What follows belongs to an exercise in optimizing a design on an open flow for small area; a production flow would make more cautious choices. The RTL was checked by simulation tests, not by an equivalence proof against the original design. Not every run is shown, and edits may drop behaviour that the tests do not exercise.

==> flow/design.v <==
`timescale 1ns / 1ps
module hx711driver (
    input clk,
    input reset,
    input logic ce,  
    input logic [15:0] dvsr,  
    input logic start,
    output logic [23:0] dout,
    output logic hx711_done_tick,
    output logic ready,
    output logic sclk,
    input logic hx711_in
);
typedef enum {idle, cpha_delay, p0, p1, g0, g1} state_type;
state_type state_reg;
state_type state_next;
logic p_clk;
logic [15:0] c_reg;
logic [15:0] c_next;
logic hx711_clk_reg;
logic hx711_clk_next;
logic ready_i;
logic hx711_done_tick_i;
logic [5:0] n_reg;
logic [5:0] n_next;
logic [23:0] si_reg;
logic [23:0] si_next;
always_ff @(posedge clk, posedge reset)
    if (reset) begin
        state_reg <= idle;
        si_reg <= 0;
        n_reg <= 0;
        c_reg <= 0;
        hx711_clk_reg <= 0;
    end
    else if (ce) begin
        state_reg <= state_next;
        si_reg <= si_next;
        n_reg <= n_next;
        c_reg <= c_next;
        hx711_clk_reg <= hx711_clk_next;
    end
always_comb
begin
    state_next = state_reg;  
    ready_i = 0;
    hx711_done_tick_i = 0;
    si_next = si_reg;
    n_next = n_reg;
    c_next = c_reg;
    case (state_reg)
        idle: begin
                ready_i = 1;  
                if (start & !hx711_in) begin  
                    n_next = 0;  
                    c_next =0;   
                    state_next = cpha_delay;  
                end
            end
        cpha_delay: begin
                if (c_reg==dvsr) begin  
                    state_next = p0;  
                    c_next = 0;   
                end
                else
                    c_next = c_reg + 1;  
            end
        p0: begin
                if (c_reg==dvsr) begin  
                    state_next = p1;   
                    si_next = {si_reg[22:0], hx711_in};  
                    c_next = 0;  
                end
                else
                    c_next = c_reg + 1;   
            end
        p1: begin
                if (c_reg==dvsr) begin  
                    if (n_reg==23) begin  
                        state_next = g0;  
                        c_next = 0;  
                    end
                    else begin
                        state_next = p0;   
                        n_next = n_reg + 1;   
                        c_next = 0;   
                    end
                end
                else
                    c_next = c_reg + 1;  
            end
        g0: begin
                if (c_reg==dvsr) begin  
                    state_next = g1;  
                    c_next = 0;  
                end
                else
                    c_next = c_reg + 1;   
            end
        g1: begin
                if (c_reg==dvsr) begin  
                    hx711_done_tick_i = 1;   
                    state_next = idle;   
                end
                else
                    c_next = c_reg + 1;  
            end
     endcase
end
assign ready = ready_i;
assign hx711_done_tick = hx711_done_tick_i;
assign p_clk = (state_next==p0) || (state_next == g0);
assign hx711_clk_next = p_clk;
assign dout = si_reg;
assign sclk = hx711_clk_reg;
endmodule
`timescale 1ns / 1ps
module seven_seg_driver (
    input logic clock,
    input logic reset,
    input logic [23:0] binary_in,
    output logic [7:0] segments_out,  
    output logic [7:0] anodes_out      
);
    logic [15:0] refresh_counter;
    logic refresh_tick;
    always_ff @(posedge clock, posedge reset) begin
        if (reset) begin
            refresh_counter <= '0;
            refresh_tick <= 1'b0;
        end else begin
            refresh_tick <= 1'b0;  
            if (refresh_counter == 16'd1023) begin
                refresh_counter <= '0;
                refresh_tick <= 1'b1;
            end else begin
                refresh_counter <= refresh_counter + 1;
            end
        end
    end
    logic [31:0] bcd_digits;  
    always_comb begin
        logic [23:0] bin_copy;
        logic [31:0] bcd_temp;
        bin_copy = binary_in;
        bcd_temp = '0;
        for (int i = 0; i < 24; i++) begin
            for (int j = 0; j < 8; j++) begin
                if (bcd_temp[ (j*4) +: 4 ] > 4) begin
                bcd_temp[ (j*4) +: 4 ] = bcd_temp[ (j*4) +: 4 ] + 3;
                end
            end
            {bcd_temp, bin_copy} = {bcd_temp, bin_copy} << 1;
        end
        bcd_digits = bcd_temp;  
    end
    logic [2:0] digit_selector;  
    logic [3:0] current_bcd_digit;  
    always_ff @(posedge clock, posedge reset) begin
        if (reset) begin
            digit_selector <= '0;
        end else if (refresh_tick) begin
            digit_selector <= digit_selector + 1;  
        end
    end
    always_comb begin
        case (digit_selector)
            3'd0:    current_bcd_digit = bcd_digits[3:0];    
            3'd1:    current_bcd_digit = bcd_digits[7:4];    
            3'd2:    current_bcd_digit = bcd_digits[11:8];   
            3'd3:    current_bcd_digit = bcd_digits[15:12];  
            3'd4:    current_bcd_digit = bcd_digits[19:16];  
            3'd5:    current_bcd_digit = bcd_digits[23:20];  
            3'd6:    current_bcd_digit = bcd_digits[27:24];  
            3'd7:    current_bcd_digit = bcd_digits[31:28];  
            default: current_bcd_digit = 4'b1111;          
        endcase
    end
    always_comb begin
        case (current_bcd_digit)
            4'd0:    segments_out = 8'b00000011;  
            4'd1:    segments_out = 8'b10011111;  
            4'd2:    segments_out = 8'b00100101;  
            4'd3:    segments_out = 8'b00001101;  
            4'd4:    segments_out = 8'b10011001;  
            4'd5:    segments_out = 8'b01001001;  
            4'd6:    segments_out = 8'b01000001;  
            4'd7:    segments_out = 8'b00011111;  
            4'd8:    segments_out = 8'b00000001;  
            4'd9:    segments_out = 8'b00001001;  
            default: segments_out = 8'b11111111;  
        endcase
    end
    always_comb begin
        case (digit_selector)
            3'd0:    anodes_out = 8'b11111110;  
            3'd1:    anodes_out = 8'b11111101;  
            3'd2:    anodes_out = 8'b11111011;  
            3'd3:    anodes_out = 8'b11110111;  
            3'd4:    anodes_out = 8'b11101111;  
            3'd5:    anodes_out = 8'b11011111;  
            3'd6:    anodes_out = 8'b10111111;  
            3'd7:    anodes_out = 8'b01111111;  
            default: anodes_out = 8'b11111111;  
        endcase
    end
endmodule
`timescale 1ns / 1ps
module top_nexys_a7 (
    input logic clock,       
    input logic reset,
    input logic hx711_data_in,
    output logic hx711_sclk_out,
    output logic [5:0] states_led,
    output logic [7:0] DDP,
    output logic [7:0] AN
);
    logic clock50MHz;
    always_ff @(posedge clock, posedge reset) begin
        if (reset) clock50MHz <= 0;
        else       clock50MHz <= ~clock50MHz;
    end
    logic ce_50;
    assign ce_50 = ~clock50MHz;
    logic hx711_data_sync1, hx711_data_sync2;
    always_ff @(posedge clock) begin
        if (ce_50) begin
            hx711_data_sync1 <= hx711_data_in;
            hx711_data_sync2 <= hx711_data_sync1;
        end
    end
    logic [23:0] s_hx711_raw_bits; 
    logic        s_hx711_tick;     
    hx711driver inst_hx711_driver (
        .clk(clock), 
        .reset(reset), 
        .ce(ce_50),
        .dvsr(16'd50), 
        .start(1'b1), 
        .dout(s_hx711_raw_bits), 
        .hx711_done_tick(s_hx711_tick),
        .ready(), 
        .sclk(hx711_sclk_out), 
        .hx711_in(hx711_data_sync2) 
    );
    logic signed [31:0] data_signed;
    assign data_signed = {{8{s_hx711_raw_bits[23]}}, s_hx711_raw_bits};
    logic s_tick_sync_r, s_tick_rising;
    always_ff @(posedge clock) s_tick_sync_r <= s_hx711_tick;
    assign s_tick_rising = s_hx711_tick && !s_tick_sync_r; 
    localparam int CLOCKS_PER_SECOND = 100_000;
    localparam int THRESHOLD = 50;                      
    localparam int NOISE_LIMIT = 15000; 
    int timer_1sec;
    logic signed [63:0] accumulator_sum; 
    int sample_count;
    int consecutive_outliers;
    logic signed [31:0] current_second_avg;
    logic signed [31:0] previous_second_avg;
    logic signed [31:0] display_stable_val;
    logic signed [31:0] r_sample_captured;  
    typedef enum logic [3:0] {
        ST_IDLE,          
        ST_SAMPLE_CALC,   
        ST_SAMPLE_CHECK,  
        ST_SAMPLE_ACCUM,  
        ST_PREP_DIV,      
        ST_DIVIDE,        
        ST_UPDATE,        
        ST_CLEANUP        
    } state_t;
    state_t state;
    logic [63:0] div_dividend;
    logic [63:0] div_remainder;
    logic [31:0] div_divisor;
    logic [31:0] div_quotient;
    logic [6:0]  div_counter;
    logic        div_sign_bit;
    logic signed [31:0] r_diff;
    logic [31:0] r_abs_diff;
    logic        r_is_valid_sample;
    always_ff @(posedge clock, posedge reset) begin
        if (reset) begin
            timer_1sec <= '0;
            accumulator_sum <= '0;
            sample_count <= '0;
            current_second_avg <= '0;
            previous_second_avg <= '0;
            display_stable_val <= '0;
            states_led <= '0;
            state <= ST_IDLE;
            div_dividend <= 0; 
            div_remainder <= 0; 
            div_divisor <= 0;
            div_quotient <= 0; 
            div_counter <= 0; 
            div_sign_bit <= 0;
            consecutive_outliers <= 0;
            r_sample_captured <= 0;
            r_diff <= 0;
            r_abs_diff <= 0;
            r_is_valid_sample <= 0;
        end
        else begin
            case (state)
                ST_IDLE: begin
                    if (s_tick_rising) begin
                        r_sample_captured <= data_signed;  
                        state <= ST_SAMPLE_CALC;           
                    end 
                    else if (timer_1sec == CLOCKS_PER_SECOND - 1) begin
                        timer_1sec <= 0;
                        state <= ST_PREP_DIV;
                    end 
                    else begin
                        timer_1sec <= timer_1sec + 1;
                    end
                end
                ST_SAMPLE_CALC: begin
                    if (timer_1sec != CLOCKS_PER_SECOND - 1) timer_1sec <= timer_1sec + 1;
                    r_diff <= r_sample_captured - current_second_avg;
                    state <= ST_SAMPLE_CHECK;
                end
                ST_SAMPLE_CHECK: begin
                    if (timer_1sec != CLOCKS_PER_SECOND - 1) timer_1sec <= timer_1sec + 1;
                    if (r_diff < 0) r_abs_diff <= unsigned'(-r_diff);
                    else            r_abs_diff <= unsigned'(r_diff);
                    state <= ST_SAMPLE_ACCUM;
                end
                ST_SAMPLE_ACCUM: begin
                    if (timer_1sec != CLOCKS_PER_SECOND - 1) timer_1sec <= timer_1sec + 1;
                    if (r_abs_diff < NOISE_LIMIT || current_second_avg == 0 || consecutive_outliers >= 3) begin
                        accumulator_sum <= accumulator_sum + r_sample_captured;
                        sample_count <= sample_count + 1;
                        consecutive_outliers <= 0;
                    end else begin
                        consecutive_outliers <= consecutive_outliers + 1;
                    end
                    state <= ST_IDLE;  
                end
                ST_PREP_DIV: begin
                    if (sample_count == 0) begin
                        current_second_avg <= 0;
                        state <= ST_UPDATE;
                    end else begin
                        if (accumulator_sum < 0) begin
                            div_dividend <= unsigned'(-accumulator_sum);
                            div_sign_bit <= 1'b1;
                        end else begin
                            div_dividend <= unsigned'(accumulator_sum);
                            div_sign_bit <= 1'b0;
                        end
                        div_divisor   <= unsigned'(sample_count);
                        div_remainder <= 0;
                        div_quotient  <= 0;
                        div_counter   <= 63; 
                        state <= ST_DIVIDE;
                    end
                end
                ST_DIVIDE: begin
                    div_remainder = (div_remainder << 1) | (div_dividend[div_counter]);
                    if (div_remainder >= div_divisor) begin
                        div_remainder = div_remainder - div_divisor;
                        div_quotient[div_counter] = 1'b1; 
                    end
                    if (div_counter == 0) state <= ST_UPDATE;
                    else div_counter <= div_counter - 1;
                end
                ST_UPDATE: begin
                    logic signed [31:0] temp_avg;
                    if (div_sign_bit) temp_avg = signed'(-div_quotient);
                    else              temp_avg = signed'(div_quotient);
                    current_second_avg <= temp_avg;
                    display_stable_val <= temp_avg;
                    if ((previous_second_avg - temp_avg) > THRESHOLD) states_led <= 6'b101101; 
                    else states_led <= 6'b000000;
                    state <= ST_CLEANUP;
                end
                ST_CLEANUP: begin
                    previous_second_avg <= current_second_avg;
                    accumulator_sum <= 0;
                    sample_count <= 0;
                    state <= ST_IDLE; 
                end
                default: state <= ST_IDLE;
            endcase
        end
    end
    logic [23:0] final_display_number;
    always_comb begin
        if (display_stable_val < 0) final_display_number = unsigned'(-display_stable_val);
        else                        final_display_number = unsigned'(display_stable_val);
    end
    seven_seg_driver inst_display (
        .clock(clock),                  
        .reset(reset),                
        .binary_in(final_display_number),   
        .segments_out(DDP),           
        .anodes_out(AN)               
    );
endmodule
==> flow/run.sh <==
#!/bin/bash
# synth_recipe.tcl (not shown) runs the flow's synth.tcl, then flattens the netlist and writes it again
# the make line also repeats each setting of config.mk as NAME=value (left out here)
make -C /OpenROAD-flow-scripts/flow DESIGN_CONFIG=/design/flow/config.mk WORK_HOME=/design/flow/orfs CLKGATE_MAP_FILE= SYNTH_SCRIPT=/design/flow/synth_recipe.tcl finish
==> flow/config.mk <==
export PLATFORM = sky130hd
export DESIGN_NAME = top_nexys_a7
export DESIGN_NICKNAME = top_nexys_a7
export VERILOG_FILES = /design/flow/design.v
export SDC_FILE = /design/flow/constraint.sdc
export NUM_CORES = 4
export LEC_CHECK = 0
export CAP_MARGIN = 20
export CORE_MARGIN = 2
export CORE_UTILIZATION = 40
export SLEW_MARGIN = 20
==> flow/constraint.sdc <==
create_clock -name core_clock -period 40.0 [get_ports {clock}]
set_input_delay 8.0000 -clock core_clock [delete_from_list [all_inputs] [get_ports {clock}]]
set_output_delay 8.0000 -clock core_clock [all_outputs]
set_load 0.01 [all_outputs]
run_1/layer_met1.png
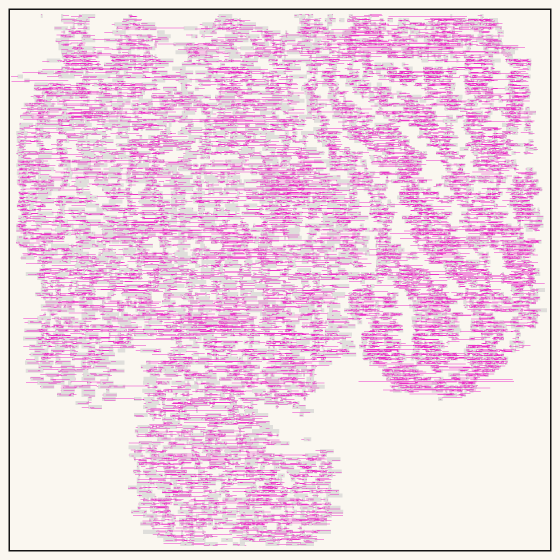
The layer holds 49% of the routed length. 5947 nets have wire on it. The layer carries 59.7 mm of wire. The wires run mostly horizontal.
drt total wl: 123000 um
GRT met1 Usage: 0.251
vias after detailed routing: 44215

run_1/layer_met2.png
Bar = 100 um.
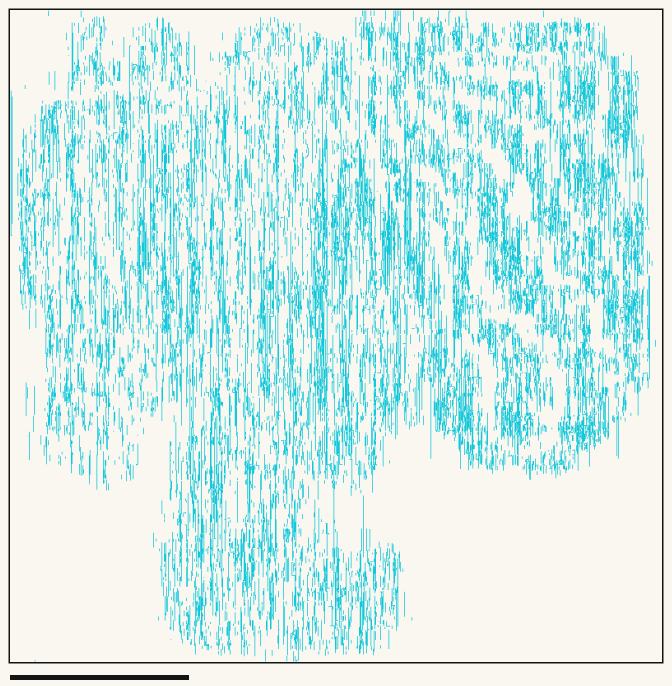
The layer carries 57.5 mm of wire. The longest straight run is 150 um.
M2 GR Usage: 0.306

run_1/layer_met3.png
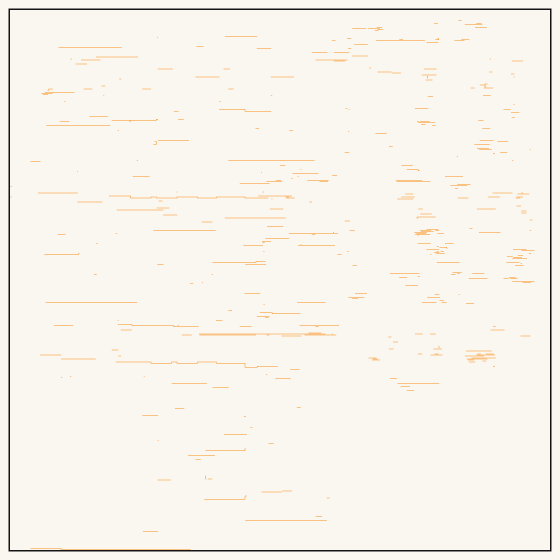
The layer holds 2.6% of the routed length. The wires run mostly horizontal.
met3 usage: 0.0163

==> summary.md, run 1 <==
| Metric | Value |
|---|---|
| Outcome | complete, no violations |
| # DRC | 0 |
| Max-slew headroom | 0.290 |
| CP Capture Type | output pin |
| GRT Total Usage | 0.182 |
| Setup bufs post-CTS | 0 |
| # hold bufs at CTS | 0 |
| First-pass GRT wire length | 208000 um |
| Max Root-Sink Buffers | 3 |
| Clk latency of the worst-skew pair | 0.63 ns |
| Critical Path Slowest Stage Cell | nor4b_1 |
| Vias per inst | 5.68 |
| Synth top area cells | dfrtp_1, ha_1, o21ai_0 |
| Clk sinks | 640 |
| DP HPWL | 89000 um |
| GP Congestion | 0.850 |
| Worst hold path startpoint | inst_hx711_driver.state_reg[22]$_DFFE_PP0N_ |
| Synth Area in XOR/XNOR | 0.0836 |
| Worst slew pin tran | 1.06 ns |
| Clock Pin Slew Worst Setup and Hold Paths | 0.06 ns |
| R2R Setup Slk | 29.44 ns |
| Total negative setup slack | 0 ns |
| Drt pass-1 iters | 9 |
| Sequential area share after synthesis | 0.308 |
| Routed WL per cell | 15.8 um |
| Count leader, synth | dfrtp_1 |
| Ys async rst share | 0.995 |
| Largest regs | accumulator_sum: 64 flops, div_dividend: 64 flops, div_remainder: 63 flops |
| Hold endpoint | inst_hx711_driver.state_reg[22]$_DFFE_PP0N_ |
| Non-filler instance count after layout | 7778 |
| Largest area contributor in the netlist | dfrtp_1 |
| Synth Flop Type | dfrtp_1 |
| Terminus of the critical flop-to-flop path | accumulator_sum[63]$_DFFE_PP0P_ |
| Antenna violations before repair | 0 |
| Die height | 365 um |
| Post-synthesis compound-gate area fraction | 0.245 |
==> run 1: worst max-delay path by stage <==
stage,from,end,slack [ns],cells past startpoint
after global routing,display_stable_val[0]$_DFFE_PP0P_,DDP[3],1.41,113
after detailed placement,display_stable_val[0]$_DFFE_PP0P_,DDP[3],5.03,114
after floorplan,display_stable_val[8]$_DFFE_PP0P_,DDP[3],9.13,113
after global placement,display_stable_val[0]$_DFFE_PP0P_,DDP[3],5.60,114
after CTS,display_stable_val[0]$_DFFE_PP0P_,DDP[3],4.25,114
final,display_stable_val[0]$_DFFE_PP0P_,DDP[3],4.03,114
==> run 1: cell usage in the layout (no fill, tap or decap), drive strengths merged, types with 87 or more instances in the layout <==
| cell | count |
|---|---|
| a21o | 193 |
| nor2 | 481 |
| ha | 282 |
| o21ai | 562 |
| inv | 262 |
| nor4 | 87 |
| o31ai | 91 |
| xnor2 | 238 |
| mux2i | 88 |
| xor2 | 254 |
| nand3 | 277 |
| a21oi | 357 |
| mux2 | 97 |
| nand2 | 555 |
| dfrtp | 637 |
| nor3 | 142 |
| clkbuf | 102 |
==> run 1: per-layer routing <==
| layer | share of wire | wire length, um | GRT usage |
|---|---|---|---|
| met2 | 0.47 | 57500 | 0.306 |
| met3 | 0.026 | 3180 | 0.0163 |
| met5 | 0 | 0 | 0 |
| met4 | 0.021 | 2560 | 0.0482 |
| met1 | 0.49 | 59700 | 0.251 |
==> run 1: through the flow <==
stage | worst slack (ns) | cell area (um2)
after floorplan | 9.13 | 52000
after global placement | 5.60 | 53500
after detailed placement | 5.03 | 53500
after CTS | 4.25 | 55800
after global routing | 1.41 | 55800
final | 4.03 | 55800
==> run 1: final cells by class <==
type,instances,area share
inverter,261,0.0177
clock buffer,102,0.0371
clock inverter,17,0.00377
sequential,640,0.287
tap,1742,0.0390
multi-input combinational,4956,0.606
timing repair buffer,60,0.00935
==> run 1: critical path: cells and delay by family, from the launching register on <==
kind	cells	cell delay (ns)
AOI/OAI and AO/OA	30	7.41
xor gates and xnor gates	13	3.51
adders and majority gates	22	6.21
buffers and inverters	12	1.87
DFF	1	0.50
muxes	5	1.48
and+or+nand+nor	32	6.33
==> run 2: a larger rewrite; changed files in full <==
==> flow/design.v <==
`timescale 1ns / 1ps
module hx711driver (
    input  logic        clk,
    input  logic        reset,
    input  logic        ce,
    input  logic        hx711_in,
    output logic [23:0] dout,
    output logic        hx711_done_tick,
    output logic        sclk
);
    logic [5:0]  ph;
    logic [5:0]  c;
    logic [23:0] si;
    logic c_end, active;
    assign active = |ph;
    assign c_end  = (c == 6'd50);
    always_ff @(posedge clk, posedge reset)
        if (reset) begin
            ph <= '0;
            c  <= '0;
        end else if (ce) begin
            if (!active) begin
                c <= '0;
                if (!hx711_in) ph <= 6'd1;
            end else if (c_end) begin
                c  <= '0;
                ph <= (ph == 6'd51) ? 6'd0 : ph + 6'd1;
            end else
                c <= c + 6'd1;
        end
    always_ff @(posedge clk)
        if (ce && c_end && active && !ph[0] && ph != 6'd50)
            si <= {si[22:0], hx711_in};
    assign dout = si;
    assign hx711_done_tick = (ph == 6'd51) && c_end;
    assign sclk = active && !ph[0];
endmodule
`timescale 1ns / 1ps
module seven_seg_driver (
    input  logic        clock,
    input  logic        reset,
    input  logic [27:0] bcd_in,
    input  logic        load,
    output logic        ce,             
    output logic [7:0]  segments_out,
    output logic [7:0]  anodes_out
);
    logic [9:0]  refresh_counter;
    logic        refresh_tick;
    logic [2:0]  digit_selector;
    logic [27:0] bcd;
    always_ff @(posedge clock, posedge reset)
        if (reset) begin
            refresh_counter <= '0;
            refresh_tick    <= 1'b0;
            digit_selector  <= '0;
            bcd             <= '0;
        end else begin
            refresh_counter <= refresh_counter + 10'd1;
            refresh_tick    <= &refresh_counter;
            if (refresh_tick) digit_selector <= digit_selector + 3'd1;
            if (load) bcd <= bcd_in;
        end
    assign ce = ~refresh_counter[0];
    logic [3:0] digit;
    always_comb
        case (digit_selector)
            3'd0: digit = bcd[3:0];
            3'd1: digit = bcd[7:4];
            3'd2: digit = bcd[11:8];
            3'd3: digit = bcd[15:12];
            3'd4: digit = bcd[19:16];
            3'd5: digit = bcd[23:20];
            3'd6: digit = bcd[27:24];
            default: digit = 4'd0;
        endcase
    always_comb
        case (digit)
            4'd0:    segments_out = 8'b00000011;
            4'd1:    segments_out = 8'b10011111;
            4'd2:    segments_out = 8'b00100101;
            4'd3:    segments_out = 8'b00001101;
            4'd4:    segments_out = 8'b10011001;
            4'd5:    segments_out = 8'b01001001;
            4'd6:    segments_out = 8'b01000001;
            4'd7:    segments_out = 8'b00011111;
            4'd8:    segments_out = 8'b00000001;
            4'd9:    segments_out = 8'b00001001;
            default: segments_out = 8'b11111111;
        endcase
    assign anodes_out = ~(8'd1 << digit_selector);
endmodule
`timescale 1ns / 1ps
module top_nexys_a7 (
    input  logic       clock,
    input  logic       reset,
    input  logic       hx711_data_in,
    output logic       hx711_sclk_out,
    output logic [5:0] states_led,
    output logic [7:0] DDP,
    output logic [7:0] AN
);
    logic ce;
    logic sync1, sync2;
    always_ff @(posedge clock)
        if (ce) begin
            sync1 <= hx711_data_in;
            sync2 <= sync1;
        end
    logic [23:0] si;
    logic        done;
    hx711driver inst_hx711_driver (
        .clk(clock), .reset(reset), .ce(ce), .hx711_in(sync2),
        .dout(si), .hx711_done_tick(done), .sclk(hx711_sclk_out));
    logic tick;
    assign tick = done & ~ce;
    localparam logic [2:0] ST_IDLE = 3'd0, ST_S1 = 3'd1, ST_S2 = 3'd2, ST_S3 = 3'd3,
                           ST_PREP = 3'd4, ST_DIV = 3'd5, ST_UPD = 3'd6, ST_CLN = 3'd7;
    logic [2:0]  state;
    logic [16:0] timer;         
    logic [28:0] acc;           
    logic [4:0]  cnt;           
    logic [1:0]  outl;          
    logic [23:0] mag;           
    logic        sgn;           
    logic        led;
    logic [4:0]  rem;           
    logic signed [6:0] pcmp;    
    logic [27:0] wb;            
    logic tmax;
    assign tmax = timer[16] & timer[15] & timer[10] & timer[9] & timer[7]
                & timer[4] & timer[3] & timer[2] & timer[1] & timer[0];
    wire in_idle = (state == ST_IDLE);
    wire in_smp  = (state == ST_S1) | (state == ST_S2) | (state == ST_S3);
    wire in_s3   = (state == ST_S3);
    wire in_prep = (state == ST_PREP);
    wire in_div  = (state == ST_DIV);
    wire in_upd  = (state == ST_UPD);
    wire in_cln  = (state == ST_CLN);
    logic signed [24:0] diff;
    assign diff = {si[23], si} + ({1'b0, mag} ^ {25{~sgn}}) + {24'd0, ~sgn};
    logic accept;
    assign accept = (diff < 25'sd15000 && diff > -25'sd15000) || (mag == 24'd0) || (&outl);
    logic [28:0] addb, asum;
    assign addb = in_prep ? {29{1'b1}} : {{5{si[23]}}, si};
    assign asum = acc + addb;
    logic [4:0] k;
    assign k = ~timer[4:0];
    logic dbit;
    assign dbit = timer[5] && (timer[4:0] >= 5'd3) && (acc[k] ^ acc[28]);
    logic [5:0] rt;
    assign rt = {rem, dbit};
    logic qbit;
    assign qbit = (rt >= {1'b0, cnt});
    logic [5:0] rsub;
    assign rsub = rt - {1'b0, cnt};
    logic mshift;
    assign mshift = in_div & timer[5] & (timer[4] | timer[3]);
    logic xo;
    assign xo = mag[23];
    logic sn;
    assign sn = acc[28];
    logic signed [2:0] dx, dy, delta;
    assign dx = {2'b0, xo};
    assign dy = {2'b0, qbit};
    assign delta = (sgn ? -dx : dx) + (sn ? dy : -dy);
    logic signed [8:0] pn;
    assign pn = 2 * pcmp + delta;
    function automatic [27:0] dd(input [27:0] w, input b);
        logic [27:0] t;
        t = w;
        for (int j = 0; j < 6; j++)
            if (t[j*4 +: 4] >= 4'd5) t[j*4 +: 4] = t[j*4 +: 4] + 4'd3;
        dd = {t[26:0], b};
    endfunction
    always_ff @(posedge clock, posedge reset)
        if (reset) begin
            state <= ST_IDLE;
            timer <= '0;
            acc   <= '0;
            cnt   <= '0;
            outl  <= '0;
            mag   <= '0;
            sgn   <= 1'b0;
            led   <= 1'b0;
        end else begin
            if ((in_idle & ~tick & tmax) | in_upd)
                timer <= '0;
            else if ((in_idle & ~tick) | (in_smp & ~tmax) | in_div)
                timer <= timer + 17'd1;
            case (state)
                ST_IDLE: if (tick) state <= ST_S1; else if (tmax) state <= ST_PREP;
                ST_S1:   state <= ST_S2;
                ST_S2:   state <= ST_S3;
                ST_S3:   state <= ST_IDLE;
                ST_PREP: state <= (cnt == 5'd0) ? ST_UPD : ST_DIV;
                ST_DIV:  if (timer[5:0] == 6'd63) state <= ST_UPD;
                ST_UPD:  state <= ST_CLN;
                default: state <= ST_IDLE;
            endcase
            if (in_s3) begin
                if (accept) begin
                    acc  <= asum;
                    cnt  <= cnt + 5'd1;
                    outl <= '0;
                end else
                    outl <= outl + 2'd1;
            end
            if (in_prep & acc[28]) acc <= asum;
            if (in_cln) begin
                acc <= '0;
                cnt <= '0;
            end
            if (mshift) mag <= {mag[22:0], qbit};
            if (in_upd) begin
                led <= 1'b0;
                if (cnt != 5'd0) begin
                    sgn <= sn;
                    led <= (pcmp >= 7'sd51);
                end
            end
        end
    always_ff @(posedge clock) begin
        if (in_prep) begin
            rem  <= '0;
            pcmp <= '0;
            wb   <= '0;
        end else begin
            rem <= qbit ? rsub[4:0] : rt[4:0];
            wb  <= dd(wb, qbit);
            if (mshift) begin
                if (pcmp < 0)        pcmp <= -7'sd1;
                else if (pn >= 51)   pcmp <= 7'sd51;
                else if (pn < 0)     pcmp <= -7'sd1;
                else                 pcmp <= pn[6:0];
            end
        end
    end
    assign states_led = {led, 1'b0, led, led, 1'b0, led};
    seven_seg_driver inst_display (
        .clock(clock), .reset(reset), .bcd_in(wb), .load(in_upd && cnt != 5'd0),
        .ce(ce), .segments_out(DDP), .anodes_out(AN));
endmodule
run_2/clock_tree.png
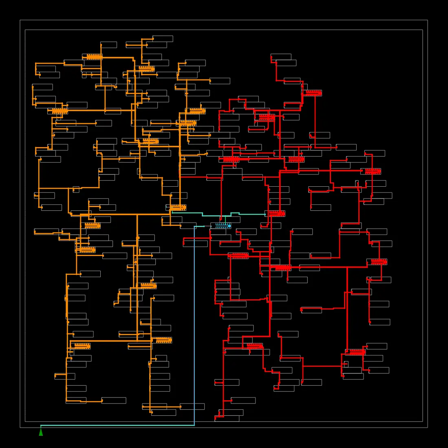
num sequential: 202
Num CTS Buffers: 24

run_2/ir_drop.png
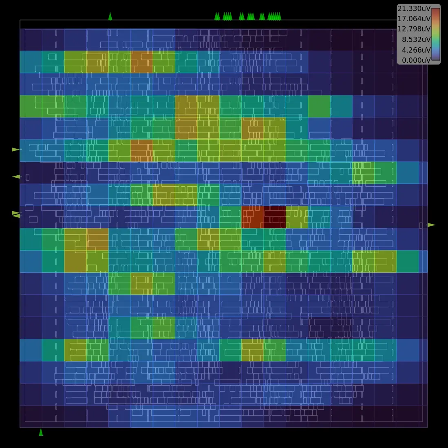

==> summary.md, run 2 <==
| Metric | Value |
|---|---|
| GP Congestion | 0.807 |
| Crit path max-delay family | buffers and inverters |
| Hold endpoint | sync2$_DFFE_PN_ |
| Drt pass-1 iters | 5 |
| Count leader, synth | nand2_1 |
| Most frequent cells in the layout | nand2_1, dfrtp_1, nor2_1 |
| Vias per inst | 5.35 |
| Sequential area share after synthesis | 0.385 |
| First-pass GRT wire length | 46800 um |
| DP HPWL | 20300 um |
| Largest regs | acc: 29 flops, inst_display.bcd: 28 flops, wb: 28 flops |
| Largest area contributor in the netlist | dfrtp_1 |
| Synth Flop Type | dfrtp_1 |
| CP Capture Type | output pin |
| GRT Total Usage | 0.168 |
| Clk latency of the worst-skew pair | 0.51 ns |
| # hold bufs at CTS | 0 |
| Synth top area cells | dfrtp_1, ha_1, dfxtp_1 |
| Max Root-Sink Buffers | 3 |
| Ys async rst share | 0.673 |
| Vias after detailed routing | 9653 |
| Routed WL per cell | 15.5 um |
| R2R Setup Slk | 33.34 ns |
| Most common cell after layout, fill and taps aside | nand2_1 |
| Critical Path Slowest Stage Cell | dfrtp_1 |
| Clk sinks | 202 |
| Outcome | complete, no violations |
| Antenna violations before repair | 0 |
| Clock Pin Slew Worst Setup and Hold Paths | 0.06 ns |
| # DRC | 0 |
| Terminus of the critical flop-to-flop path | pcmp[1]$_SDFFE_PP0P_ |
| Max-slew headroom | 0.282 |
-- run 2: worst max path at each step --
stage	start	to	depth (start not counted)
2_1_floorplan	reset	acc[0]$_DFFE_PP0P_	1
3_3_place_gp	inst_display.digit_selector[2]$_DFFE_PP0P_	DDP[2]	8
3_5_place_dp	inst_display.digit_selector[2]$_DFFE_PP0P_	DDP[2]	8
4_1_cts	inst_display.digit_selector[2]$_DFFE_PP0P_	DDP[2]	8
5_1_grt	inst_display.digit_selector[2]$_DFFE_PP0P_	DDP[4]	8
6_report	inst_display.digit_selector[2]$_DFFE_PP0P_	DDP[4]	8
-- run 2: metal layers --
metal  wire length [um]  vias to the layer above  global-route usage
met5                  0                        -                   0
met4                432                        0              0.0326
met3                868                       27              0.0226
met2              13000                      109               0.283
met1              13800                     4607               0.233
li1                   -                     4910                   -
-- run 2: kinds of logic (layout without fill, tap and decap cells) --
group	Yosys count	after routing	synth area share
AO/OA/AOI/OAI	282	282	0.141
XOR/XNOR	110	110	0.0744
flip-flops	202	202	0.385
other	2	3	0.000580
adder cells (fa/ha/maj)	105	105	0.104
buffers and inverters	105	130	0.0354
multiplexers	88	88	0.0798
AND/OR/NAND/NOR	482	482	0.180
-- run 2: area by class of cell --
cell class,instances,area [um2]
fill,2998,17400
multi-input combinational,1070,7520
sequential,202,4980
clock buffer,32,682
tap,402,503
timing repair buffer,32,305
inverter,54,208
clock inverter,12,113
-- run 2: per-stage QoR --
stage	utilization	cells	instance area [um2]	setup WS (ns)
6_report	0.451	1804	14300	28.24
5_1_grt	0.451	1804	14300	27.88
4_1_cts	0.451	1802	14300	28.19
3_5_place_dp	0.426	1758	13500	28.77
3_3_place_gp	0.426	1758	13500	28.85
2_1_floorplan	-	1377	13000	28.36
-- run 2: worst reg2reg max path, delay by kind of cell, from the launching register on --
kind	cells	cell delay, ns
simple gates	10	1.91
fa+ha+maj	6	1.59
compound gates	6	0.97
mux	2	0.86
flops	1	0.75
buf+inv	4	0.29
xor+xnor	2	0.19
==> run 3: a larger rewrite; changed files in full <==
==> flow/design.v <==
`timescale 1ns / 1ps
module hx711driver (
    input  logic        clk,
    input  logic        reset,
    input  logic        ce,
    input  logic        hx711_in,
    output logic [23:0] dout,
    output logic        hx711_done_tick,
    output logic        sclk
);
    logic [5:0]  ph;
    logic [5:0]  c;
    logic [23:0] si;
    logic c_end, active, ph_last;
    assign active  = |ph;
    assign c_end   = c[5] & c[4] & c[1];             
    assign ph_last = ph[5] & ph[4] & ph[1] & ph[0];   
    logic [6:0] cc, pc;
    assign cc[0] = 1'b1;
    assign pc[0] = 1'b1;
    genvar i;
    for (i = 0; i < 6; i++) begin : g_inc
        assign cc[i+1] = cc[i] & c[i];
        assign pc[i+1] = pc[i] & ph[i];
    end
    always_ff @(posedge clk, posedge reset)
        if (reset) begin
            ph <= '0;
            c  <= '0;
        end else if (ce) begin
            if (!active) begin
                c <= '0;
                if (!hx711_in) ph <= 6'd1;
            end else if (c_end) begin
                c  <= '0;
                ph <= ph_last ? 6'd0 : (ph ^ pc[5:0]);
            end else
                c <= c ^ cc[5:0];
        end
    always_ff @(posedge clk)
        if (ce && c_end && active && !ph[0] && !(ph[5] & ph[4] & ph[1]))
            si <= {si[22:0], hx711_in};
    assign dout = si;
    assign hx711_done_tick = ph_last & c_end;
    assign sclk = active & ~ph[0];
endmodule
`timescale 1ns / 1ps
module seven_seg_driver (
    input  logic        clock,
    input  logic        reset,
    input  logic [27:0] bcd_in,
    input  logic        load,
    output logic        ce,             
    output logic [7:0]  segments_out,
    output logic [7:0]  anodes_out
);
    logic [9:0]  refresh_counter;
    logic        refresh_tick;
    logic [2:0]  digit_selector;
    logic [27:0] bcd;
    logic [10:0] rc;
    assign rc[0] = 1'b1;
    genvar i;
    for (i = 0; i < 10; i++) begin : g_inc
        assign rc[i+1] = rc[i] & refresh_counter[i];
    end
    logic [3:0] dc;
    assign dc[0] = refresh_tick;
    for (i = 0; i < 3; i++) begin : g_dinc
        assign dc[i+1] = dc[i] & digit_selector[i];
    end
    always_ff @(posedge clock, posedge reset)
        if (reset) begin
            refresh_counter <= '0;
            refresh_tick    <= 1'b0;
            digit_selector  <= '0;
            bcd             <= '0;
        end else begin
            refresh_counter <= refresh_counter ^ rc[9:0];
            refresh_tick    <= rc[10];
            digit_selector  <= digit_selector ^ dc[2:0];
            if (load) bcd <= bcd_in;
        end
    assign ce = ~refresh_counter[0];
    logic [3:0] digit;
    always_comb
        case (digit_selector)
            3'd0: digit = bcd[3:0];
            3'd1: digit = bcd[7:4];
            3'd2: digit = bcd[11:8];
            3'd3: digit = bcd[15:12];
            3'd4: digit = bcd[19:16];
            3'd5: digit = bcd[23:20];
            3'd6: digit = bcd[27:24];
            default: digit = 4'd0;
        endcase
    always_comb
        case (digit)
            4'd0:    segments_out = 8'b00000011;
            4'd1:    segments_out = 8'b10011111;
            4'd2:    segments_out = 8'b00100101;
            4'd3:    segments_out = 8'b00001101;
            4'd4:    segments_out = 8'b10011001;
            4'd5:    segments_out = 8'b01001001;
            4'd6:    segments_out = 8'b01000001;
            4'd7:    segments_out = 8'b00011111;
            4'd8:    segments_out = 8'b00000001;
            4'd9:    segments_out = 8'b00001001;
            default: segments_out = 8'b11111111;
        endcase
    always_comb
        case (digit_selector)
            3'd0: anodes_out = 8'b11111110;
            3'd1: anodes_out = 8'b11111101;
            3'd2: anodes_out = 8'b11111011;
            3'd3: anodes_out = 8'b11110111;
            3'd4: anodes_out = 8'b11101111;
            3'd5: anodes_out = 8'b11011111;
            3'd6: anodes_out = 8'b10111111;
            default: anodes_out = 8'b01111111;
        endcase
endmodule
`timescale 1ns / 1ps
module rca #(parameter int W = 8) (
    input  logic [W-1:0] a,
    input  logic [W-1:0] b,
    input  logic         cin,
    output logic [W-1:0] s,
    output logic         cout
);
    logic [W:0] c;
    assign c[0] = cin;
    genvar i;
    for (i = 0; i < W; i++) begin : g_bit
        assign s[i]   = a[i] ^ b[i] ^ c[i];
        assign c[i+1] = (a[i] & b[i]) | (c[i] & (a[i] ^ b[i]));
    end
    assign cout = c[W];
endmodule
module rinc #(parameter int W = 8) (
    input  logic [W-1:0] a,
    input  logic         cin,
    output logic [W-1:0] s
);
    logic [W:0] c;
    assign c[0] = cin;
    genvar i;
    for (i = 0; i < W; i++) begin : g_bit
        assign s[i]   = a[i] ^ c[i];
        assign c[i+1] = a[i] & c[i];
    end
endmodule
module top_nexys_a7 (
    input  logic       clock,
    input  logic       reset,
    input  logic       hx711_data_in,
    output logic       hx711_sclk_out,
    output logic [5:0] states_led,
    output logic [7:0] DDP,
    output logic [7:0] AN
);
    logic ce;
    logic sync1, sync2;
    always_ff @(posedge clock)
        if (ce) begin
            sync1 <= hx711_data_in;
            sync2 <= sync1;
        end
    logic [23:0] si;
    logic        done;
    hx711driver inst_hx711_driver (
        .clk(clock), .reset(reset), .ce(ce), .hx711_in(sync2),
        .dout(si), .hx711_done_tick(done), .sclk(hx711_sclk_out));
    logic tick;
    assign tick = done & ~ce;
    localparam logic [2:0] ST_IDLE = 3'd0, ST_S1 = 3'd1, ST_S2 = 3'd2, ST_S3 = 3'd3,
                           ST_PREP = 3'd4, ST_DIV = 3'd5, ST_UPD = 3'd6, ST_CLN = 3'd7;
    logic [2:0]  state;
    logic [16:0] timer;         
    logic [28:0] acc;           
    logic [4:0]  cnt;           
    logic [1:0]  outl;          
    logic [23:0] mag;           
    logic        sgn;           
    logic        led;
    logic [4:0]  rem;           
    logic [5:0]  pv;            
    logic        pneg;
    logic [27:0] wb;            
    logic tmax;                 
    assign tmax = timer[16] & timer[15] & timer[10] & timer[9] & timer[7]
                & timer[4] & timer[3] & timer[2] & timer[1] & timer[0];
    logic in_idle, in_smp, in_s3, in_prep, in_div, in_upd, in_cln;
    assign in_idle = (state == ST_IDLE);
    assign in_smp  = (state == ST_S1) | (state == ST_S2) | (state == ST_S3);
    assign in_s3   = (state == ST_S3);
    assign in_prep = (state == ST_PREP);
    assign in_div  = (state == ST_DIV);
    assign in_upd  = (state == ST_UPD);
    assign in_cln  = (state == ST_CLN);
    logic [24:0] diff;
    logic        diff_co;
    rca #(25) u_diff (.a({si[23], si}), .b({1'b0, mag} ^ {25{~sgn}}), .cin(~sgn),
                      .s(diff), .cout(diff_co));
    logic [13:0] dlo;
    assign dlo = diff[13:0];
    logic lo_lt, lo_gt;
    assign lo_lt = (dlo < 14'd15000);
    assign lo_gt = (dlo > 14'd1384);
    logic d_small;
    assign d_small = diff[24] ? ((&diff[23:14]) & lo_gt) : (~(|diff[23:14]) & lo_lt);
    logic accept;
    assign accept = d_small | ~(|mag) | (&outl);
    logic [28:0] addb, asum;
    logic        asum_co;
    assign addb = in_prep ? {29{1'b1}} : {{5{si[23]}}, si};
    rca #(29) u_acc (.a(acc), .b(addb), .cin(1'b0), .s(asum), .cout(asum_co));
    logic t_inc, t_clr;
    assign t_clr = (in_idle & ~tick & tmax) | in_upd;
    assign t_inc = (in_idle & ~tick) | (in_smp & ~tmax) | in_div;
    logic [16:0] timer_n;
    rinc #(17) u_tinc (.a(timer), .cin(t_inc), .s(timer_n));
    logic [4:0] cnt_n;
    rinc #(5) u_cinc (.a(cnt), .cin(1'b1), .s(cnt_n));
    logic [4:0] k;
    assign k = ~timer[4:0];
    logic dbit;
    assign dbit = timer[5] & (timer[4] | timer[3] | timer[2] | (timer[1] & timer[0]))
                & (acc[k] ^ acc[28]);
    logic [5:0] rt, rsub;
    assign rt = {rem, dbit};
    logic qbit;
    rca #(6) u_dsub (.a(rt), .b(~{1'b0, cnt}), .cin(1'b1), .s(rsub), .cout(qbit));
    logic mshift;
    assign mshift = in_div & timer[5] & (timer[4] | timer[3]);
    logic xo, sn;
    assign xo = mag[23];
    assign sn = acc[28];
    logic [1:0] dpos;   
    logic       dneg;   
    always_comb begin
        if (!sgn && sn) begin         
            dpos = {1'b0, xo} + {1'b0, qbit};
            dneg = 1'b0;
        end else if (!sgn) begin      
            dpos = {1'b0, xo};
            dneg = qbit;
        end else begin                
            dpos = {1'b0, qbit};
            dneg = xo;
        end
    end
    logic [7:0] pt;
    rca #(8) u_pcmp (.a({1'b0, pv, dpos[0]}), .b({8{dneg}}), .cin(1'b0), .s(pt), .cout());
    logic [7:0] pt2;
    assign pt2 = dpos[1] ? {pt[7:1] + 7'd1, pt[0]} : pt;
    logic p_neg_n, p_big_n;
    assign p_neg_n = pt2[7];
    assign p_big_n = ~pt2[7] & (pt2[6:0] >= 7'd51);
    function automatic [3:0] add3(input [3:0] d);
        case (d)
            4'd5: add3 = 4'd8;
            4'd6: add3 = 4'd9;
            4'd7: add3 = 4'd10;
            4'd8: add3 = 4'd11;
            4'd9: add3 = 4'd12;
            default: add3 = d;
        endcase
    endfunction
    logic [27:0] wb_adj;
    genvar gi;
    for (gi = 0; gi < 6; gi++) begin : g_dd
        assign wb_adj[gi*4 +: 4] = add3(wb[gi*4 +: 4]);
    end
    assign wb_adj[27:24] = wb[27:24];
    always_ff @(posedge clock, posedge reset)
        if (reset) begin
            state <= ST_IDLE;
            timer <= '0;
            acc   <= '0;
            cnt   <= '0;
            outl  <= '0;
            mag   <= '0;
            sgn   <= 1'b0;
            led   <= 1'b0;
        end else begin
            timer <= t_clr ? 17'd0 : timer_n;
            case (state)
                ST_IDLE: if (tick) state <= ST_S1; else if (tmax) state <= ST_PREP;
                ST_S1:   state <= ST_S2;
                ST_S2:   state <= ST_S3;
                ST_S3:   state <= ST_IDLE;
                ST_PREP: state <= (cnt == 5'd0) ? ST_UPD : ST_DIV;
                ST_DIV:  if (&timer[5:0]) state <= ST_UPD;
                ST_UPD:  state <= ST_CLN;
                default: state <= ST_IDLE;
            endcase
            if (in_s3) begin
                if (accept) begin
                    acc  <= asum;
                    cnt  <= cnt_n;
                    outl <= '0;
                end else
                    outl <= {outl[1] | outl[0], ~outl[0]};
            end
            if (in_prep & acc[28]) acc <= asum;
            if (in_cln) begin
                acc <= '0;
                cnt <= '0;
            end
            if (mshift) mag <= {mag[22:0], qbit};
            if (in_upd) begin
                led <= 1'b0;
                if (cnt != 5'd0) begin
                    sgn <= sn;
                    led <= ~pneg & (pv == 6'd51) & ~(sgn & ~sn);
                end
            end
        end
    always_ff @(posedge clock) begin
        if (in_prep) begin
            rem  <= '0;
            pv   <= '0;
            pneg <= 1'b0;
            wb   <= '0;
        end else begin
            rem <= qbit ? rsub[4:0] : rt[4:0];
            wb  <= {wb_adj[26:0], qbit};
            if (mshift && !pneg && pv != 6'd51) begin
                pneg <= p_neg_n;
                pv   <= p_big_n ? 6'd51 : pt2[5:0];
            end
        end
    end
    assign states_led = {led, 1'b0, led, led, 1'b0, led};
    seven_seg_driver inst_display (
        .clock(clock), .reset(reset), .bcd_in(wb), .load(in_upd && cnt != 5'd0),
        .ce(ce), .segments_out(DDP), .anodes_out(AN));
endmodule
run_3/layer_met3.png
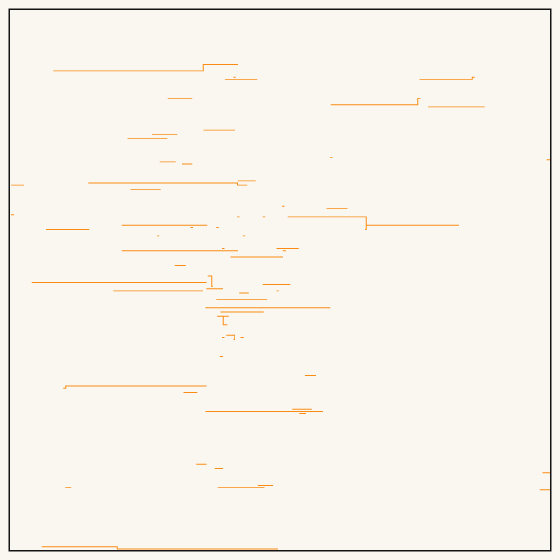
The layer holds 3.6% of the routed length. The longest straight run is 55.9 um.
vias after detailed routing: 7539
drt total wl: 22600 um

run_3/clock_tree.png
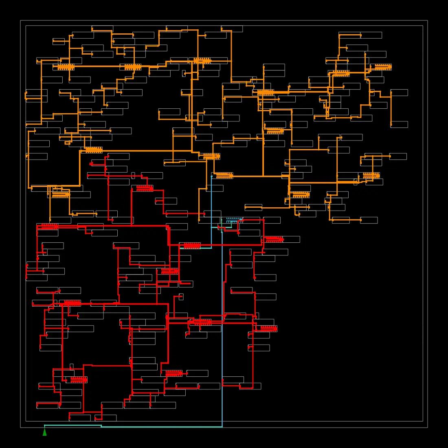
clk root buf: clkbuf_16
CTS H-tree lvls: 1
clk sinks: 202

==> summary.md, run 3 <==
| Metric | Value |
|---|---|
| Num CTS Buffers | 24 |
| Outcome | complete, no violations |
| Worst min path class | reg2reg |
| Critical Path Slowest Stage Cell | dfrtp_1 |
| Final #Nets | 1156 |
| Max-slew headroom | 0.280 |
| M1 WL | 10900 um |
| Post-synthesis compound-gate area fraction | 0.122 |
| DP HPWL | 15700 um |
| # DRC | 0 |
| Clock Pin Slew Worst Setup and Hold Paths | 0.06 ns |
| Most frequent cells in the layout | dfrtp_1, a21oi_1, fa_1 |
| # fillers | 2701 |
| Synth top area cells | dfrtp_1, fa_1, dfxtp_1 |
| Ys async rst share | 0.673 |
| Largest family of logic cells by synthesized area | adder cells |
| Most common cell after layout, fill and taps aside | dfrtp_1 |
| Simple-gate area share of the yosys netlist | 0.126 |
| Vias per inst | 5.22 |
| Count leader, synth | dfrtp_1 |
| Setup bufs post-CTS | 0 |
| # IOs | 26 |
| Largest regs | acc: 29 flops, inst_display.bcd: 28 flops, wb: 28 flops |
| Clk latency of the worst-skew pair | 0.53 ns |
| Synth Flop Type | dfrtp_1 |
| Multi-input logic area | 6010 um2 |
| Largest area contributor in the netlist | dfrtp_1 |
| Die height | 174 um |
| GRT Total Usage | 0.154 |
| Total negative setup slack | 0 ns |
| First-pass GRT wire length | 38800 um |
| Worst slew pin tran | 1.08 ns |
| Met3 Routed Length | 823 um |
| Antenna violations before repair | 0 |
| Post-synthesis mux area share | 0.0843 |
| Crit path launch type | flop |
| Drt pass-1 iters | 4 |
| GP Congestion | 0.778 |
| Most common cell on crit path | fa_1 |
| CP Capture Type | flop |
| Routed WL per cell | 15.6 um |
| DR top layer | met4 |
| Max Root-Sink Buffers | 3 |
| ANT nets after route | 0 |
| FF+latch area | 4980 um2 |
| Wire length on met2 | 10400 um |
run 3: stage by stage:
step | instances | util | setup WS (ns) | cell area (um2)
floorplan | 1048 | - | 27.28 | 11500
global placement | 1400 | 0.419 | 26.36 | 12000
detailed placement | 1400 | 0.419 | 26.36 | 12000
CTS | 1443 | 0.447 | 26.26 | 12800
global route | 1444 | 0.447 | 25.77 | 12800
finish | 1444 | 0.447 | 26.37 | 12800
run 3: worst paths after layout:
check | startpoint | endpoint | slack, ns | depth (start not counted)
max in group asynchronous | reset | mag[17]$_DFFE_PP0P_ | 30.74 | 3
min in group asynchronous | reset | inst_display.refresh_counter[9]$_DFF_PP0_ | 7.95 | 2
worst max register to register | state[2]$_DFFE_PP0P_ | acc[28]$_DFFE_PP0P_ | 26.37 | 37
worst max-delay path | state[2]$_DFFE_PP0P_ | acc[28]$_DFFE_PP0P_ | 26.37 | 37
worst min-delay path | sync1$_DFFE_PN_ | sync2$_DFFE_PN_ | 0.42 | 0
worst min register to register | sync1$_DFFE_PN_ | sync2$_DFFE_PN_ | 0.42 | 0
run 3: layout make-up:
type                            instances  share of cell area
Clock buffer                           33              0.0536
Clock inverter                         10             0.00852
Inverter                               58              0.0174
Multi-Input combinational cell        728               0.471
Sequential cell                       202               0.390
Tap cell                              384              0.0376
Timing Repair Buffer                   29              0.0219
run 3: routing by layer:
layer / up-vias / GRT usage
li1: 3668 / -
met2: 105 / 0.253
met3: 40 / 0.0263
met1: 3726 / 0.211
met5: - / 0
met4: 0 / 0.0431
run 3: cells by family (layout without fill, tap and decap cells):
family | count (synthesis) | after routing
AND/OR/NAND/NOR | 265 | 265
multiplexers | 88 | 88
buffers and inverters | 118 | 130
other | 2 | 3
XOR/XNOR | 36 | 36
adder cells (fa/ha/maj) | 110 | 110
flip-flops | 202 | 202
AO/OA/AOI/OAI | 226 | 226
run 3: worst max-delay path, delay by kind of cell, from the launching register on:
kind                       cells  cell delay (ns)
adders and majority gates     28            11.29
DFF                            1             0.60
AOI/OAI and AO/OA              2             0.24
and+or+nand+nor                3             0.69
buffers and inverters          2             0.41
xor gates and xnor gates       2             0.28
## Run 4: files that changed since run 3, shown whole
==> flow/design.v <==
`timescale 1ns / 1ps
module hx711driver (
    input  logic        clk,
    input  logic        reset,
    input  logic        ce,
    input  logic        hx711_in,
    output logic [23:0] dout,
    output logic        hx711_done_tick,
    output logic        sclk
);
    logic [5:0]  ph;
    logic [5:0]  c;
    logic [23:0] si;
    logic c_end, active, ph_last;
    assign active  = |ph;
    assign c_end   = c[5] & c[4] & c[1];             
    assign ph_last = ph[5] & ph[4] & ph[1] & ph[0];   
    logic [6:0] cc, pc;
    assign cc[0] = 1'b1;
    assign pc[0] = 1'b1;
    genvar i;
    for (i = 0; i < 6; i++) begin : g_inc
        assign cc[i+1] = cc[i] & c[i];
        assign pc[i+1] = pc[i] & ph[i];
    end
    always_ff @(posedge clk, posedge reset)
        if (reset)
            ph <= '0;
        else if (ce) begin
            if (!active) begin
                if (!hx711_in) ph <= 6'd1;
            end else if (c_end)
                ph <= ph_last ? 6'd0 : (ph ^ pc[5:0]);
        end
    always_ff @(posedge clk)
        if (ce) begin
            if (!active || c_end) c <= '0;
            else                  c <= c ^ cc[5:0];
        end
    always_ff @(posedge clk)
        if (ce && c_end && active && !ph[0] && !(ph[5] & ph[4] & ph[1]))
            si <= {si[22:0], hx711_in};
    assign dout = si;
    assign hx711_done_tick = ph_last & c_end;
    assign sclk = active & ~ph[0];
endmodule
`timescale 1ns / 1ps
module seven_seg_driver (
    input  logic        clock,
    input  logic        reset,
    input  logic [23:0] om,       
    input  logic        sgn,
    input  logic        qbit,     
    input  logic        conv_q,   
    input  logic        clr_q,    
    input  logic        load,     
    output logic        ce,       
    output logic [7:0]  segments_out,
    output logic [7:0]  anodes_out
);
    logic [9:0]  refresh_counter;
    logic        refresh_tick;
    logic [2:0]  digit_selector;
    logic [27:0] wb;
    logic        clean;
    logic [3:0]  cur, nxt;
    logic [10:0] rc;
    assign rc[0] = 1'b1;
    genvar i;
    for (i = 0; i < 10; i++) begin : g_inc
        assign rc[i+1] = rc[i] & refresh_counter[i];
    end
    logic [3:0] dc;
    assign dc[0] = refresh_tick;
    for (i = 0; i < 3; i++) begin : g_dinc
        assign dc[i+1] = dc[i] & digit_selector[i];
    end
    logic [2:0] dsel_n, dsel_n1;      
    assign dsel_n = digit_selector ^ dc[2:0];
    logic [3:0] dc1;
    assign dc1[0] = 1'b1;
    for (i = 0; i < 3; i++) begin : g_dinc1
        assign dc1[i+1] = dc1[i] & dsel_n[i];
    end
    assign dsel_n1 = dsel_n ^ dc1[2:0];
    logic [4:0] j;
    assign j = refresh_counter[4:0];
    logic per_clr;
    assign per_clr = ~(j[4] | j[3]);
    logic bin;
    logic [31:0] om_pad;
    assign om_pad = {8'b0, om};
    assign bin = conv_q ? qbit : (om_pad[~j] ^ sgn);
    logic wclr;
    assign wclr = conv_q ? clr_q : per_clr;
    logic valid;
    assign valid = clean & ~(|j);
    function automatic [3:0] add3(input [3:0] d);
        case (d)
            4'd5: add3 = 4'd8;
            4'd6: add3 = 4'd9;
            4'd7: add3 = 4'd10;
            4'd8: add3 = 4'd11;
            4'd9: add3 = 4'd12;
            default: add3 = d;
        endcase
    endfunction
    logic [27:0] wb_adj;
    for (i = 0; i < 6; i++) begin : g_dd
        assign wb_adj[i*4 +: 4] = add3(wb[i*4 +: 4]);
    end
    assign wb_adj[27:24] = wb[27:24];
    function automatic [3:0] digit_of(input [27:0] w, input [2:0] s);
        case (s)
            3'd0: digit_of = w[3:0];
            3'd1: digit_of = w[7:4];
            3'd2: digit_of = w[11:8];
            3'd3: digit_of = w[15:12];
            3'd4: digit_of = w[19:16];
            3'd5: digit_of = w[23:20];
            3'd6: digit_of = w[27:24];
            default: digit_of = 4'd0;
        endcase
    endfunction
    logic [3:0] dig_a, dig_b;
    assign dig_a = digit_of(wb, dsel_n);
    assign dig_b = digit_of(wb, dsel_n1);
    always_ff @(posedge clock, posedge reset)
        if (reset) begin
            refresh_counter <= '0;
            refresh_tick    <= 1'b0;
            digit_selector  <= '0;
            clean           <= 1'b0;
            cur             <= '0;
        end else begin
            refresh_counter <= refresh_counter ^ rc[9:0];
            refresh_tick    <= rc[10];
            digit_selector  <= dsel_n;
            if (conv_q)       clean <= 1'b0;
            else if (per_clr) clean <= 1'b1;
            if (load | valid)      cur <= dig_a;
            else if (refresh_tick) cur <= nxt;
        end
    always_ff @(posedge clock) begin
        wb <= wclr ? 28'd0 : {wb_adj[26:0], bin};
        if (load | valid) nxt <= dig_b;
    end
    assign ce = ~refresh_counter[0];
    always_comb
        case (cur)
            4'd0:    segments_out = 8'b00000011;
            4'd1:    segments_out = 8'b10011111;
            4'd2:    segments_out = 8'b00100101;
            4'd3:    segments_out = 8'b00001101;
            4'd4:    segments_out = 8'b10011001;
            4'd5:    segments_out = 8'b01001001;
            4'd6:    segments_out = 8'b01000001;
            4'd7:    segments_out = 8'b00011111;
            4'd8:    segments_out = 8'b00000001;
            4'd9:    segments_out = 8'b00001001;
            default: segments_out = 8'b11111111;
        endcase
    always_comb
        case (digit_selector)
            3'd0: anodes_out = 8'b11111110;
            3'd1: anodes_out = 8'b11111101;
            3'd2: anodes_out = 8'b11111011;
            3'd3: anodes_out = 8'b11110111;
            3'd4: anodes_out = 8'b11101111;
            3'd5: anodes_out = 8'b11011111;
            3'd6: anodes_out = 8'b10111111;
            default: anodes_out = 8'b01111111;
        endcase
endmodule
`timescale 1ns / 1ps
module rca #(parameter int W = 8) (
    input  logic [W-1:0] a,
    input  logic [W-1:0] b,
    input  logic         cin,
    output logic [W-1:0] s,
    output logic         cout
);
    logic [W:0] c;
    assign c[0] = cin;
    genvar i;
    for (i = 0; i < W; i++) begin : g_bit
        assign s[i]   = a[i] ^ b[i] ^ c[i];
        assign c[i+1] = (a[i] & b[i]) | (c[i] & (a[i] ^ b[i]));
    end
    assign cout = c[W];
endmodule
module rinc #(parameter int W = 8) (
    input  logic [W-1:0] a,
    input  logic         cin,
    output logic [W-1:0] s
);
    logic [W:0] c;
    assign c[0] = cin;
    genvar i;
    for (i = 0; i < W; i++) begin : g_bit
        assign s[i]   = a[i] ^ c[i];
        assign c[i+1] = a[i] & c[i];
    end
endmodule
module lt_const #(parameter int W = 8, parameter logic [W-1:0] K = '0) (
    input  logic [W-1:0] a,
    output logic         lt
);
    logic [W:0] c;
    assign c[0] = 1'b0;
    genvar i;
    for (i = 0; i < W; i++) begin : g_bit
        if (K[i]) begin : g_one
            assign c[i+1] = ~a[i] | c[i];
        end else begin : g_zero
            assign c[i+1] = ~a[i] & c[i];
        end
    end
    assign lt = c[W];
endmodule
module top_nexys_a7 (
    input  logic       clock,
    input  logic       reset,
    input  logic       hx711_data_in,
    output logic       hx711_sclk_out,
    output logic [5:0] states_led,
    output logic [7:0] DDP,
    output logic [7:0] AN
);
    logic ce;
    logic sync1, sync2;
    always_ff @(posedge clock)
        if (ce) begin
            sync1 <= hx711_data_in;
            sync2 <= sync1;
        end
    logic [23:0] si;
    logic        done;
    hx711driver inst_hx711_driver (
        .clk(clock), .reset(reset), .ce(ce), .hx711_in(sync2),
        .dout(si), .hx711_done_tick(done), .sclk(hx711_sclk_out));
    logic tick;
    assign tick = done & ~ce;
    localparam logic [2:0] ST_IDLE = 3'd0, ST_S1 = 3'd1, ST_S2 = 3'd2, ST_S3 = 3'd3,
                           ST_PREP = 3'd4, ST_DIV = 3'd5, ST_UPD = 3'd6, ST_CLN = 3'd7;
    logic [2:0]  state;
    logic [16:0] timer;         
    logic [28:0] acc;           
    logic [4:0]  cnt;           
    logic [1:0]  outl;          
    logic [23:0] om;            
    logic        sgn;           
    logic        zero;          
    logic        led;
    logic [4:0]  rem;           
    logic [5:0]  pv;            
    logic        pneg;
    logic tmax;                 
    assign tmax = timer[16] & timer[15] & timer[10] & timer[9] & timer[7]
                & timer[4] & timer[3] & timer[2] & timer[1] & timer[0];
    logic in_idle, in_smp, in_s3, in_prep, in_div, in_upd, in_cln;
    assign in_idle = (state == ST_IDLE);
    assign in_smp  = (state == ST_S1) | (state == ST_S2) | (state == ST_S3);
    assign in_s3   = (state == ST_S3);
    assign in_prep = (state == ST_PREP);
    assign in_div  = (state == ST_DIV);
    assign in_upd  = (state == ST_UPD);
    assign in_cln  = (state == ST_CLN);
    logic cnt_nz;
    assign cnt_nz = |cnt;
    logic [24:0] diff;
    rca #(25) u_diff (.a({si[23], si}), .b(~{sgn, om}), .cin(~sgn), .s(diff), .cout());
    logic lo_lt, lo_le;
    lt_const #(14, 14'd15000) u_lt (.a(diff[13:0]), .lt(lo_lt));
    lt_const #(14, 14'd1385)  u_le (.a(diff[13:0]), .lt(lo_le));
    logic d_small;
    assign d_small = diff[24] ? ((&diff[23:14]) & ~lo_le) : (~(|diff[23:14]) & lo_lt);
    logic accept;
    assign accept = d_small | zero | (&outl);
    logic en_s, en_p;
    assign en_s = in_s3 & accept;
    assign en_p = in_prep & acc[28];
    logic [28:0] addb, asum;
    assign addb = ({{5{si[23]}}, si} & {29{en_s}}) | {29{en_p}};
    rca #(29) u_acc (.a(acc), .b(addb), .cin(1'b0), .s(asum), .cout());
    logic t_inc, t_clr;
    assign t_clr = (in_idle & ~tick & tmax) | in_upd;
    assign t_inc = (in_idle & ~tick) | (in_smp & ~tmax) | in_div;
    logic [16:0] timer_n;
    rinc #(17) u_tinc (.a(timer), .cin(t_inc), .s(timer_n));
    logic [4:0] cnt_n;
    rinc #(5) u_cinc (.a(cnt), .cin(en_s), .s(cnt_n));
    logic [4:0] k;
    assign k = ~timer[4:0];
    logic [31:0] acc_pad;
    assign acc_pad = {3'b0, acc};
    logic dbit;
    assign dbit = timer[5] & (timer[4] | timer[3] | timer[2] | (timer[1] & timer[0]))
                & (acc_pad[k] ^ acc[28]);
    logic [5:0] rt, rsub;
    assign rt = {rem, dbit};
    logic qbit;
    rca #(6) u_dsub (.a(rt), .b(~{1'b0, cnt}), .cin(1'b1), .s(rsub), .cout(qbit));
    logic mshift;
    assign mshift = in_div & timer[5] & (timer[4] | timer[3]);
    logic xo, sn;
    assign xo = om[23] ^ sgn;
    assign sn = acc[28];
    logic [2:0] delta;
    always_comb
        case ({sgn, sn, xo, qbit})
            4'b0100, 4'b0000, 4'b0011,
            4'b1000, 4'b1011, 4'b1100, 4'b1111: delta = 3'b000;
            4'b0110, 4'b0101, 4'b0010,
            4'b1001, 4'b1101:                   delta = 3'b001;
            4'b0111:                            delta = 3'b010;
            default:                            delta = 3'b111;   
        endcase
    logic [7:0] pt2;
    rca #(8) u_pcmp (.a({1'b0, pv, 1'b0}), .b({{5{delta[2]}}, delta}), .cin(1'b0), .s(pt2), .cout());
    logic p_neg_n, p_big_n, pt_lt51;
    lt_const #(7, 7'd51) u_p51 (.a(pt2[6:0]), .lt(pt_lt51));
    assign p_neg_n = pt2[7];
    assign p_big_n = ~pt2[7] & ~pt_lt51;
    always_ff @(posedge clock, posedge reset)
        if (reset) begin
            state <= ST_IDLE;
            outl  <= '0;
            om    <= '0;
            sgn   <= 1'b0;
            zero  <= 1'b1;
            led   <= 1'b0;
        end else begin
            case (state)
                ST_IDLE: if (tick) state <= ST_S1; else if (tmax) state <= ST_PREP;
                ST_S1:   state <= ST_S2;
                ST_S2:   state <= ST_S3;
                ST_S3:   state <= ST_IDLE;
                ST_PREP: state <= cnt_nz ? ST_DIV : ST_UPD;
                ST_DIV:  if (&timer[5:0]) state <= ST_UPD;
                ST_UPD:  state <= ST_CLN;
                default: state <= ST_IDLE;
            endcase
            if (in_s3) begin
                if (accept) outl <= '0;
                else        outl <= {outl[1] | outl[0], ~outl[0]};
            end
            if (in_prep & cnt_nz) zero <= 1'b1;
            if (mshift) begin
                om   <= {om[22:0], qbit ^ sn};
                zero <= zero & ~qbit;
            end
            if (in_upd) begin
                led <= 1'b0;
                if (cnt_nz) begin
                    sgn <= sn;
                    led <= ~pneg & (pv == 6'd51) & ~(sgn & ~sn);
                end
            end
        end
    always_ff @(posedge clock) begin
        timer <= (t_clr | reset) ? 17'd0 : timer_n;
        acc   <= (in_cln | reset) ? 29'd0 : asum;
        cnt   <= (in_cln | reset) ? 5'd0 : cnt_n;
    end
    always_ff @(posedge clock) begin
        if (in_prep) begin
            rem  <= '0;
            pv   <= '0;
            pneg <= 1'b0;
        end else begin
            rem <= qbit ? rsub[4:0] : rt[4:0];
            if (mshift && !pneg && pv != 6'd51) begin
                pneg <= p_neg_n;
                pv   <= p_big_n ? 6'd51 : pt2[5:0];
            end
        end
    end
    assign states_led = {led, 1'b0, led, led, 1'b0, led};
    seven_seg_driver inst_display (
        .clock(clock), .reset(reset), .om(om), .sgn(sgn), .qbit(qbit),
        .conv_q(in_prep | in_div | in_upd), .clr_q(in_prep), .load(in_upd & cnt_nz),
        .ce(ce), .segments_out(DDP), .anodes_out(AN));
endmodule
==> flow/config.mk <==
export PLATFORM = sky130hd
export DESIGN_NAME = top_nexys_a7
export DESIGN_NICKNAME = top_nexys_a7
export VERILOG_FILES = /design/flow/design.v
export SDC_FILE = /design/flow/constraint.sdc
export NUM_CORES = 4
export LEC_CHECK = 0
export CAP_MARGIN = 20
export CORE_MARGIN = 2
export CORE_UTILIZATION = 40
export CTS_BUF_LIST = sky130_fd_sc_hd__clkbuf_8
export SLEW_MARGIN = 20
run_4/layer_met3.png
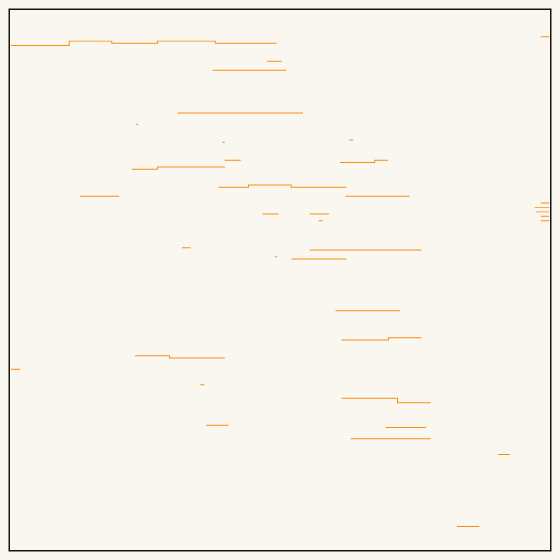
The wires run mostly horizontal. The layer carries 503 um of wire. 27 nets have wire on it. The layer holds 2.6% of the routed length.
met3 usage: 0.0282
vias after detailed routing: 6572

run_4/layer_met2.png
Bar = 50 um.
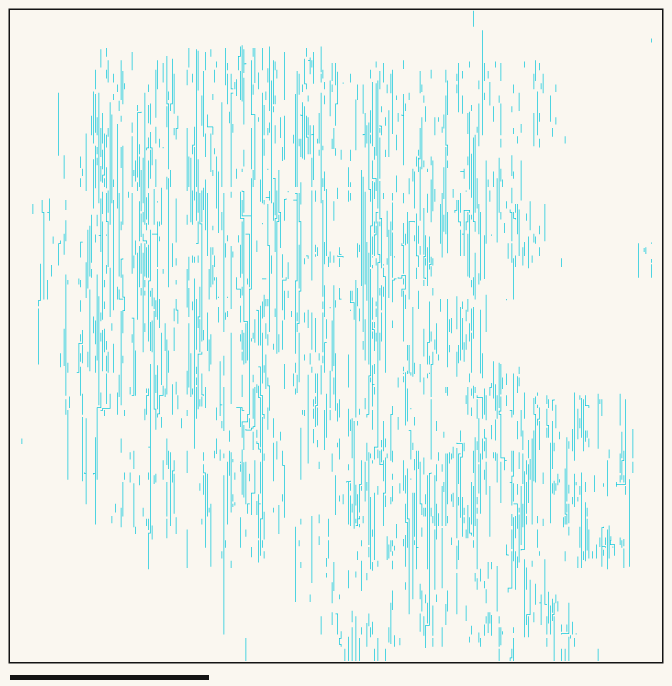
The layer holds 47% of the routed length. The longest straight run is 46.2 um.
drt total wl: 19300 um
M2 GR Usage: 0.250

==> summary.md, run 4 <==
| Metric | Value |
|---|---|
| Outcome | complete, no violations |
| Most common cell after layout, fill and taps aside | inv_1 |
| Terminus of the critical flop-to-flop path | acc[28]$_SDFF_PP0_ |
| Worst min path class | reg2reg |
| Vias per inst | 5.03 |
| Clk sinks | 184 |
| Setup bufs post-CTS | 0 |
| Most frequent cells in the layout | inv_1, dfxtp_1, nor2_1 |
| Final #Nets | 1080 |
| Total negative setup slack | 0 ns |
| Worst R2R Path Depth | 66 |
| CTS H-tree lvls | 4 |
| # hold bufs at CTS | 0 |
| # DRC | 0 |
| Crit path launch type | flop |
| Count leader, synth | inv_1 |
| Clock Pin Slew Worst Setup and Hold Paths | 0.11 ns |
| Worst Setup EP | acc[28]$_SDFF_PP0_ |
| CP Class | reg2reg |
| Pre-CTS WS | 15.73 ns |
| Clk latency of the worst-skew pair | 0.48 ns |
| Synth Flop Type | dfxtp_1 |
| Post-synth top area share | 0.179 |
| Most common cell on crit path | fa_1 |
| Largest regs | acc: 29 flops, inst_display.wb: 28 flops |
| R2R Setup Slk | 15.72 ns |
| Max Root-Sink Buffers | 2 |
| GRT Total Usage | 0.158 |
| # fillers | 2413 |
| Largest area contributor in the netlist | dfxtp_1 |
| Hold endpoint | sync2$_DFFE_PN_ |
| Placed cells | 1275 |
| Sequential area share after synthesis | 0.426 |
| First-pass GRT wire length | 33500 um |
| Worst hold path startpoint | sync1$_DFFE_PN_ |
| CP Capture Type | flop |
| DP HPWL | 14100 um |
| Synth top area cells | dfxtp_1, dfrtp_1, fa_1 |
| Routed WL per cell | 14.7 um |
| Drt pass-1 iters | 4 |
| Final WS setup | 15.72 ns |
| Ys async rst share | 0.310 |
| Worst slew pin tran | 1.07 ns |
| Num CTS Buffers | 17 |
| Worst reg2reg path startpoint | sgn$_DFFE_PP0P_ |
| ANT nets after route | 0 |
| Die height | 163 um |
| GP Congestion | 0.804 |
| Max-slew headroom | 0.283 |
==> run 4: cell types whose count changed in the layout (fill, tap and decap cells not counted), sizes merged, moves of 16 or more <==
cell,previous run,this run
and2,7,32
clkbuf,33,17
dfrtp,136,56
dfxtp,40,91
inv,56,102
mux2,58,13
mux4,1,17
nand2,48,69
nand3,46,11
nor2,49,83
nor2b,24,7
or2,23,2
xnor2,29,12
==> run 4: metal layers <==
layer	up-vias	global-route usage	part of all wire	wire, um
li1	3291	-	-	-
met2	62	0.250	0.47	8960
met3	14	0.0282	0.026	502
met4	0	0.0430	0.011	214
met5	-	0	0	0
met1	3205	0.225	0.50	9580
==> run 4: kinds of logic after synthesis <==
| logic type | Yosys count | share of synthesized area |
|---|---|---|
| compound gates | 196 | 0.112 |
| flops | 184 | 0.426 |
| other cells | 2 | 0.000739 |
| buf+inv | 148 | 0.0635 |
| xor+xnor | 15 | 0.0162 |
| simple gates | 267 | 0.130 |
| fa+ha+maj | 113 | 0.183 |
| mux | 47 | 0.0688 |
==> run 4: cell type report <==
type                       count  area (um2)  share of cell area
clock inverter                15         193              0.0175
tap                          330         413              0.0376
inverter                      94         358              0.0326
clock buffer                  17         234              0.0213
multi-input combinational    641        5200               0.474
sequential                   184        4330               0.394
timing repair buffer          26         250              0.0228
==> run 4: worst max-delay path, delay by kind of cell (launching register included) <==
family                     cells  cell delay (ns)
buffers and inverters          6             0.43
DFF                            1             0.56
and+or+nand+nor                6             1.52
AOI/OAI and AO/OA              1             0.22
muxes                          1             0.14
adders and majority gates     52            21.33
==> run 4: metrics by stage <==
stage | hold slack (ns) | cell area [um2]
finish | 0.439 | 11000
global route | 0.466 | 11000
CTS | 0.442 | 11000
detailed placement | 0.416 | 10600
global placement | 0.410 | 10600
floorplan | 0.400 | 10200
==> run 4 -> run 5 <==
--- a/flow/config.mk
+++ b/flow/config.mk
@@ -8,5 +8,4 @@
 export CAP_MARGIN = 20
 export CORE_MARGIN = 2
 export CORE_UTILIZATION = 40
-export CTS_BUF_LIST = sky130_fd_sc_hd__clkbuf_8
 export SLEW_MARGIN = 20
run_5/clock_tree.png
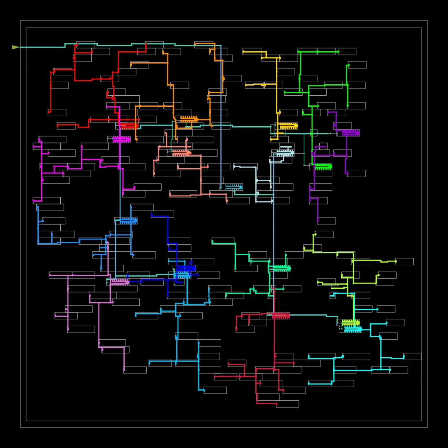
num sequential: 184
CTS H-tree lvls: 4
Num CTS Buffers: 17
clk sinks: 184

run_5/power_grid.png
Pins as bars on the die edge. Tap cells in gray.
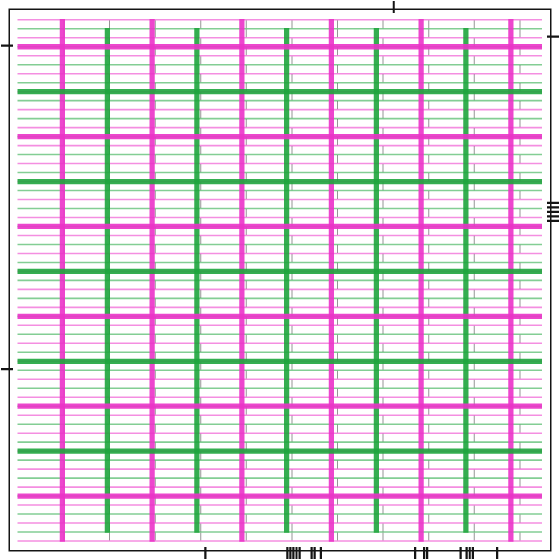
Green marks VDD. Magenta marks VSS.
The core has 58 rows. 11 straps on met5. 330 tap cells. 26 signal pins sit on the boundary.
chip width: 163 um
core area: 25000 um2

==> summary.md, run 5 <==
| Metric | Value |
|---|---|
| Simple-gate area share of the yosys netlist | 0.130 |
| Crit path launch type | flop |
| Worst Setup SP | sgn$_DFFE_PP0P_ |
| Ys async rst share | 0.310 |
| # fillers | 2381 |
| Vias after detailed routing | 6630 |
| Worst min path class | reg2reg |
| Fraction of the mapped netlist area in adder cells | 0.183 |
| Outcome | complete, no violations |
| Drt pass-1 iters | 5 |
| Buffers plus inverters on the worst setup path | 6 |
| Design area | 11200 um2 |
| Sequential area share after synthesis | 0.426 |
| Multi-input logic area | 5200 um2 |
| # hold bufs at CTS | 0 |
| Worst slew pin tran | 1.06 ns |
| FF+latch area | 4330 um2 |
| # IOs | 26 |
| Worst reg2reg path startpoint | sgn$_DFFE_PP0P_ |
| Drt total wl | 19400 um |
| Setup bufs post-CTS | 0 |
| Post-synthesis compound-gate area fraction | 0.112 |
| Final #Nets | 1080 |
| Antenna violations before repair | 0 |
| M1 WL | 9460 um |
| Vias per inst | 5.07 |
| R2R Setup Slk | 15.67 ns |
| ANT nets after route | 0 |
| DR top layer | met4 |
| Largest regs | acc: 29 flops, inst_display.wb: 28 flops |
| Most frequent cells in the layout | inv_1, dfxtp_1, nor2_1 |
| Synth Flop Type | dfxtp_1 |
| Max Root-Sink Buffers | 2 |
| CP Capture Type | flop |
| Crit path max-delay family | adder cells |
| Count leader, synth | inv_1 |
| Synth Area in XOR/XNOR | 0.0162 |
| Most common cell on crit path | fa_1 |
| Largest family of logic cells by synthesized area | adder cells |
| Total negative setup slack | 0 ns |
| Post-synthesis mux area share | 0.0688 |
| First-pass GRT wire length | 33700 um |
| Most common cell after layout, fill and taps aside | inv_1 |
| CP Class | reg2reg |
run 5: changes by cell type in the layout (fill, tap and decap cells not counted), sizes merged:
cell / change
inv: -1
clkbuf: +4
bufinv: -3
run 5: final timing paths:
check	end	cells past startpoint
worst max-delay path	acc[28]$_SDFF_PP0_	66
worst min-delay path	sync2$_DFFE_PN_	0
worst max register to register	acc[28]$_SDFF_PP0_	66
worst min register to register	sync2$_DFFE_PN_	0
max in group asynchronous	om[2]$_DFFE_PP0P_	3
min in group asynchronous	led$_DFFE_PP0P_	3
run 5: routing by layer:
metal / global-route usage / up-vias
met5: 0 / -
met3: 0.0279 / 11
li1: - / 3290
met2: 0.255 / 88
met4: 0.0398 / 0
met1: 0.224 / 3241
run 5: kinds of logic after synthesis:
logic type,count (synthesis)
fa+ha+maj,113
other cells,2
buf+inv,148
mux,47
xor+xnor,15
compound gates,196
flops,184
simple gates,267
run 5: metrics by stage:
stage	hold WS (ns)	cells	setup slack (ns)
finish	0.433	1307	15.67
global route	0.457	1307	14.58
CTS	0.434	1307	15.57
detailed placement	0.416	1275	15.73
global placement	0.410	1275	16.01
floorplan	0.400	973	17.33
run 5: final cells by class:
| cell class | count | share of cell area |
|---|---|---|
| Multi-Input combinational cell | 641 | 0.466 |
| Sequential cell | 184 | 0.388 |
| Clock buffer | 21 | 0.0452 |
| Tap cell | 330 | 0.0370 |
| Inverter | 94 | 0.0321 |
| Timing Repair Buffer | 26 | 0.0224 |
| Clock inverter | 11 | 0.00886 |
==> run 5 -> run 6 <==
==> flow/flow/run.sh (new file) <==
#!/bin/bash
# Standard layout (standard synthesis unchanged), with three layout options:
# port buffers use the smallest buffer, the clock tree uses clkbuf_8 without
# dummy loads, and global routing recovers area on paths with slack.
set -uo pipefail
bash standard.sh \
  RECOVER_POWER=100 \
  "CTS_ARGS=-sink_clustering_enable -repair_clock_nets -buf_list sky130_fd_sc_hd__clkbuf_8 -dont_use_dummy_load" \
  "BUFFER_PORTS_ARGS=-buffer_cell sky130_fd_sc_hd__buf_1" \
  finish > flow_make.log 2>&1
status=$?
cp -r orfs/logs flow_logs 2>/dev/null || true
exit $status
==> flow/standard.sh (new file) <==
#!/bin/bash
# synth_recipe.tcl (not shown) runs the flow's synth.tcl, then flattens the netlist and writes it again
# the make line also repeats each setting of config.mk as NAME=value (left out here)
make -C /OpenROAD-flow-scripts/flow DESIGN_CONFIG=/design/flow/config.mk WORK_HOME=/design/flow/orfs CLKGATE_MAP_FILE= SYNTH_SCRIPT=/design/flow/synth_recipe.tcl "${@:-finish}"
--- a/flow/config.mk
+++ b/flow/config.mk
@@ -5,6 +5,7 @@
 export SDC_FILE = /design/flow/constraint.sdc
 export NUM_CORES = 4
 export LEC_CHECK = 0
+export ABC_AREA = 1
 export CAP_MARGIN = 20
 export CORE_MARGIN = 2
 export CORE_UTILIZATION = 40
removed: flow/run.sh
run_6/clock_tree.png
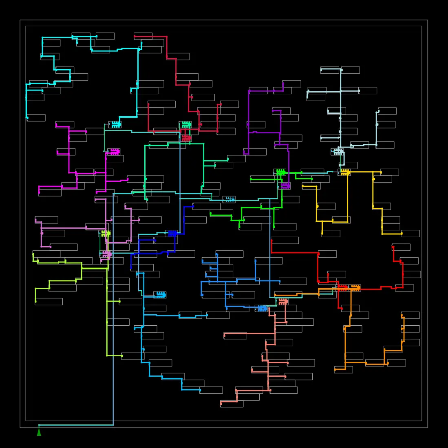
clk root buf: clkbuf_8

run_6/layer_met3.png
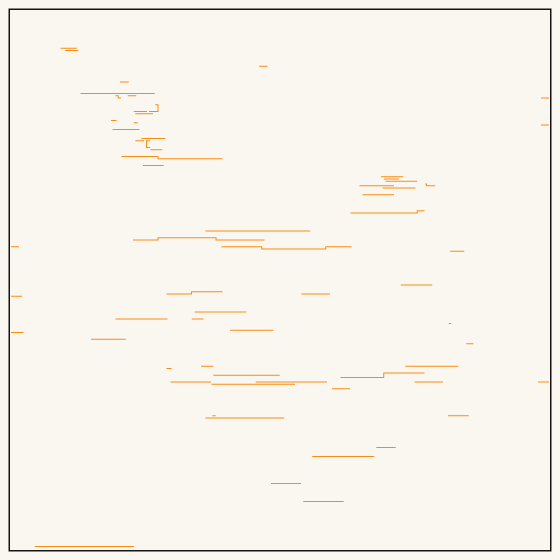
The layer holds 3.4% of the routed length. The layer carries 659 um of wire. 53 nets have wire on it. The longest straight run is 31.3 um.
vias after detailed routing: 7229
met3 usage: 0.0293

==> summary.md, run 6 <==
| Metric | Value |
|---|---|
| Outcome | finished with violations |
| Failed Checks | capacitance limit, slew limit |
| Area after DPL | 10400 um2 |
| Final WS setup | 16.16 ns |
| Hold endpoint | sync2$_DFFE_PN_ |
| Most frequent cells in the layout | inv_1, nand2_1, nor2_1 |
| Clk latency of the worst-skew pair | 0.46 ns |
| Buffers plus inverters on the worst setup path | 7 |
| Most common cell after layout, fill and taps aside | inv_1 |
| Worst R2R Path Depth | 69 |
| Ys async rst share | 0.310 |
| DP HPWL | 14900 um |
| Critical Path Slowest Stage Cell | fa_1 |
| Core area | 25000 um2 |
| Antenna violations before repair | 0 |
| Drt pass-1 iters | 5 |
| Post-synth top area share | 0.180 |
| Setup bufs post-CTS | 0 |
| # fillers | 2515 |
| R2R Setup Slk | 16.16 ns |
| ANT nets after route | 0 |
| Routed WL per cell | 13.2 um |
| Drt total wl | 19700 um |
| First-pass GRT wire length | 34100 um |
| Pre-CTS WS | 16.37 ns |
| CP Class | reg2reg |
| Worst hold path startpoint | sync1$_DFFE_PN_ |
| Max Cap Violations | 3 |
| Max Slew Vio Count | 139 |
| Die height | 163 um |
| Largest area contributor in the netlist | dfxtp_1 |
| Max-slew headroom | -1.20 |
| Vias per inst | 4.86 |
| # hold bufs at CTS | 0 |
| Count leader, synth | inv_1 |
| Clk sinks | 184 |
| Worst reg2reg path startpoint | sgn$_DFFE_PP0P_ |
| Terminus of the critical flop-to-flop path | acc[28]$_SDFF_PP0_ |
| Total negative setup slack | 0 ns |
| Fin Hold WS | 0.429 ns |
| GP Congestion | 0.907 |
| Crit path max-delay family | adder cells |
| CP Capture Type | flop |
| Largest regs | acc: 29 flops, inst_display.wb: 28 flops |
| # DRC | 0 |
| Final Util | 0.425 |
| Synth top area cells | dfxtp_1, dfrtp_1, fa_1 |
| Worst min path class | reg2reg |
| CTS H-tree lvls | 4 |
| Clock Pin Slew Worst Setup and Hold Paths | 0.08 ns |
[run 6: metrics by stage]
step | instances
3_5_place_dp | 1469
5_1_grt | 1486
3_3_place_gp | 1469
6_report | 1486
2_1_floorplan | 1147
4_1_cts | 1486
[run 6: cell families after synthesis]
kind of cell,share of synthesized area
simple gates,0.153
buf+inv,0.105
compound gates,0.120
flops,0.429
fa+ha+maj,0.185
xor+xnor,0.00694
other cells,0.000744
[run 6: worst reg2reg max path, delay by kind of cell, from the launching register on]
kind                     cells  cell delay (ns)
adder cells (fa/ha/maj)     52            21.28
buffers and inverters        7             0.97
AND/OR/NAND/NOR              9             0.93
flip-flops                   1             0.44
AO/OA/AOI/OAI                1             0.14
[run 6: worst max-delay path by stage]
stage | startpoint | end | depth (start not counted)
global route | sgn$_DFFE_PP0P_ | acc[28]$_SDFF_PP0_ | 70
global placement | sgn$_DFFE_PP0P_ | acc[28]$_SDFF_PP0_ | 69
finish | sgn$_DFFE_PP0P_ | acc[28]$_SDFF_PP0_ | 69
detailed placement | sgn$_DFFE_PP0P_ | acc[28]$_SDFF_PP0_ | 69
CTS | sgn$_DFFE_PP0P_ | acc[28]$_SDFF_PP0_ | 69
floorplan | sgn$_DFFE_PP0P_ | acc[28]$_SDFF_PP0_ | 70
[run 6: area by class of cell]
| class | instances | area (um2) | area share |
|---|---|---|---|
| flip-flops and latches | 184 | 4330 | 0.408 |
| well taps | 330 | 413 | 0.0389 |
| repair buffers | 26 | 101 | 0.00956 |
| multi-input cells | 699 | 4660 | 0.440 |
| clock buffers | 17 | 234 | 0.0221 |
| inverters | 230 | 863 | 0.0814 |
[run 6: layer usage]
metal / track usage / share of wire / vias up
li1: - / - / 3696
met5: 0 / 0 / -
met1: 0.231 / 0.51 / 3395
met3: 0.0293 / 0.033 / 14
met2: 0.249 / 0.45 / 124
met4: 0.0463 / 0.012 / 0
==> run 6 -> run 7 <==
==> flow/flow/run.sh (replaced) <==
#!/bin/bash
# Standard layout (standard synthesis unchanged), with three layout options:
# output port buffers use buf_1, the clock tree uses clkbuf_8 without dummy
# loads, and global routing recovers area on paths with slack.
set -uo pipefail
bash standard.sh \
  RECOVER_POWER=100 \
  DONT_BUFFER_PORTS=1 \
  "PRE_GLOBAL_PLACE_TCL=$PWD/flow/pre_gpl.tcl" \
  "CTS_ARGS=-sink_clustering_enable -repair_clock_nets -buf_list sky130_fd_sc_hd__clkbuf_8 -dont_use_dummy_load" \
  finish > flow_make.log 2>&1
status=$?
cp -r orfs/logs flow_logs 2>/dev/null || true
exit $status
==> flow/flow/pre_gpl.tcl (new file) <==
# Port buffering in place of the standard step (DONT_BUFFER_PORTS=1):
# every input and output port still gets a buffer; outputs use buf_1.
buffer_ports -inputs
buffer_ports -outputs -buffer_cell sky130_fd_sc_hd__buf_1
run_7/layer_met1.png
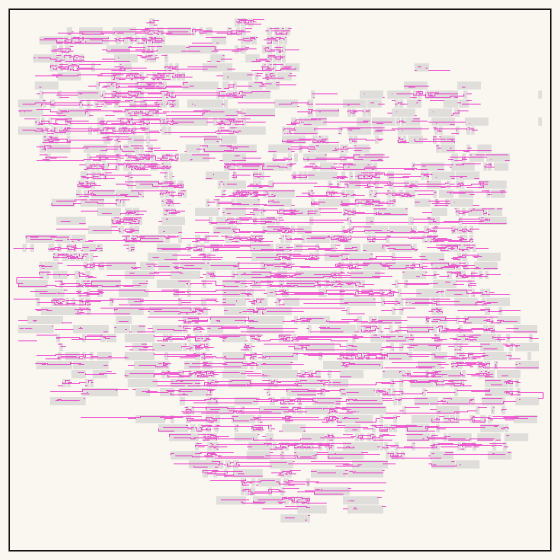
1194 nets have wire on it. The layer holds 51% of the routed length. The layer carries 10000 um of wire.
vias after detailed routing: 7167
drt total wl: 19500 um
GRT met1 Usage: 0.230

run_7/ir_drop.png
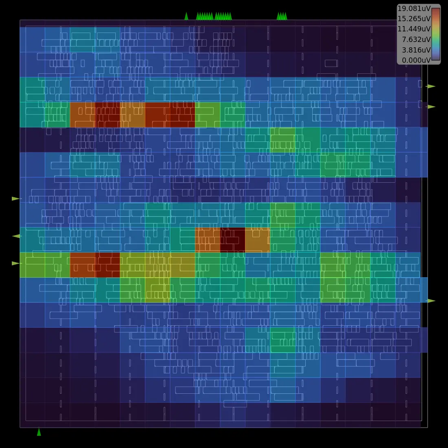

==> summary.md, run 7 <==
| Metric | Value |
|---|---|
| Vias per inst | 4.89 |
| CTS H-tree lvls | 4 |
| Failed Checks | capacitance limit, slew limit |
| Worst hold path startpoint | sync1$_DFFE_PN_ |
| CP Capture Type | flop |
| # fillers | 2550 |
| Crit path launch type | flop |
| Max Cap Violations | 2 |
| Sequential area share after synthesis | 0.429 |
| Placed cells | 1448 |
| Non-filler instance count after layout | 1465 |
| Num CTS Buffers | 17 |
| Most frequent cells in the layout | inv_1, nand2_1, nor2_1 |
| Outcome | finished with violations |
| Max Slew Vio Count | 110 |
| Core area | 25000 um2 |
| Worst reg2reg path startpoint | sgn$_DFFE_PP0P_ |
| Most common cell on crit path | fa_1 |
| Clk root buf | clkbuf_8 |
| DP HPWL | 14900 um |
| Drt pass-1 iters | 5 |
| Post-synth top area share | 0.180 |
| Worst Setup EP | acc[28]$_SDFF_PP0_ |
| Buffers plus inverters on the worst setup path | 7 |
| Max-slew headroom | -1.18 |
| Count leader, synth | inv_1 |
| Routed WL per cell | 13.3 um |
| Worst min path class | reg2reg |
| Worst R2R Path Depth | 69 |
| Crit path max-delay family | adder cells |
run 7: how the worst min path moves through the flow:
stage                                                 to  slack (ns)  depth (start not counted)
after floorplan                          sync2$_DFFE_PN_        0.40                          0
after global placement                   sync2$_DFFE_PN_        0.40                          0
after detailed placement                 sync2$_DFFE_PN_        0.41                          0
after CTS                 inst_display.wb[11]$_SDFF_PP0_        0.45                          2
after global routing                     sync2$_DFFE_PN_        0.46                          0
final                                    sync2$_DFFE_PN_        0.44                          0
run 7: cells by family (layout without fill, tap and decap cells):
group	count (synthesis)	after routing	share of synthesized area
XOR/XNOR	8	8	0.00694
AND/OR/NAND/NOR	358	358	0.153
other	2	3	0.000744
buffers and inverters	264	252	0.105
flip-flops	184	184	0.429
AO/OA/AOI/OAI	217	217	0.120
adder cells (fa/ha/maj)	113	113	0.185
run 7: routing by layer:
layer / part of all wire / vias to the layer above / global-route usage
li1: - / 3638 / -
met1: 0.51 / 3395 / 0.230
met2: 0.44 / 110 / 0.240
met3: 0.034 / 24 / 0.0300
met4: 0.013 / 0 / 0.0451
met5: 0 / - / 0
run 7: layout make-up:
| type | count | area (um2) | area share |
|---|---|---|---|
| clock buffers | 17 | 234 | 0.0222 |
| repair buffers | 5 | 22.5 | 0.00214 |
| inverters | 230 | 863 | 0.0820 |
| flip-flops and latches | 184 | 4330 | 0.411 |
| well taps | 330 | 413 | 0.0392 |
| multi-input cells | 699 | 4660 | 0.443 |
run 7: worst register-to-register path, delay by kind of cell (launching register included):
kind            cells  cell delay [ns]
buf+inv             7             0.96
compound gates      1             0.13
simple gates        9             0.92
flops               1             0.43
fa+ha+maj          52            21.26
run 7: through the flow:
stage	area [um2]	setup WS, ns	hold slack, ns	utilization
global route	10500	15.13	0.460	0.422
finish	10500	16.21	0.445	0.422
CTS	10600	16.37	0.450	0.424
floorplan	10100	17.37	0.400	-
global placement	10400	16.58	0.404	0.415
detailed placement	10400	16.42	0.415	0.415
==> run 7 -> run 8 <==
--- a/flow/design.v
+++ b/flow/design.v
@@ -6,7 +6,8 @@
     input  logic        hx711_in,
     output logic [23:0] dout,
     output logic        hx711_done_tick,
-    output logic        sclk
+    output logic        sclk,
+    output logic        last_phase      
 );
     logic [5:0]  ph;
     logic [5:0]  c;
@@ -43,13 +44,16 @@
     assign dout = si;
     assign hx711_done_tick = ph_last & c_end;
     assign sclk = active & ~ph[0];
+    assign last_phase = ph_last;
 endmodule
 `timescale 1ns / 1ps
 module seven_seg_driver (
     input  logic        clock,
     input  logic        reset,
-    input  logic [23:0] om,       
+    input  logic        om_msb,   
     input  logic        sgn,
+    input  logic        busy_soon,  
+    output logic        rot,      
     input  logic        qbit,     
     input  logic        conv_q,   
     input  logic        clr_q,    
@@ -63,6 +67,7 @@
     logic [2:0]  digit_selector;
     logic [27:0] wb;
     logic        clean;
+    logic        rot_go;
     logic [3:0]  cur, nxt;
     logic [10:0] rc;
     assign rc[0] = 1'b1;
@@ -88,13 +93,12 @@
     logic per_clr;
     assign per_clr = ~(j[4] | j[3]);
     logic bin;
-    logic [31:0] om_pad;
-    assign om_pad = {8'b0, om};
-    assign bin = conv_q ? qbit : (om_pad[~j] ^ sgn);
+    assign bin = conv_q ? qbit : (om_msb ^ sgn);
+    assign rot = rot_go & ~per_clr;
     logic wclr;
     assign wclr = conv_q ? clr_q : per_clr;
     logic valid;
-    assign valid = clean & ~(|j);
+    assign valid = clean & rot_go & ~(|j);
     function automatic [3:0] add3(input [3:0] d);
         case (d)
             4'd5: add3 = 4'd8;
@@ -131,6 +135,7 @@
             refresh_tick    <= 1'b0;
             digit_selector  <= '0;
             clean           <= 1'b0;
+            rot_go          <= 1'b0;
             cur             <= '0;
         end else begin
             refresh_counter <= refresh_counter ^ rc[9:0];
@@ -138,6 +143,7 @@
             digit_selector  <= dsel_n;
             if (conv_q)       clean <= 1'b0;
             else if (per_clr) clean <= 1'b1;
+            if (j == 5'd7)    rot_go <= ~conv_q & ~busy_soon;
             if (load | valid)      cur <= dig_a;
             else if (refresh_tick) cur <= nxt;
         end
@@ -235,10 +241,10 @@
             sync2 <= sync1;
         end
     logic [23:0] si;
-    logic        done;
+    logic        done, last_phase;
     hx711driver inst_hx711_driver (
         .clk(clock), .reset(reset), .ce(ce), .hx711_in(sync2),
-        .dout(si), .hx711_done_tick(done), .sclk(hx711_sclk_out));
+        .dout(si), .hx711_done_tick(done), .sclk(hx711_sclk_out), .last_phase(last_phase));
     logic tick;
     assign tick = done & ~ce;
     localparam logic [2:0] ST_IDLE = 3'd0, ST_S1 = 3'd1, ST_S2 = 3'd2, ST_S3 = 3'd3,
@@ -246,6 +252,7 @@
     logic [2:0]  state;
     logic [16:0] timer;         
     logic [28:0] acc;           
+    logic        sn;            
     logic [4:0]  cnt;           
     logic [1:0]  outl;          
     logic [23:0] om;            
@@ -277,11 +284,13 @@
     assign d_small = diff[24] ? ((&diff[23:14]) & ~lo_le) : (~(|diff[23:14]) & lo_lt);
     logic accept;
     assign accept = d_small | zero | (&outl);
+    logic dshift;
+    assign dshift = in_div & timer[5] & (timer[4] | timer[3] | timer[2] | (timer[1] & timer[0]));
     logic en_s, en_p;
     assign en_s = in_s3 & accept;
     assign en_p = in_prep & acc[28];
     logic [28:0] addb, asum;
-    assign addb = ({{5{si[23]}}, si} & {29{en_s}}) | {29{en_p}};
+    assign addb = ({{5{si[23]}}, si} & {29{en_s}}) | (acc & {29{dshift}}) | {29{en_p}};
     rca #(29) u_acc (.a(acc), .b(addb), .cin(1'b0), .s(asum), .cout());
     logic t_inc, t_clr;
     assign t_clr = (in_idle & ~tick & tmax) | in_upd;
@@ -290,22 +299,17 @@
     rinc #(17) u_tinc (.a(timer), .cin(t_inc), .s(timer_n));
     logic [4:0] cnt_n;
     rinc #(5) u_cinc (.a(cnt), .cin(en_s), .s(cnt_n));
-    logic [4:0] k;
-    assign k = ~timer[4:0];
-    logic [31:0] acc_pad;
-    assign acc_pad = {3'b0, acc};
     logic dbit;
-    assign dbit = timer[5] & (timer[4] | timer[3] | timer[2] | (timer[1] & timer[0]))
-                & (acc_pad[k] ^ acc[28]);
+    assign dbit = dshift & (acc[28] ^ sn);
     logic [5:0] rt, rsub;
     assign rt = {rem, dbit};
     logic qbit;
     rca #(6) u_dsub (.a(rt), .b(~{1'b0, cnt}), .cin(1'b1), .s(rsub), .cout(qbit));
+    logic rot;
     logic mshift;
     assign mshift = in_div & timer[5] & (timer[4] | timer[3]);
-    logic xo, sn;
+    logic xo;
     assign xo = om[23] ^ sgn;
-    assign sn = acc[28];
     logic [2:0] delta;
     always_comb
         case ({sgn, sn, xo, qbit})
@@ -316,12 +320,22 @@
             4'b0111:                            delta = 3'b010;
             default:                            delta = 3'b111;   
         endcase
-    logic [7:0] pt2;
-    rca #(8) u_pcmp (.a({1'b0, pv, 1'b0}), .b({{5{delta[2]}}, delta}), .cin(1'b0), .s(pt2), .cout());
-    logic p_neg_n, p_big_n, pt_lt51;
-    lt_const #(7, 7'd51) u_p51 (.a(pt2[6:0]), .lt(pt_lt51));
-    assign p_neg_n = pt2[7];
-    assign p_big_n = ~pt2[7] & ~pt_lt51;
+    logic p_inc, p_dec, p_f;
+    assign p_inc = ~delta[2] & delta[1];
+    assign p_dec = delta[2];
+    assign p_f   = delta[0];
+    logic [6:0] pc;
+    logic [5:0] pu;
+    assign pc[0] = p_inc | p_dec;
+    genvar gi;
+    for (gi = 0; gi < 6; gi++) begin : g_pu
+        assign pu[gi]   = pv[gi] ^ pc[gi];
+        assign pc[gi+1] = pc[gi] & (pv[gi] ^ p_dec);
+    end
+    logic p_neg_n, p_big_n, pu_lt26;
+    assign p_neg_n = p_dec & pc[6];
+    lt_const #(6, 6'd26) u_p26 (.a(pu), .lt(pu_lt26));
+    assign p_big_n = ~p_neg_n & (~pu_lt26 | (pu == 6'd25 & p_f));
     always_ff @(posedge clock, posedge reset)
         if (reset) begin
             state <= ST_IDLE;
@@ -349,7 +363,8 @@
             if (mshift) begin
                 om   <= {om[22:0], qbit ^ sn};
                 zero <= zero & ~qbit;
-            end
+            end else if (rot)
+                om   <= {om[22:0], om[23]};
             if (in_upd) begin
                 led <= 1'b0;
                 if (cnt_nz) begin
@@ -360,7 +375,8 @@
         end
     always_ff @(posedge clock) begin
         timer <= (t_clr | reset) ? 17'd0 : timer_n;
-        acc   <= (in_cln | reset) ? 29'd0 : asum;
+        acc   <= reset ? 29'd0 : asum;      
+        if (in_prep) sn <= acc[28];
         cnt   <= (in_cln | reset) ? 5'd0 : cnt_n;
     end
     always_ff @(posedge clock) begin
@@ -372,13 +388,14 @@
             rem <= qbit ? rsub[4:0] : rt[4:0];
             if (mshift && !pneg && pv != 6'd51) begin
                 pneg <= p_neg_n;
-                pv   <= p_big_n ? 6'd51 : pt2[5:0];
+                pv   <= p_big_n ? 6'd51 : {pu[4:0], p_f};
             end
         end
     end
     assign states_led = {led, 1'b0, led, led, 1'b0, led};
     seven_seg_driver inst_display (
-        .clock(clock), .reset(reset), .om(om), .sgn(sgn), .qbit(qbit),
+        .clock(clock), .reset(reset), .om_msb(om[23]), .sgn(sgn), .qbit(qbit),
+        .busy_soon(last_phase), .rot(rot),
         .conv_q(in_prep | in_div | in_upd), .clr_q(in_prep), .load(in_upd & cnt_nz),
         .ce(ce), .segments_out(DDP), .anodes_out(AN));
 endmodule
==> flow/run.sh (new file) <==
#!/bin/bash
# synth_recipe.tcl (not shown) runs the flow's synth.tcl, then flattens the netlist and writes it again
# the make line also repeats each setting of config.mk as NAME=value (left out here)
make -C /OpenROAD-flow-scripts/flow DESIGN_CONFIG=/design/flow/config.mk WORK_HOME=/design/flow/orfs CLKGATE_MAP_FILE= SYNTH_SCRIPT=/design/flow/synth_recipe.tcl finish
--- a/flow/config.mk
+++ b/flow/config.mk
@@ -5,8 +5,8 @@
 export SDC_FILE = /design/flow/constraint.sdc
 export NUM_CORES = 4
 export LEC_CHECK = 0
-export ABC_AREA = 1
 export CAP_MARGIN = 20
 export CORE_MARGIN = 2
 export CORE_UTILIZATION = 40
+export CTS_BUF_LIST = sky130_fd_sc_hd__clkbuf_8
 export SLEW_MARGIN = 20
removed: flow/flow/run.sh
removed: flow/flow/pre_gpl.tcl
removed: flow/standard.sh
run_8/layer_met1.png
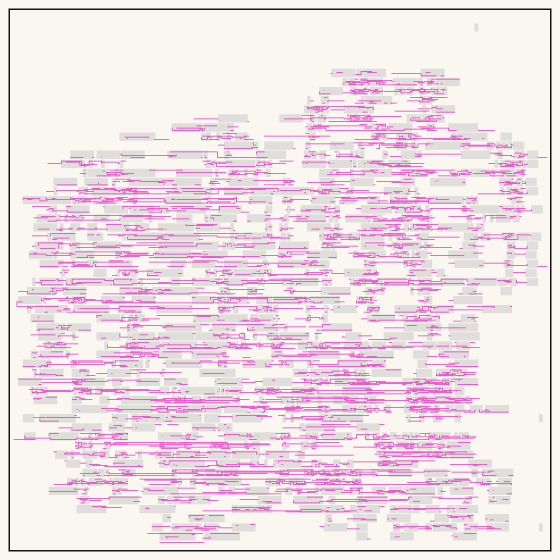
The wires run mostly horizontal. The layer holds 51% of the routed length. The layer carries 9330 um of wire. The longest straight run is 51.1 um.
GRT met1 Usage: 0.218
vias after detailed routing: 6618
drt total wl: 18400 um

run_8/layer_met2.png
Bar = 50 um.
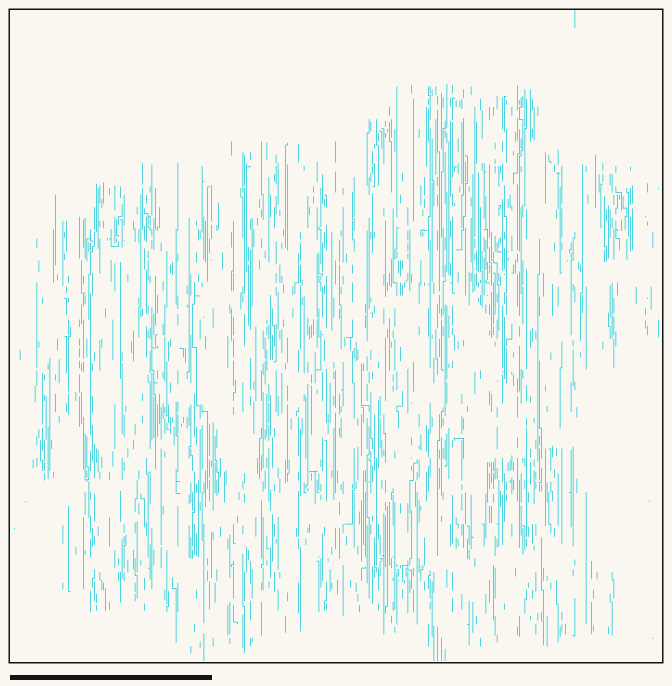
830 nets have wire on it. The wires run mostly vertical. The layer holds 45% of the routed length. The layer carries 8300 um of wire.
M2 GR Usage: 0.232

==> summary.md, run 8 <==
| Metric | Value |
|---|---|
| Worst hold path startpoint | sync1$_DFFE_PN_ |
| Post-synthesis compound-gate area fraction | 0.142 |
| Most common cell on crit path | fa_1 |
| Critical Path Slowest Stage Cell | dfrtp_1 |
| Clock Pin Slew Worst Setup and Hold Paths | 0.10 ns |
| DP HPWL | 13100 um |
| Outcome | complete, no violations |
| Clk latency of the worst-skew pair | 0.47 ns |
| CP Capture Type | flop |
| Chip width | 162 um |
| Vias per inst | 5.06 |
| Die height | 162 um |
| Cell depth of the worst setup path | 67 |
| # IOs | 26 |
| Setup bufs post-CTS | 0 |
| Total negative setup slack | 0 ns |
| Fraction of the mapped netlist area in adder cells | 0.176 |
| CTS H-tree lvls | 4 |
| Num CTS Buffers | 17 |
| Worst slew pin tran | 0.903 ns |
| Terminus of the critical flop-to-flop path | acc[28]$_SDFF_PP0_ |
| Largest family of logic cells by synthesized area | adder cells |
run 8: changes by cell type in the layout (fill, tap and decap cells not counted), moves of 22 or more:
cell / previous run / this run
a221oi_1: 0 / 27
and2_1: 0 / 31
clkdlybuf4s50_1: 0 / 22
inv_1: 225 / 92
nand2_1: 152 / 74
nand3_1: 45 / 11
nor2_1: 115 / 90
o21ai_0: 92 / 65
run 8: per-layer routing:
| metal | wire, um | up-vias | track usage |
|---|---|---|---|
| li1 | - | 3343 | - |
| met1 | 9330 | 3190 | 0.218 |
| met2 | 8300 | 70 | 0.232 |
| met3 | 535 | 15 | 0.0283 |
| met4 | 202 | 0 | 0.0394 |
| met5 | 0 | - | 0 |
run 8: cells by family (layout without fill, tap and decap cells):
logic type               Yosys count  count (layout)
AND/OR/NAND/NOR                  282             282
AO/OA/AOI/OAI                    215             215
flip-flops                       186             186
buffers and inverters            152             156
adder cells (fa/ha/maj)          107             107
multiplexers                      18              18
XOR/XNOR                          17              17
other                              2               3
run 8: metrics by stage:
| stage | util | hold WS, ns | cells | worst slack, ns |
|---|---|---|---|---|
| 2_1_floorplan | - | 0.400 | 980 | 17.02 |
| 6_report | 0.443 | 0.429 | 1308 | 16.03 |
| 3_3_place_gp | 0.426 | 0.401 | 1275 | 16.20 |
| 5_1_grt | 0.443 | 0.454 | 1308 | 15.00 |
| 4_1_cts | 0.442 | 0.432 | 1307 | 15.90 |
| 3_5_place_dp | 0.426 | 0.407 | 1275 | 15.94 |
run 8: worst register-to-register path: cells and delay by family, from the launching register on:
kind                       cells  cell delay, ns
adders and majority gates     52           21.17
AOI/OAI and AO/OA              4            0.87
buffers and inverters          7            0.79
and+or+nand+nor                4            0.55
DFF                            1            0.50
run 8: area by class of cell:
cell class                 count  area [um2]  share of cell area
inverter                      95         357              0.0330
multi-input combinational    642        4970               0.460
sequential                   186        4390               0.406
clock inverter                15         171              0.0159
timing repair buffer          29         280              0.0259
clock buffer                  17         234              0.0217
tap                          324         405              0.0375
==> run 8 -> run 9 <==
==> flow/flow/run.sh (new file) <==
#!/bin/bash
# Standard layout (standard synthesis unchanged), with two layout options:
# output port buffers use buf_1, and the clock tree uses clkbuf_8 without
# dummy loads.
set -uo pipefail
bash standard.sh \
  DONT_BUFFER_PORTS=1 \
  "PRE_GLOBAL_PLACE_TCL=$PWD/flow/pre_gpl.tcl" \
  "CTS_ARGS=-sink_clustering_enable -repair_clock_nets -buf_list sky130_fd_sc_hd__clkbuf_8 -dont_use_dummy_load" \
  finish > flow_make.log 2>&1
status=$?
cp -r orfs/logs flow_logs 2>/dev/null || true
exit $status
==> flow/flow/pre_gpl.tcl (new file) <==
# Port buffering in place of the standard step (DONT_BUFFER_PORTS=1):
# every input and output port still gets a buffer; outputs use buf_1.
buffer_ports -inputs
buffer_ports -outputs -buffer_cell sky130_fd_sc_hd__buf_1
==> flow/standard.sh (new file) <==
#!/bin/bash
# synth_recipe.tcl (not shown) runs the flow's synth.tcl, then flattens the netlist and writes it again
# the make line also repeats each setting of config.mk as NAME=value (left out here)
make -C /OpenROAD-flow-scripts/flow DESIGN_CONFIG=/design/flow/config.mk WORK_HOME=/design/flow/orfs CLKGATE_MAP_FILE= SYNTH_SCRIPT=/design/flow/synth_recipe.tcl "${@:-finish}"
--- a/flow/config.mk
+++ b/flow/config.mk
@@ -8,5 +8,4 @@
 export CAP_MARGIN = 20
 export CORE_MARGIN = 2
 export CORE_UTILIZATION = 40
-export CTS_BUF_LIST = sky130_fd_sc_hd__clkbuf_8
 export SLEW_MARGIN = 20
removed: flow/run.sh
run_9/ir_drop.png
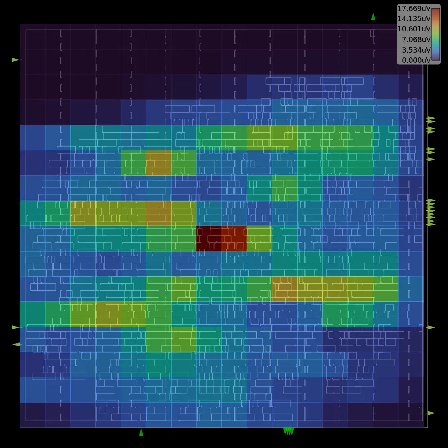

run_9/layer_met3.png
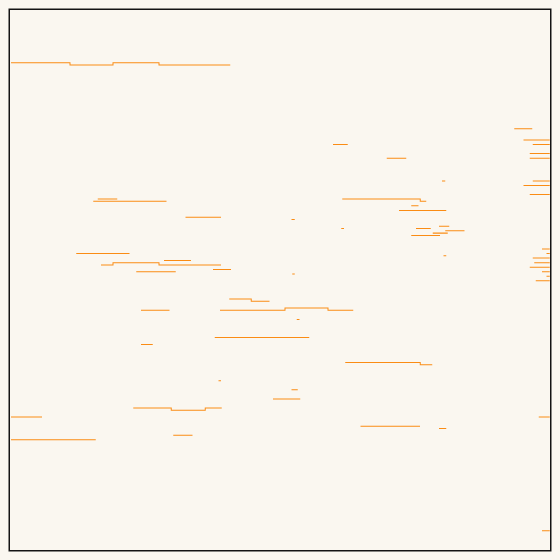
The wires run mostly horizontal. The layer holds 3.0% of the routed length. The layer carries 552 um of wire. The longest straight run is 28.1 um.
drt total wl: 18400 um
vias after detailed routing: 6568
met3 usage: 0.0304

==> summary.md, run 9 <==
| Metric | Value |
|---|---|
| Worst slew pin tran | 0.955 ns |
| Num CTS Buffers | 17 |
| Largest area contributor in the netlist | dfxtp_1 |
| Clock Pin Slew Worst Setup and Hold Paths | 0.10 ns |
| Sequential area share after synthesis | 0.441 |
| DR top layer | met4 |
| # hold bufs at CTS | 0 |
| CP Class | reg2reg |
| Clk root buf | clkbuf_8 |
| ANT nets after route | 0 |
| Clk latency of the worst-skew pair | 0.46 ns |
| Critical Path Slowest Stage Cell | dfrtp_1 |
| # DRC | 0 |
| Drt pass-1 iters | 5 |
| Setup bufs post-CTS | 0 |
| Most common cell after layout, fill and taps aside | inv_1 |
| Met3 Routed Length | 551 um |
| First-pass GRT wire length | 32000 um |
| Post-synth top area share | 0.183 |
| Core area | 24400 um2 |
| Die height | 162 um |
| Crit path max-delay family | adder cells |
| Synth Flop Type | dfxtp_1 |
| Crit path launch type | flop |
| Outcome | complete, no violations |
| CTS H-tree lvls | 4 |
| Max Slew Vio Count | 0 |
| M1 WL | 9540 um |
| Worst min path class | reg2reg |
| Max Cap Violations | 0 |
| Most frequent cells in the layout | inv_1, dfxtp_1, nor2_1 |
| # IOs | 26 |
| Routed WL per cell | 14.5 um |
| Count leader, synth | inv_1 |
| Largest regs | acc: 29 flops, inst_display.wb: 28 flops |
| Chip width | 162 um |
-- run 9: cell types whose count changed in the layout (fill, tap and decap cells not counted), sizes merged --
cell and change:
clkdlybuf4s50 -22, buf -1, bufinv -2, inv -12, clkinv -1
-- run 9: layout make-up --
class,count,area (um2)
well taps,324,405
inverters,95,357
clock buffers,17,234
fillers,2402,14000
repair buffers,6,48.8
multi-input cells,642,4970
flip-flops and latches,186,4390
-- run 9: path summary, 6_finish.rpt --
| kind | depth (start not counted) | slack [ns] | from | endpoint |
|---|---|---|---|---|
| worst max-delay path | 67 | 16.11 | sgn$_DFFE_PP0P_ | acc[28]$_SDFF_PP0_ |
| max in group asynchronous | 2 | 31.79 | reset | inst_display.clean$_DFFE_PP0P_ |
| worst min-delay path | 0 | 0.43 | sync1$_DFFE_PN_ | sync2$_DFFE_PN_ |
| min in group asynchronous | 2 | 7.65 | reset | inst_hx711_driver.ph[0]$_DFFE_PP0P_ |
| worst min register to register | 0 | 0.43 | sync1$_DFFE_PN_ | sync2$_DFFE_PN_ |
| worst max register to register | 67 | 16.11 | sgn$_DFFE_PP0P_ | acc[28]$_SDFF_PP0_ |
-- run 9: per-stage QoR --
stage	worst slack, ns	area (um2)	util	hold slack [ns]	instances
finish	16.11	10400	0.427	0.430	1270
global route	15.04	10400	0.427	0.471	1270
CTS	15.97	10400	0.426	0.430	1269
detailed placement	16.00	10200	0.416	0.405	1252
global placement	16.21	10200	0.416	0.404	1252
floorplan	17.02	9950	-	0.400	980
-- run 9: cells by family (layout without fill, tap and decap cells) --
logic type               after synthesis  count (layout)  synth area share
AO/OA/AOI/OAI                        215             215             0.142
multiplexers                          18              18            0.0272
other                                  2               3          0.000755
AND/OR/NAND/NOR                      282             282             0.137
flip-flops                           186             186             0.441
adder cells (fa/ha/maj)              107             107             0.176
XOR/XNOR                              17              17            0.0150
buffers and inverters                152             118            0.0605
==> run 9 -> run 10 <==
--- a/flow/design.v
+++ b/flow/design.v
@@ -16,28 +16,23 @@
     assign active  = |ph;
     assign c_end   = c[5] & c[4] & c[1];             
     assign ph_last = ph[5] & ph[4] & ph[1] & ph[0];   
+    logic c_clr, ph_inc, ph_clr;
+    assign c_clr  = ce & (~active | c_end);
+    assign ph_inc = ce & (active ? c_end : ~hx711_in);
+    assign ph_clr = ce & c_end & ph_last;
     logic [6:0] cc, pc;
-    assign cc[0] = 1'b1;
-    assign pc[0] = 1'b1;
+    assign cc[0] = ce;
+    assign pc[0] = ph_inc;
     genvar i;
     for (i = 0; i < 6; i++) begin : g_inc
         assign cc[i+1] = cc[i] & c[i];
         assign pc[i+1] = pc[i] & ph[i];
     end
     always_ff @(posedge clk, posedge reset)
-        if (reset)
-            ph <= '0;
-        else if (ce) begin
-            if (!active) begin
-                if (!hx711_in) ph <= 6'd1;
-            end else if (c_end)
-                ph <= ph_last ? 6'd0 : (ph ^ pc[5:0]);
-        end
+        if (reset) ph <= '0;
+        else       ph <= ph_clr ? 6'd0 : (ph ^ pc[5:0]);
     always_ff @(posedge clk)
-        if (ce) begin
-            if (!active || c_end) c <= '0;
-            else                  c <= c ^ cc[5:0];
-        end
+        c <= c_clr ? 6'd0 : (c ^ cc[5:0]);
     always_ff @(posedge clk)
         if (ce && c_end && active && !ph[0] && !(ph[5] & ph[4] & ph[1]))
             si <= {si[22:0], hx711_in};
@@ -80,14 +75,8 @@
     for (i = 0; i < 3; i++) begin : g_dinc
         assign dc[i+1] = dc[i] & digit_selector[i];
     end
-    logic [2:0] dsel_n, dsel_n1;      
+    logic [2:0] dsel_n;               
     assign dsel_n = digit_selector ^ dc[2:0];
-    logic [3:0] dc1;
-    assign dc1[0] = 1'b1;
-    for (i = 0; i < 3; i++) begin : g_dinc1
-        assign dc1[i+1] = dc1[i] & dsel_n[i];
-    end
-    assign dsel_n1 = dsel_n ^ dc1[2:0];
     logic [4:0] j;
     assign j = refresh_counter[4:0];
     logic per_clr;
@@ -114,21 +103,18 @@
         assign wb_adj[i*4 +: 4] = add3(wb[i*4 +: 4]);
     end
     assign wb_adj[27:24] = wb[27:24];
-    function automatic [3:0] digit_of(input [27:0] w, input [2:0] s);
-        case (s)
-            3'd0: digit_of = w[3:0];
-            3'd1: digit_of = w[7:4];
-            3'd2: digit_of = w[11:8];
-            3'd3: digit_of = w[15:12];
-            3'd4: digit_of = w[19:16];
-            3'd5: digit_of = w[23:20];
-            3'd6: digit_of = w[27:24];
-            default: digit_of = 4'd0;
+    logic [3:0] ev, od, ev1;
+    always_comb begin
+        case (dsel_n[2:1])
+            2'd0: begin ev = wb[3:0];   od = wb[7:4];   ev1 = wb[11:8];  end
+            2'd1: begin ev = wb[11:8];  od = wb[15:12]; ev1 = wb[19:16]; end
+            2'd2: begin ev = wb[19:16]; od = wb[23:20]; ev1 = wb[27:24]; end
+            default: begin ev = wb[27:24]; od = 4'd0;   ev1 = wb[3:0];   end
         endcase
-    endfunction
+    end
     logic [3:0] dig_a, dig_b;
-    assign dig_a = digit_of(wb, dsel_n);
-    assign dig_b = digit_of(wb, dsel_n1);
+    assign dig_a = dsel_n[0] ? od : ev;
+    assign dig_b = dsel_n[0] ? ev1 : od;
     always_ff @(posedge clock, posedge reset)
         if (reset) begin
             refresh_counter <= '0;
run_10/power_grid.png
Pins as bars on the die edge. Tap cells in gray.
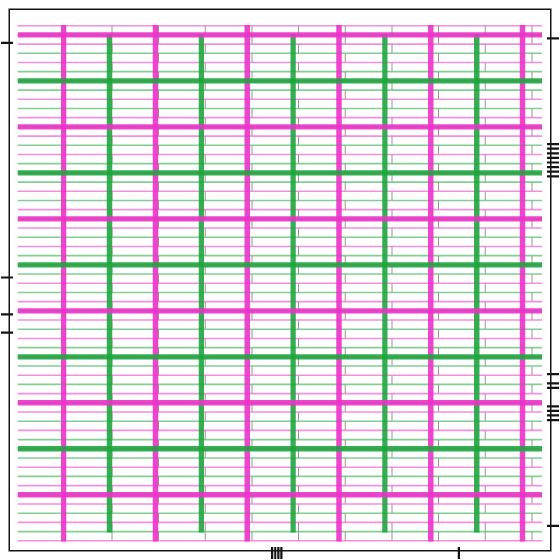
Green marks VDD. Magenta marks VSS.
11 straps on met4. 57 met1 rails follow the rows. The core has 56 rows. 11 straps on met5.
die height: 160 um
chip width: 160 um
core area: 23600 um2

run_10/layer_met1.png
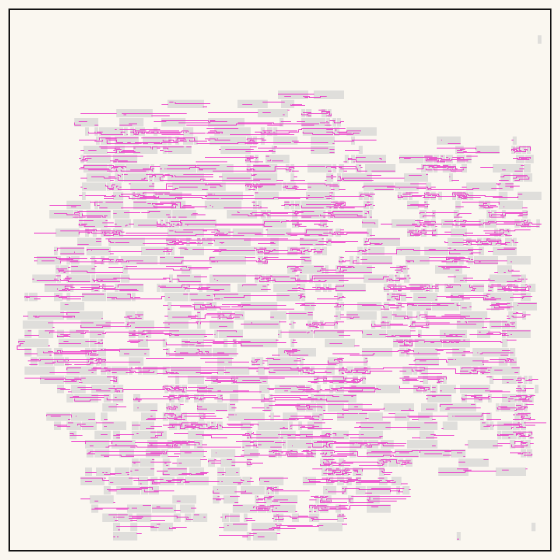
951 nets have wire on it. The layer carries 8710 um of wire. The wires run mostly horizontal. The longest straight run is 52.0 um.
vias after detailed routing: 6264
GRT met1 Usage: 0.202
drt total wl: 17200 um

==> summary.md, run 10 <==
| Metric | Value |
|---|---|
| Most common cell after layout, fill and taps aside | dfxtp_1 |
| Fraction of the mapped netlist area in adder cells | 0.181 |
| Setup bufs post-CTS | 0 |
| Worst min path class | reg2reg |
| Largest area contributor in the netlist | dfxtp_1 |
| Fin Hold WS | 0.429 ns |
| CTS H-tree lvls | 4 |
| Outcome | complete, no violations |
| Max Root-Sink Buffers | 2 |
| Worst hold path startpoint | sync1$_DFFE_PN_ |
| Vias per inst | 5.11 |
| Drt pass-1 iters | 5 |
| Ys async rst share | 0.312 |
| First-pass GRT wire length | 29800 um |
| Most common cell on crit path | fa_1 |
| Max-slew headroom | 0.362 |
| GP Congestion | 0.786 |
| Clk root buf | clkbuf_8 |
| Pre-CTS WS | 15.93 ns |
| Synth Area in XOR/XNOR | 0.0145 |
| Synth top area cells | dfxtp_1, dfrtp_1, fa_1 |
| Sequential area share after synthesis | 0.446 |
| Max Cap Violations | 0 |
| # IOs | 26 |
| Final #Nets | 1019 |
| Count leader, synth | dfxtp_1 |
| Antenna violations before repair | 0 |
| Post-synth top area share | 0.200 |
| Synth Flop Type | dfxtp_1 |
| Clk sinks | 186 |
| Simple-gate area share of the yosys netlist | 0.138 |
| CP Capture Type | flop |
| ANT nets after route | 0 |
| Routed WL per cell | 14.0 um |
| Crit path launch type | flop |
| Worst R2R Path Depth | 67 |
| GRT Total Usage | 0.144 |
| # DRC | 0 |
| Terminus of the critical flop-to-flop path | acc[28]$_SDFF_PP0_ |
| Largest family of logic cells by synthesized area | adder cells |
| Max Slew Vio Count | 0 |
| # hold bufs at CTS | 0 |
==> run 10: cell count changes after synthesis, sizes merged, moves of 6 or more <==
cell	change
nand3	+8
clkbuf	-9
inv	-9
nand3b	+6
buf	+6
edfxtp	-6
a221oi	-6
dfxtp	+6
nand2	-19
and3	-6
==> run 10: metal layers <==
| metal | global-route usage | vias up | wire length, um |
|---|---|---|---|
| met3 | 0.0361 | 11 | 634 |
| met1 | 0.202 | 3035 | 8710 |
| met5 | 0 | - | 0 |
| met4 | 0.0360 | 0 | 167 |
| met2 | 0.223 | 89 | 7700 |
| li1 | - | 3129 | - |
==> run 10: cell families (layout without fill, tap and decap cells) <==
group / Yosys count / after routing
adder cells (fa/ha/maj): 107 / 107
XOR/XNOR: 16 / 16
AND/OR/NAND/NOR: 269 / 269
multiplexers: 24 / 24
AO/OA/AOI/OAI: 192 / 192
buffers and inverters: 140 / 110
flip-flops: 186 / 186
other: 2 / 3
==> run 10: layout make-up <==
type	instances	area (um2)
Fill cell	2247	13500
Multi-Input combinational cell	611	4820
Sequential cell	186	4330
Tap cell	319	399
Inverter	86	323
Clock buffer	17	234
Timing Repair Buffer	7	56.3
==> run 10: stage by stage <==
step	cell area [um2]	instances	util
global placement	9910	1208	0.420
CTS	10200	1226	0.430
global route	10200	1226	0.430
floorplan	9700	937	-
detailed placement	9920	1209	0.420
finish	10200	1226	0.430
==> run 10: worst max-delay path, delay by kind of cell (launching register included) <==
kind,cells,cell delay (ns)
fa+ha+maj,52,21.23
compound gates,4,0.85
buf+inv,7,0.79
simple gates,4,0.52
flops,1,0.48
==> run 10: worst max-delay path by stage <==
stage	endpoint	startpoint	slack [ns]
global placement	acc[28]$_SDFF_PP0_	sgn$_DFFE_PP0P_	16.20
floorplan	acc[28]$_SDFF_PP0_	sgn$_DFFE_PP0P_	16.93
global route	acc[28]$_SDFF_PP0_	sgn$_DFFE_PP0P_	15.08
detailed placement	acc[28]$_SDFF_PP0_	sgn$_DFFE_PP0P_	15.93
finish	acc[28]$_SDFF_PP0_	sgn$_DFFE_PP0P_	16.06
CTS	acc[28]$_SDFF_PP0_	sgn$_DFFE_PP0P_	15.94

==> layout pictures side by side <==
Met2 routing.
Bar = 50 um.
image #1
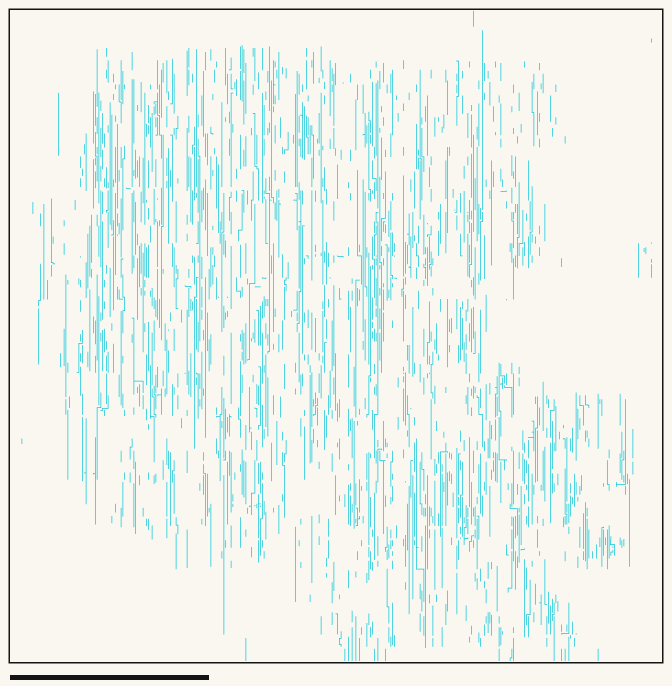
image #2
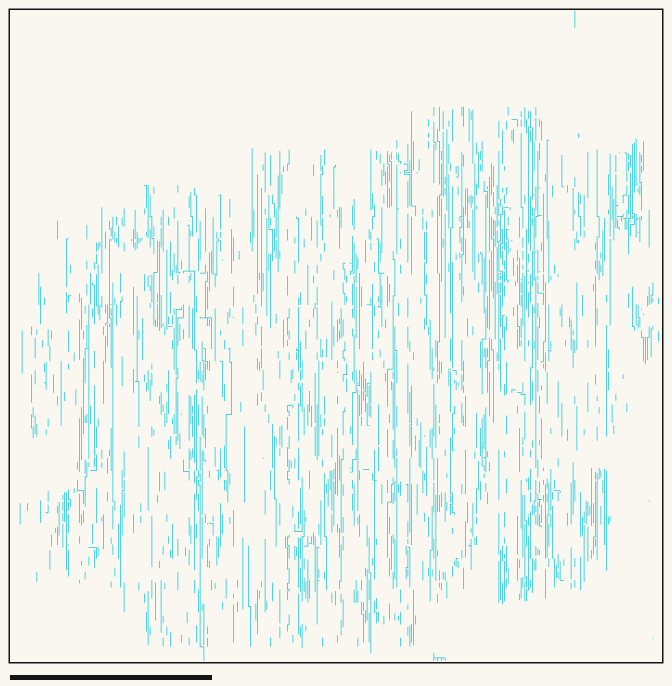
image #3
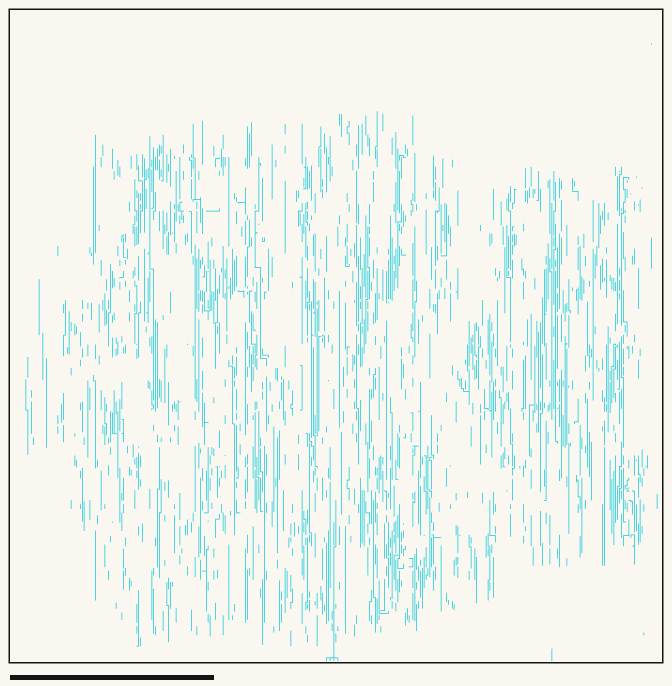
image #4
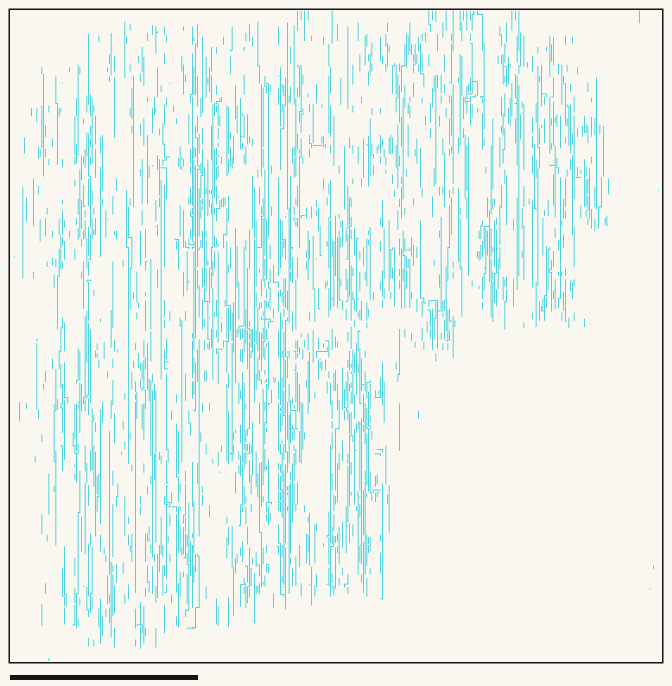
image #5
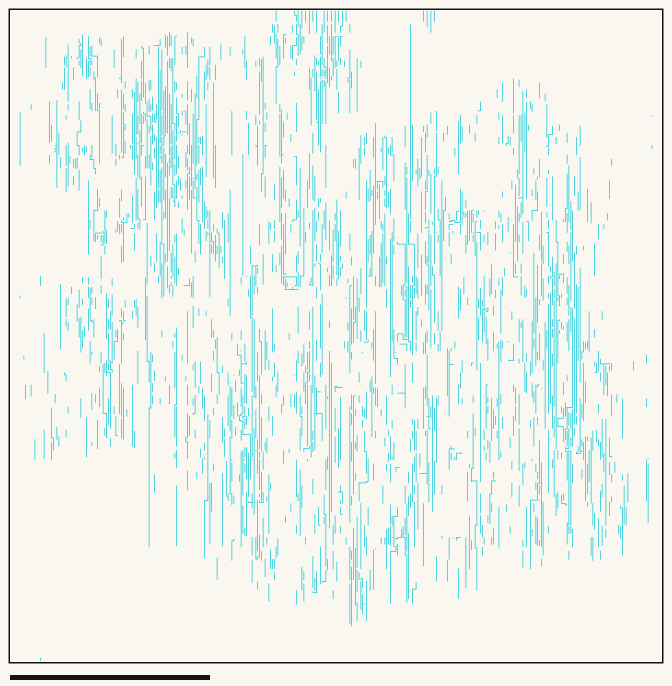
image #6
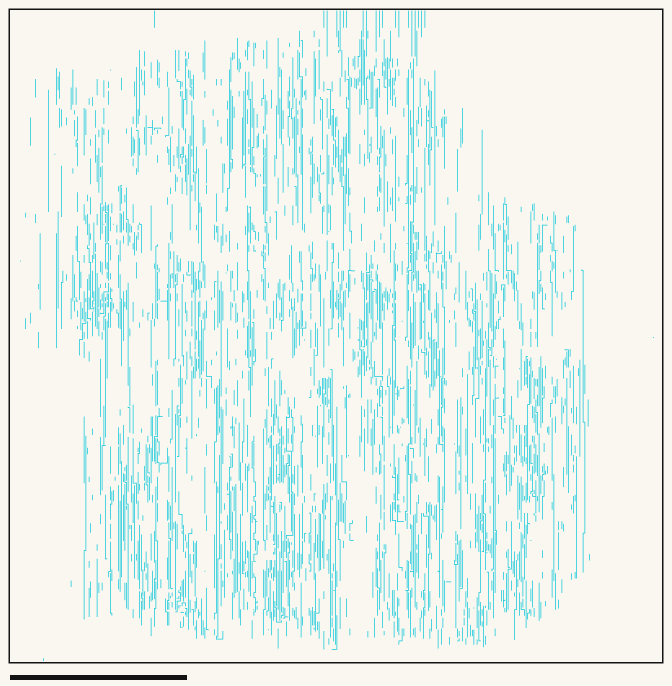
Image #2 comes from run 9.
Image #1 comes from run 5.
Image #3 comes from run 10.
Image #5 comes from run 6.
Image #4 comes from run 3.
Image #6 comes from run 2.


==> gallery <==
Metal 3.
panel A
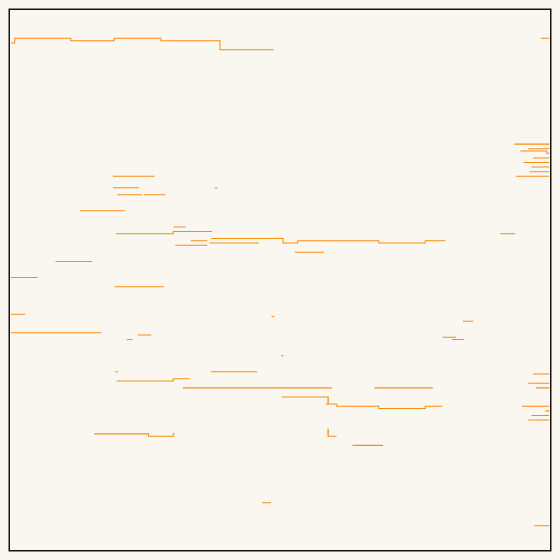
panel B
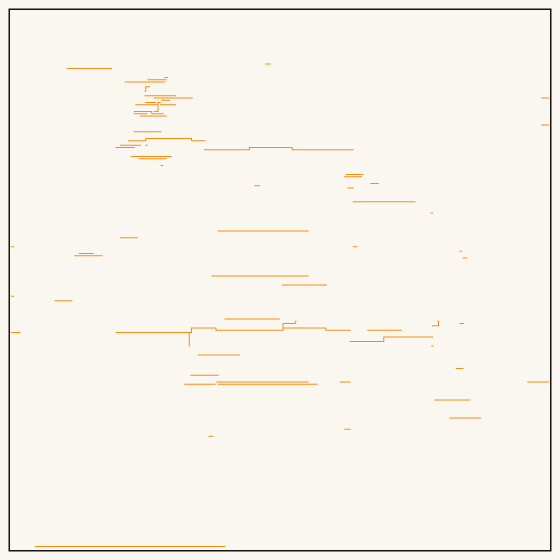
panel C
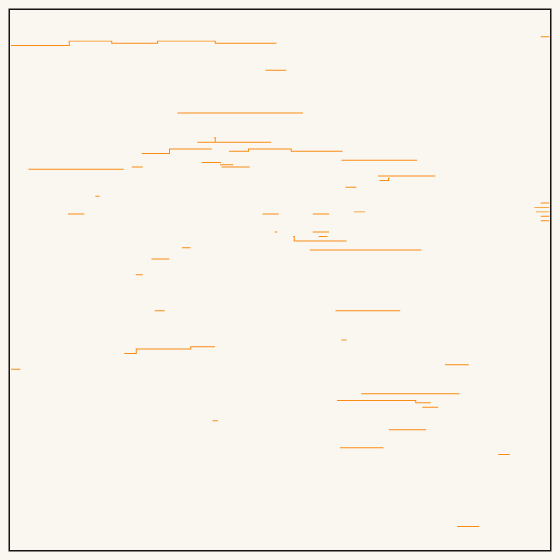
panel D
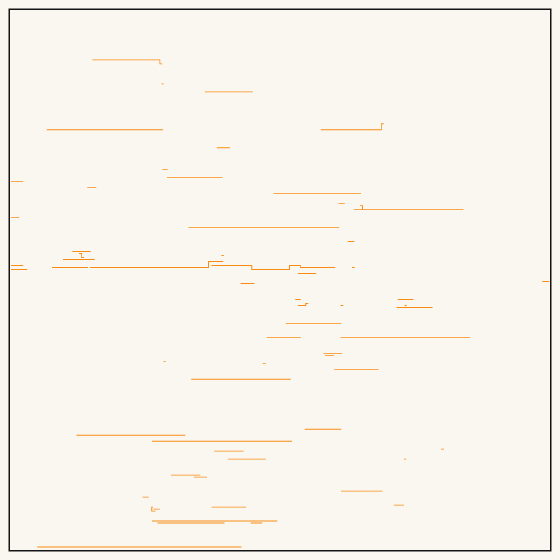
- panel C = run 5
- panel D = run 2
- panel B = run 7
- panel A = run 10

## what the ideal ports hide
The results above use ideal ports. As a check the final layouts listed here were re-extracted and re-timed, cells and wires unchanged. Step 1, drivers: a clkbuf_16 drives clock and a buf_2 each remaining input, both assumed. Step 2, shift: input delay + t, output delay - t, t = (earliest + latest rising clock arrival at the registers) / 2. This alone moves slack from input paths to output paths. Three values: ideal, step 1, step 2; two values: the first two.
run | t (ns) | setup WS [ns] | latest minus earliest clock arrival (ns)
run 1 | 0.677 | 4.026 / 3.964 / 4.642 | 0.035 / 0.035
run 2 | 0.557 | 28.240 / 28.192 / 28.749 | 0.010 / 0.010
run 3 | 0.565 | 26.373 / 26.373 / 26.373 | 0.019 / 0.018
run 4 | 0.514 | 15.720 / 15.720 / 15.720 | 0.018 / 0.018
run 5 | 0.476 | 15.670 / 15.670 / 15.670 | 0.020 / 0.020
run 6 | 0.486 | 16.158 / 16.158 / 16.158 | 0.050 / 0.050
run 7 | 0.495 | 16.207 / 16.207 / 16.207 | 0.043 / 0.042
run 8 | 0.502 | 16.028 / 16.028 / 16.028 | 0.014 / 0.013
run 9 | 0.482 | 16.111 / 16.111 / 16.111 | 0.036 / 0.036
run 10 | 0.488 | 16.063 / 16.063 / 16.063 | 0.032 / 0.033
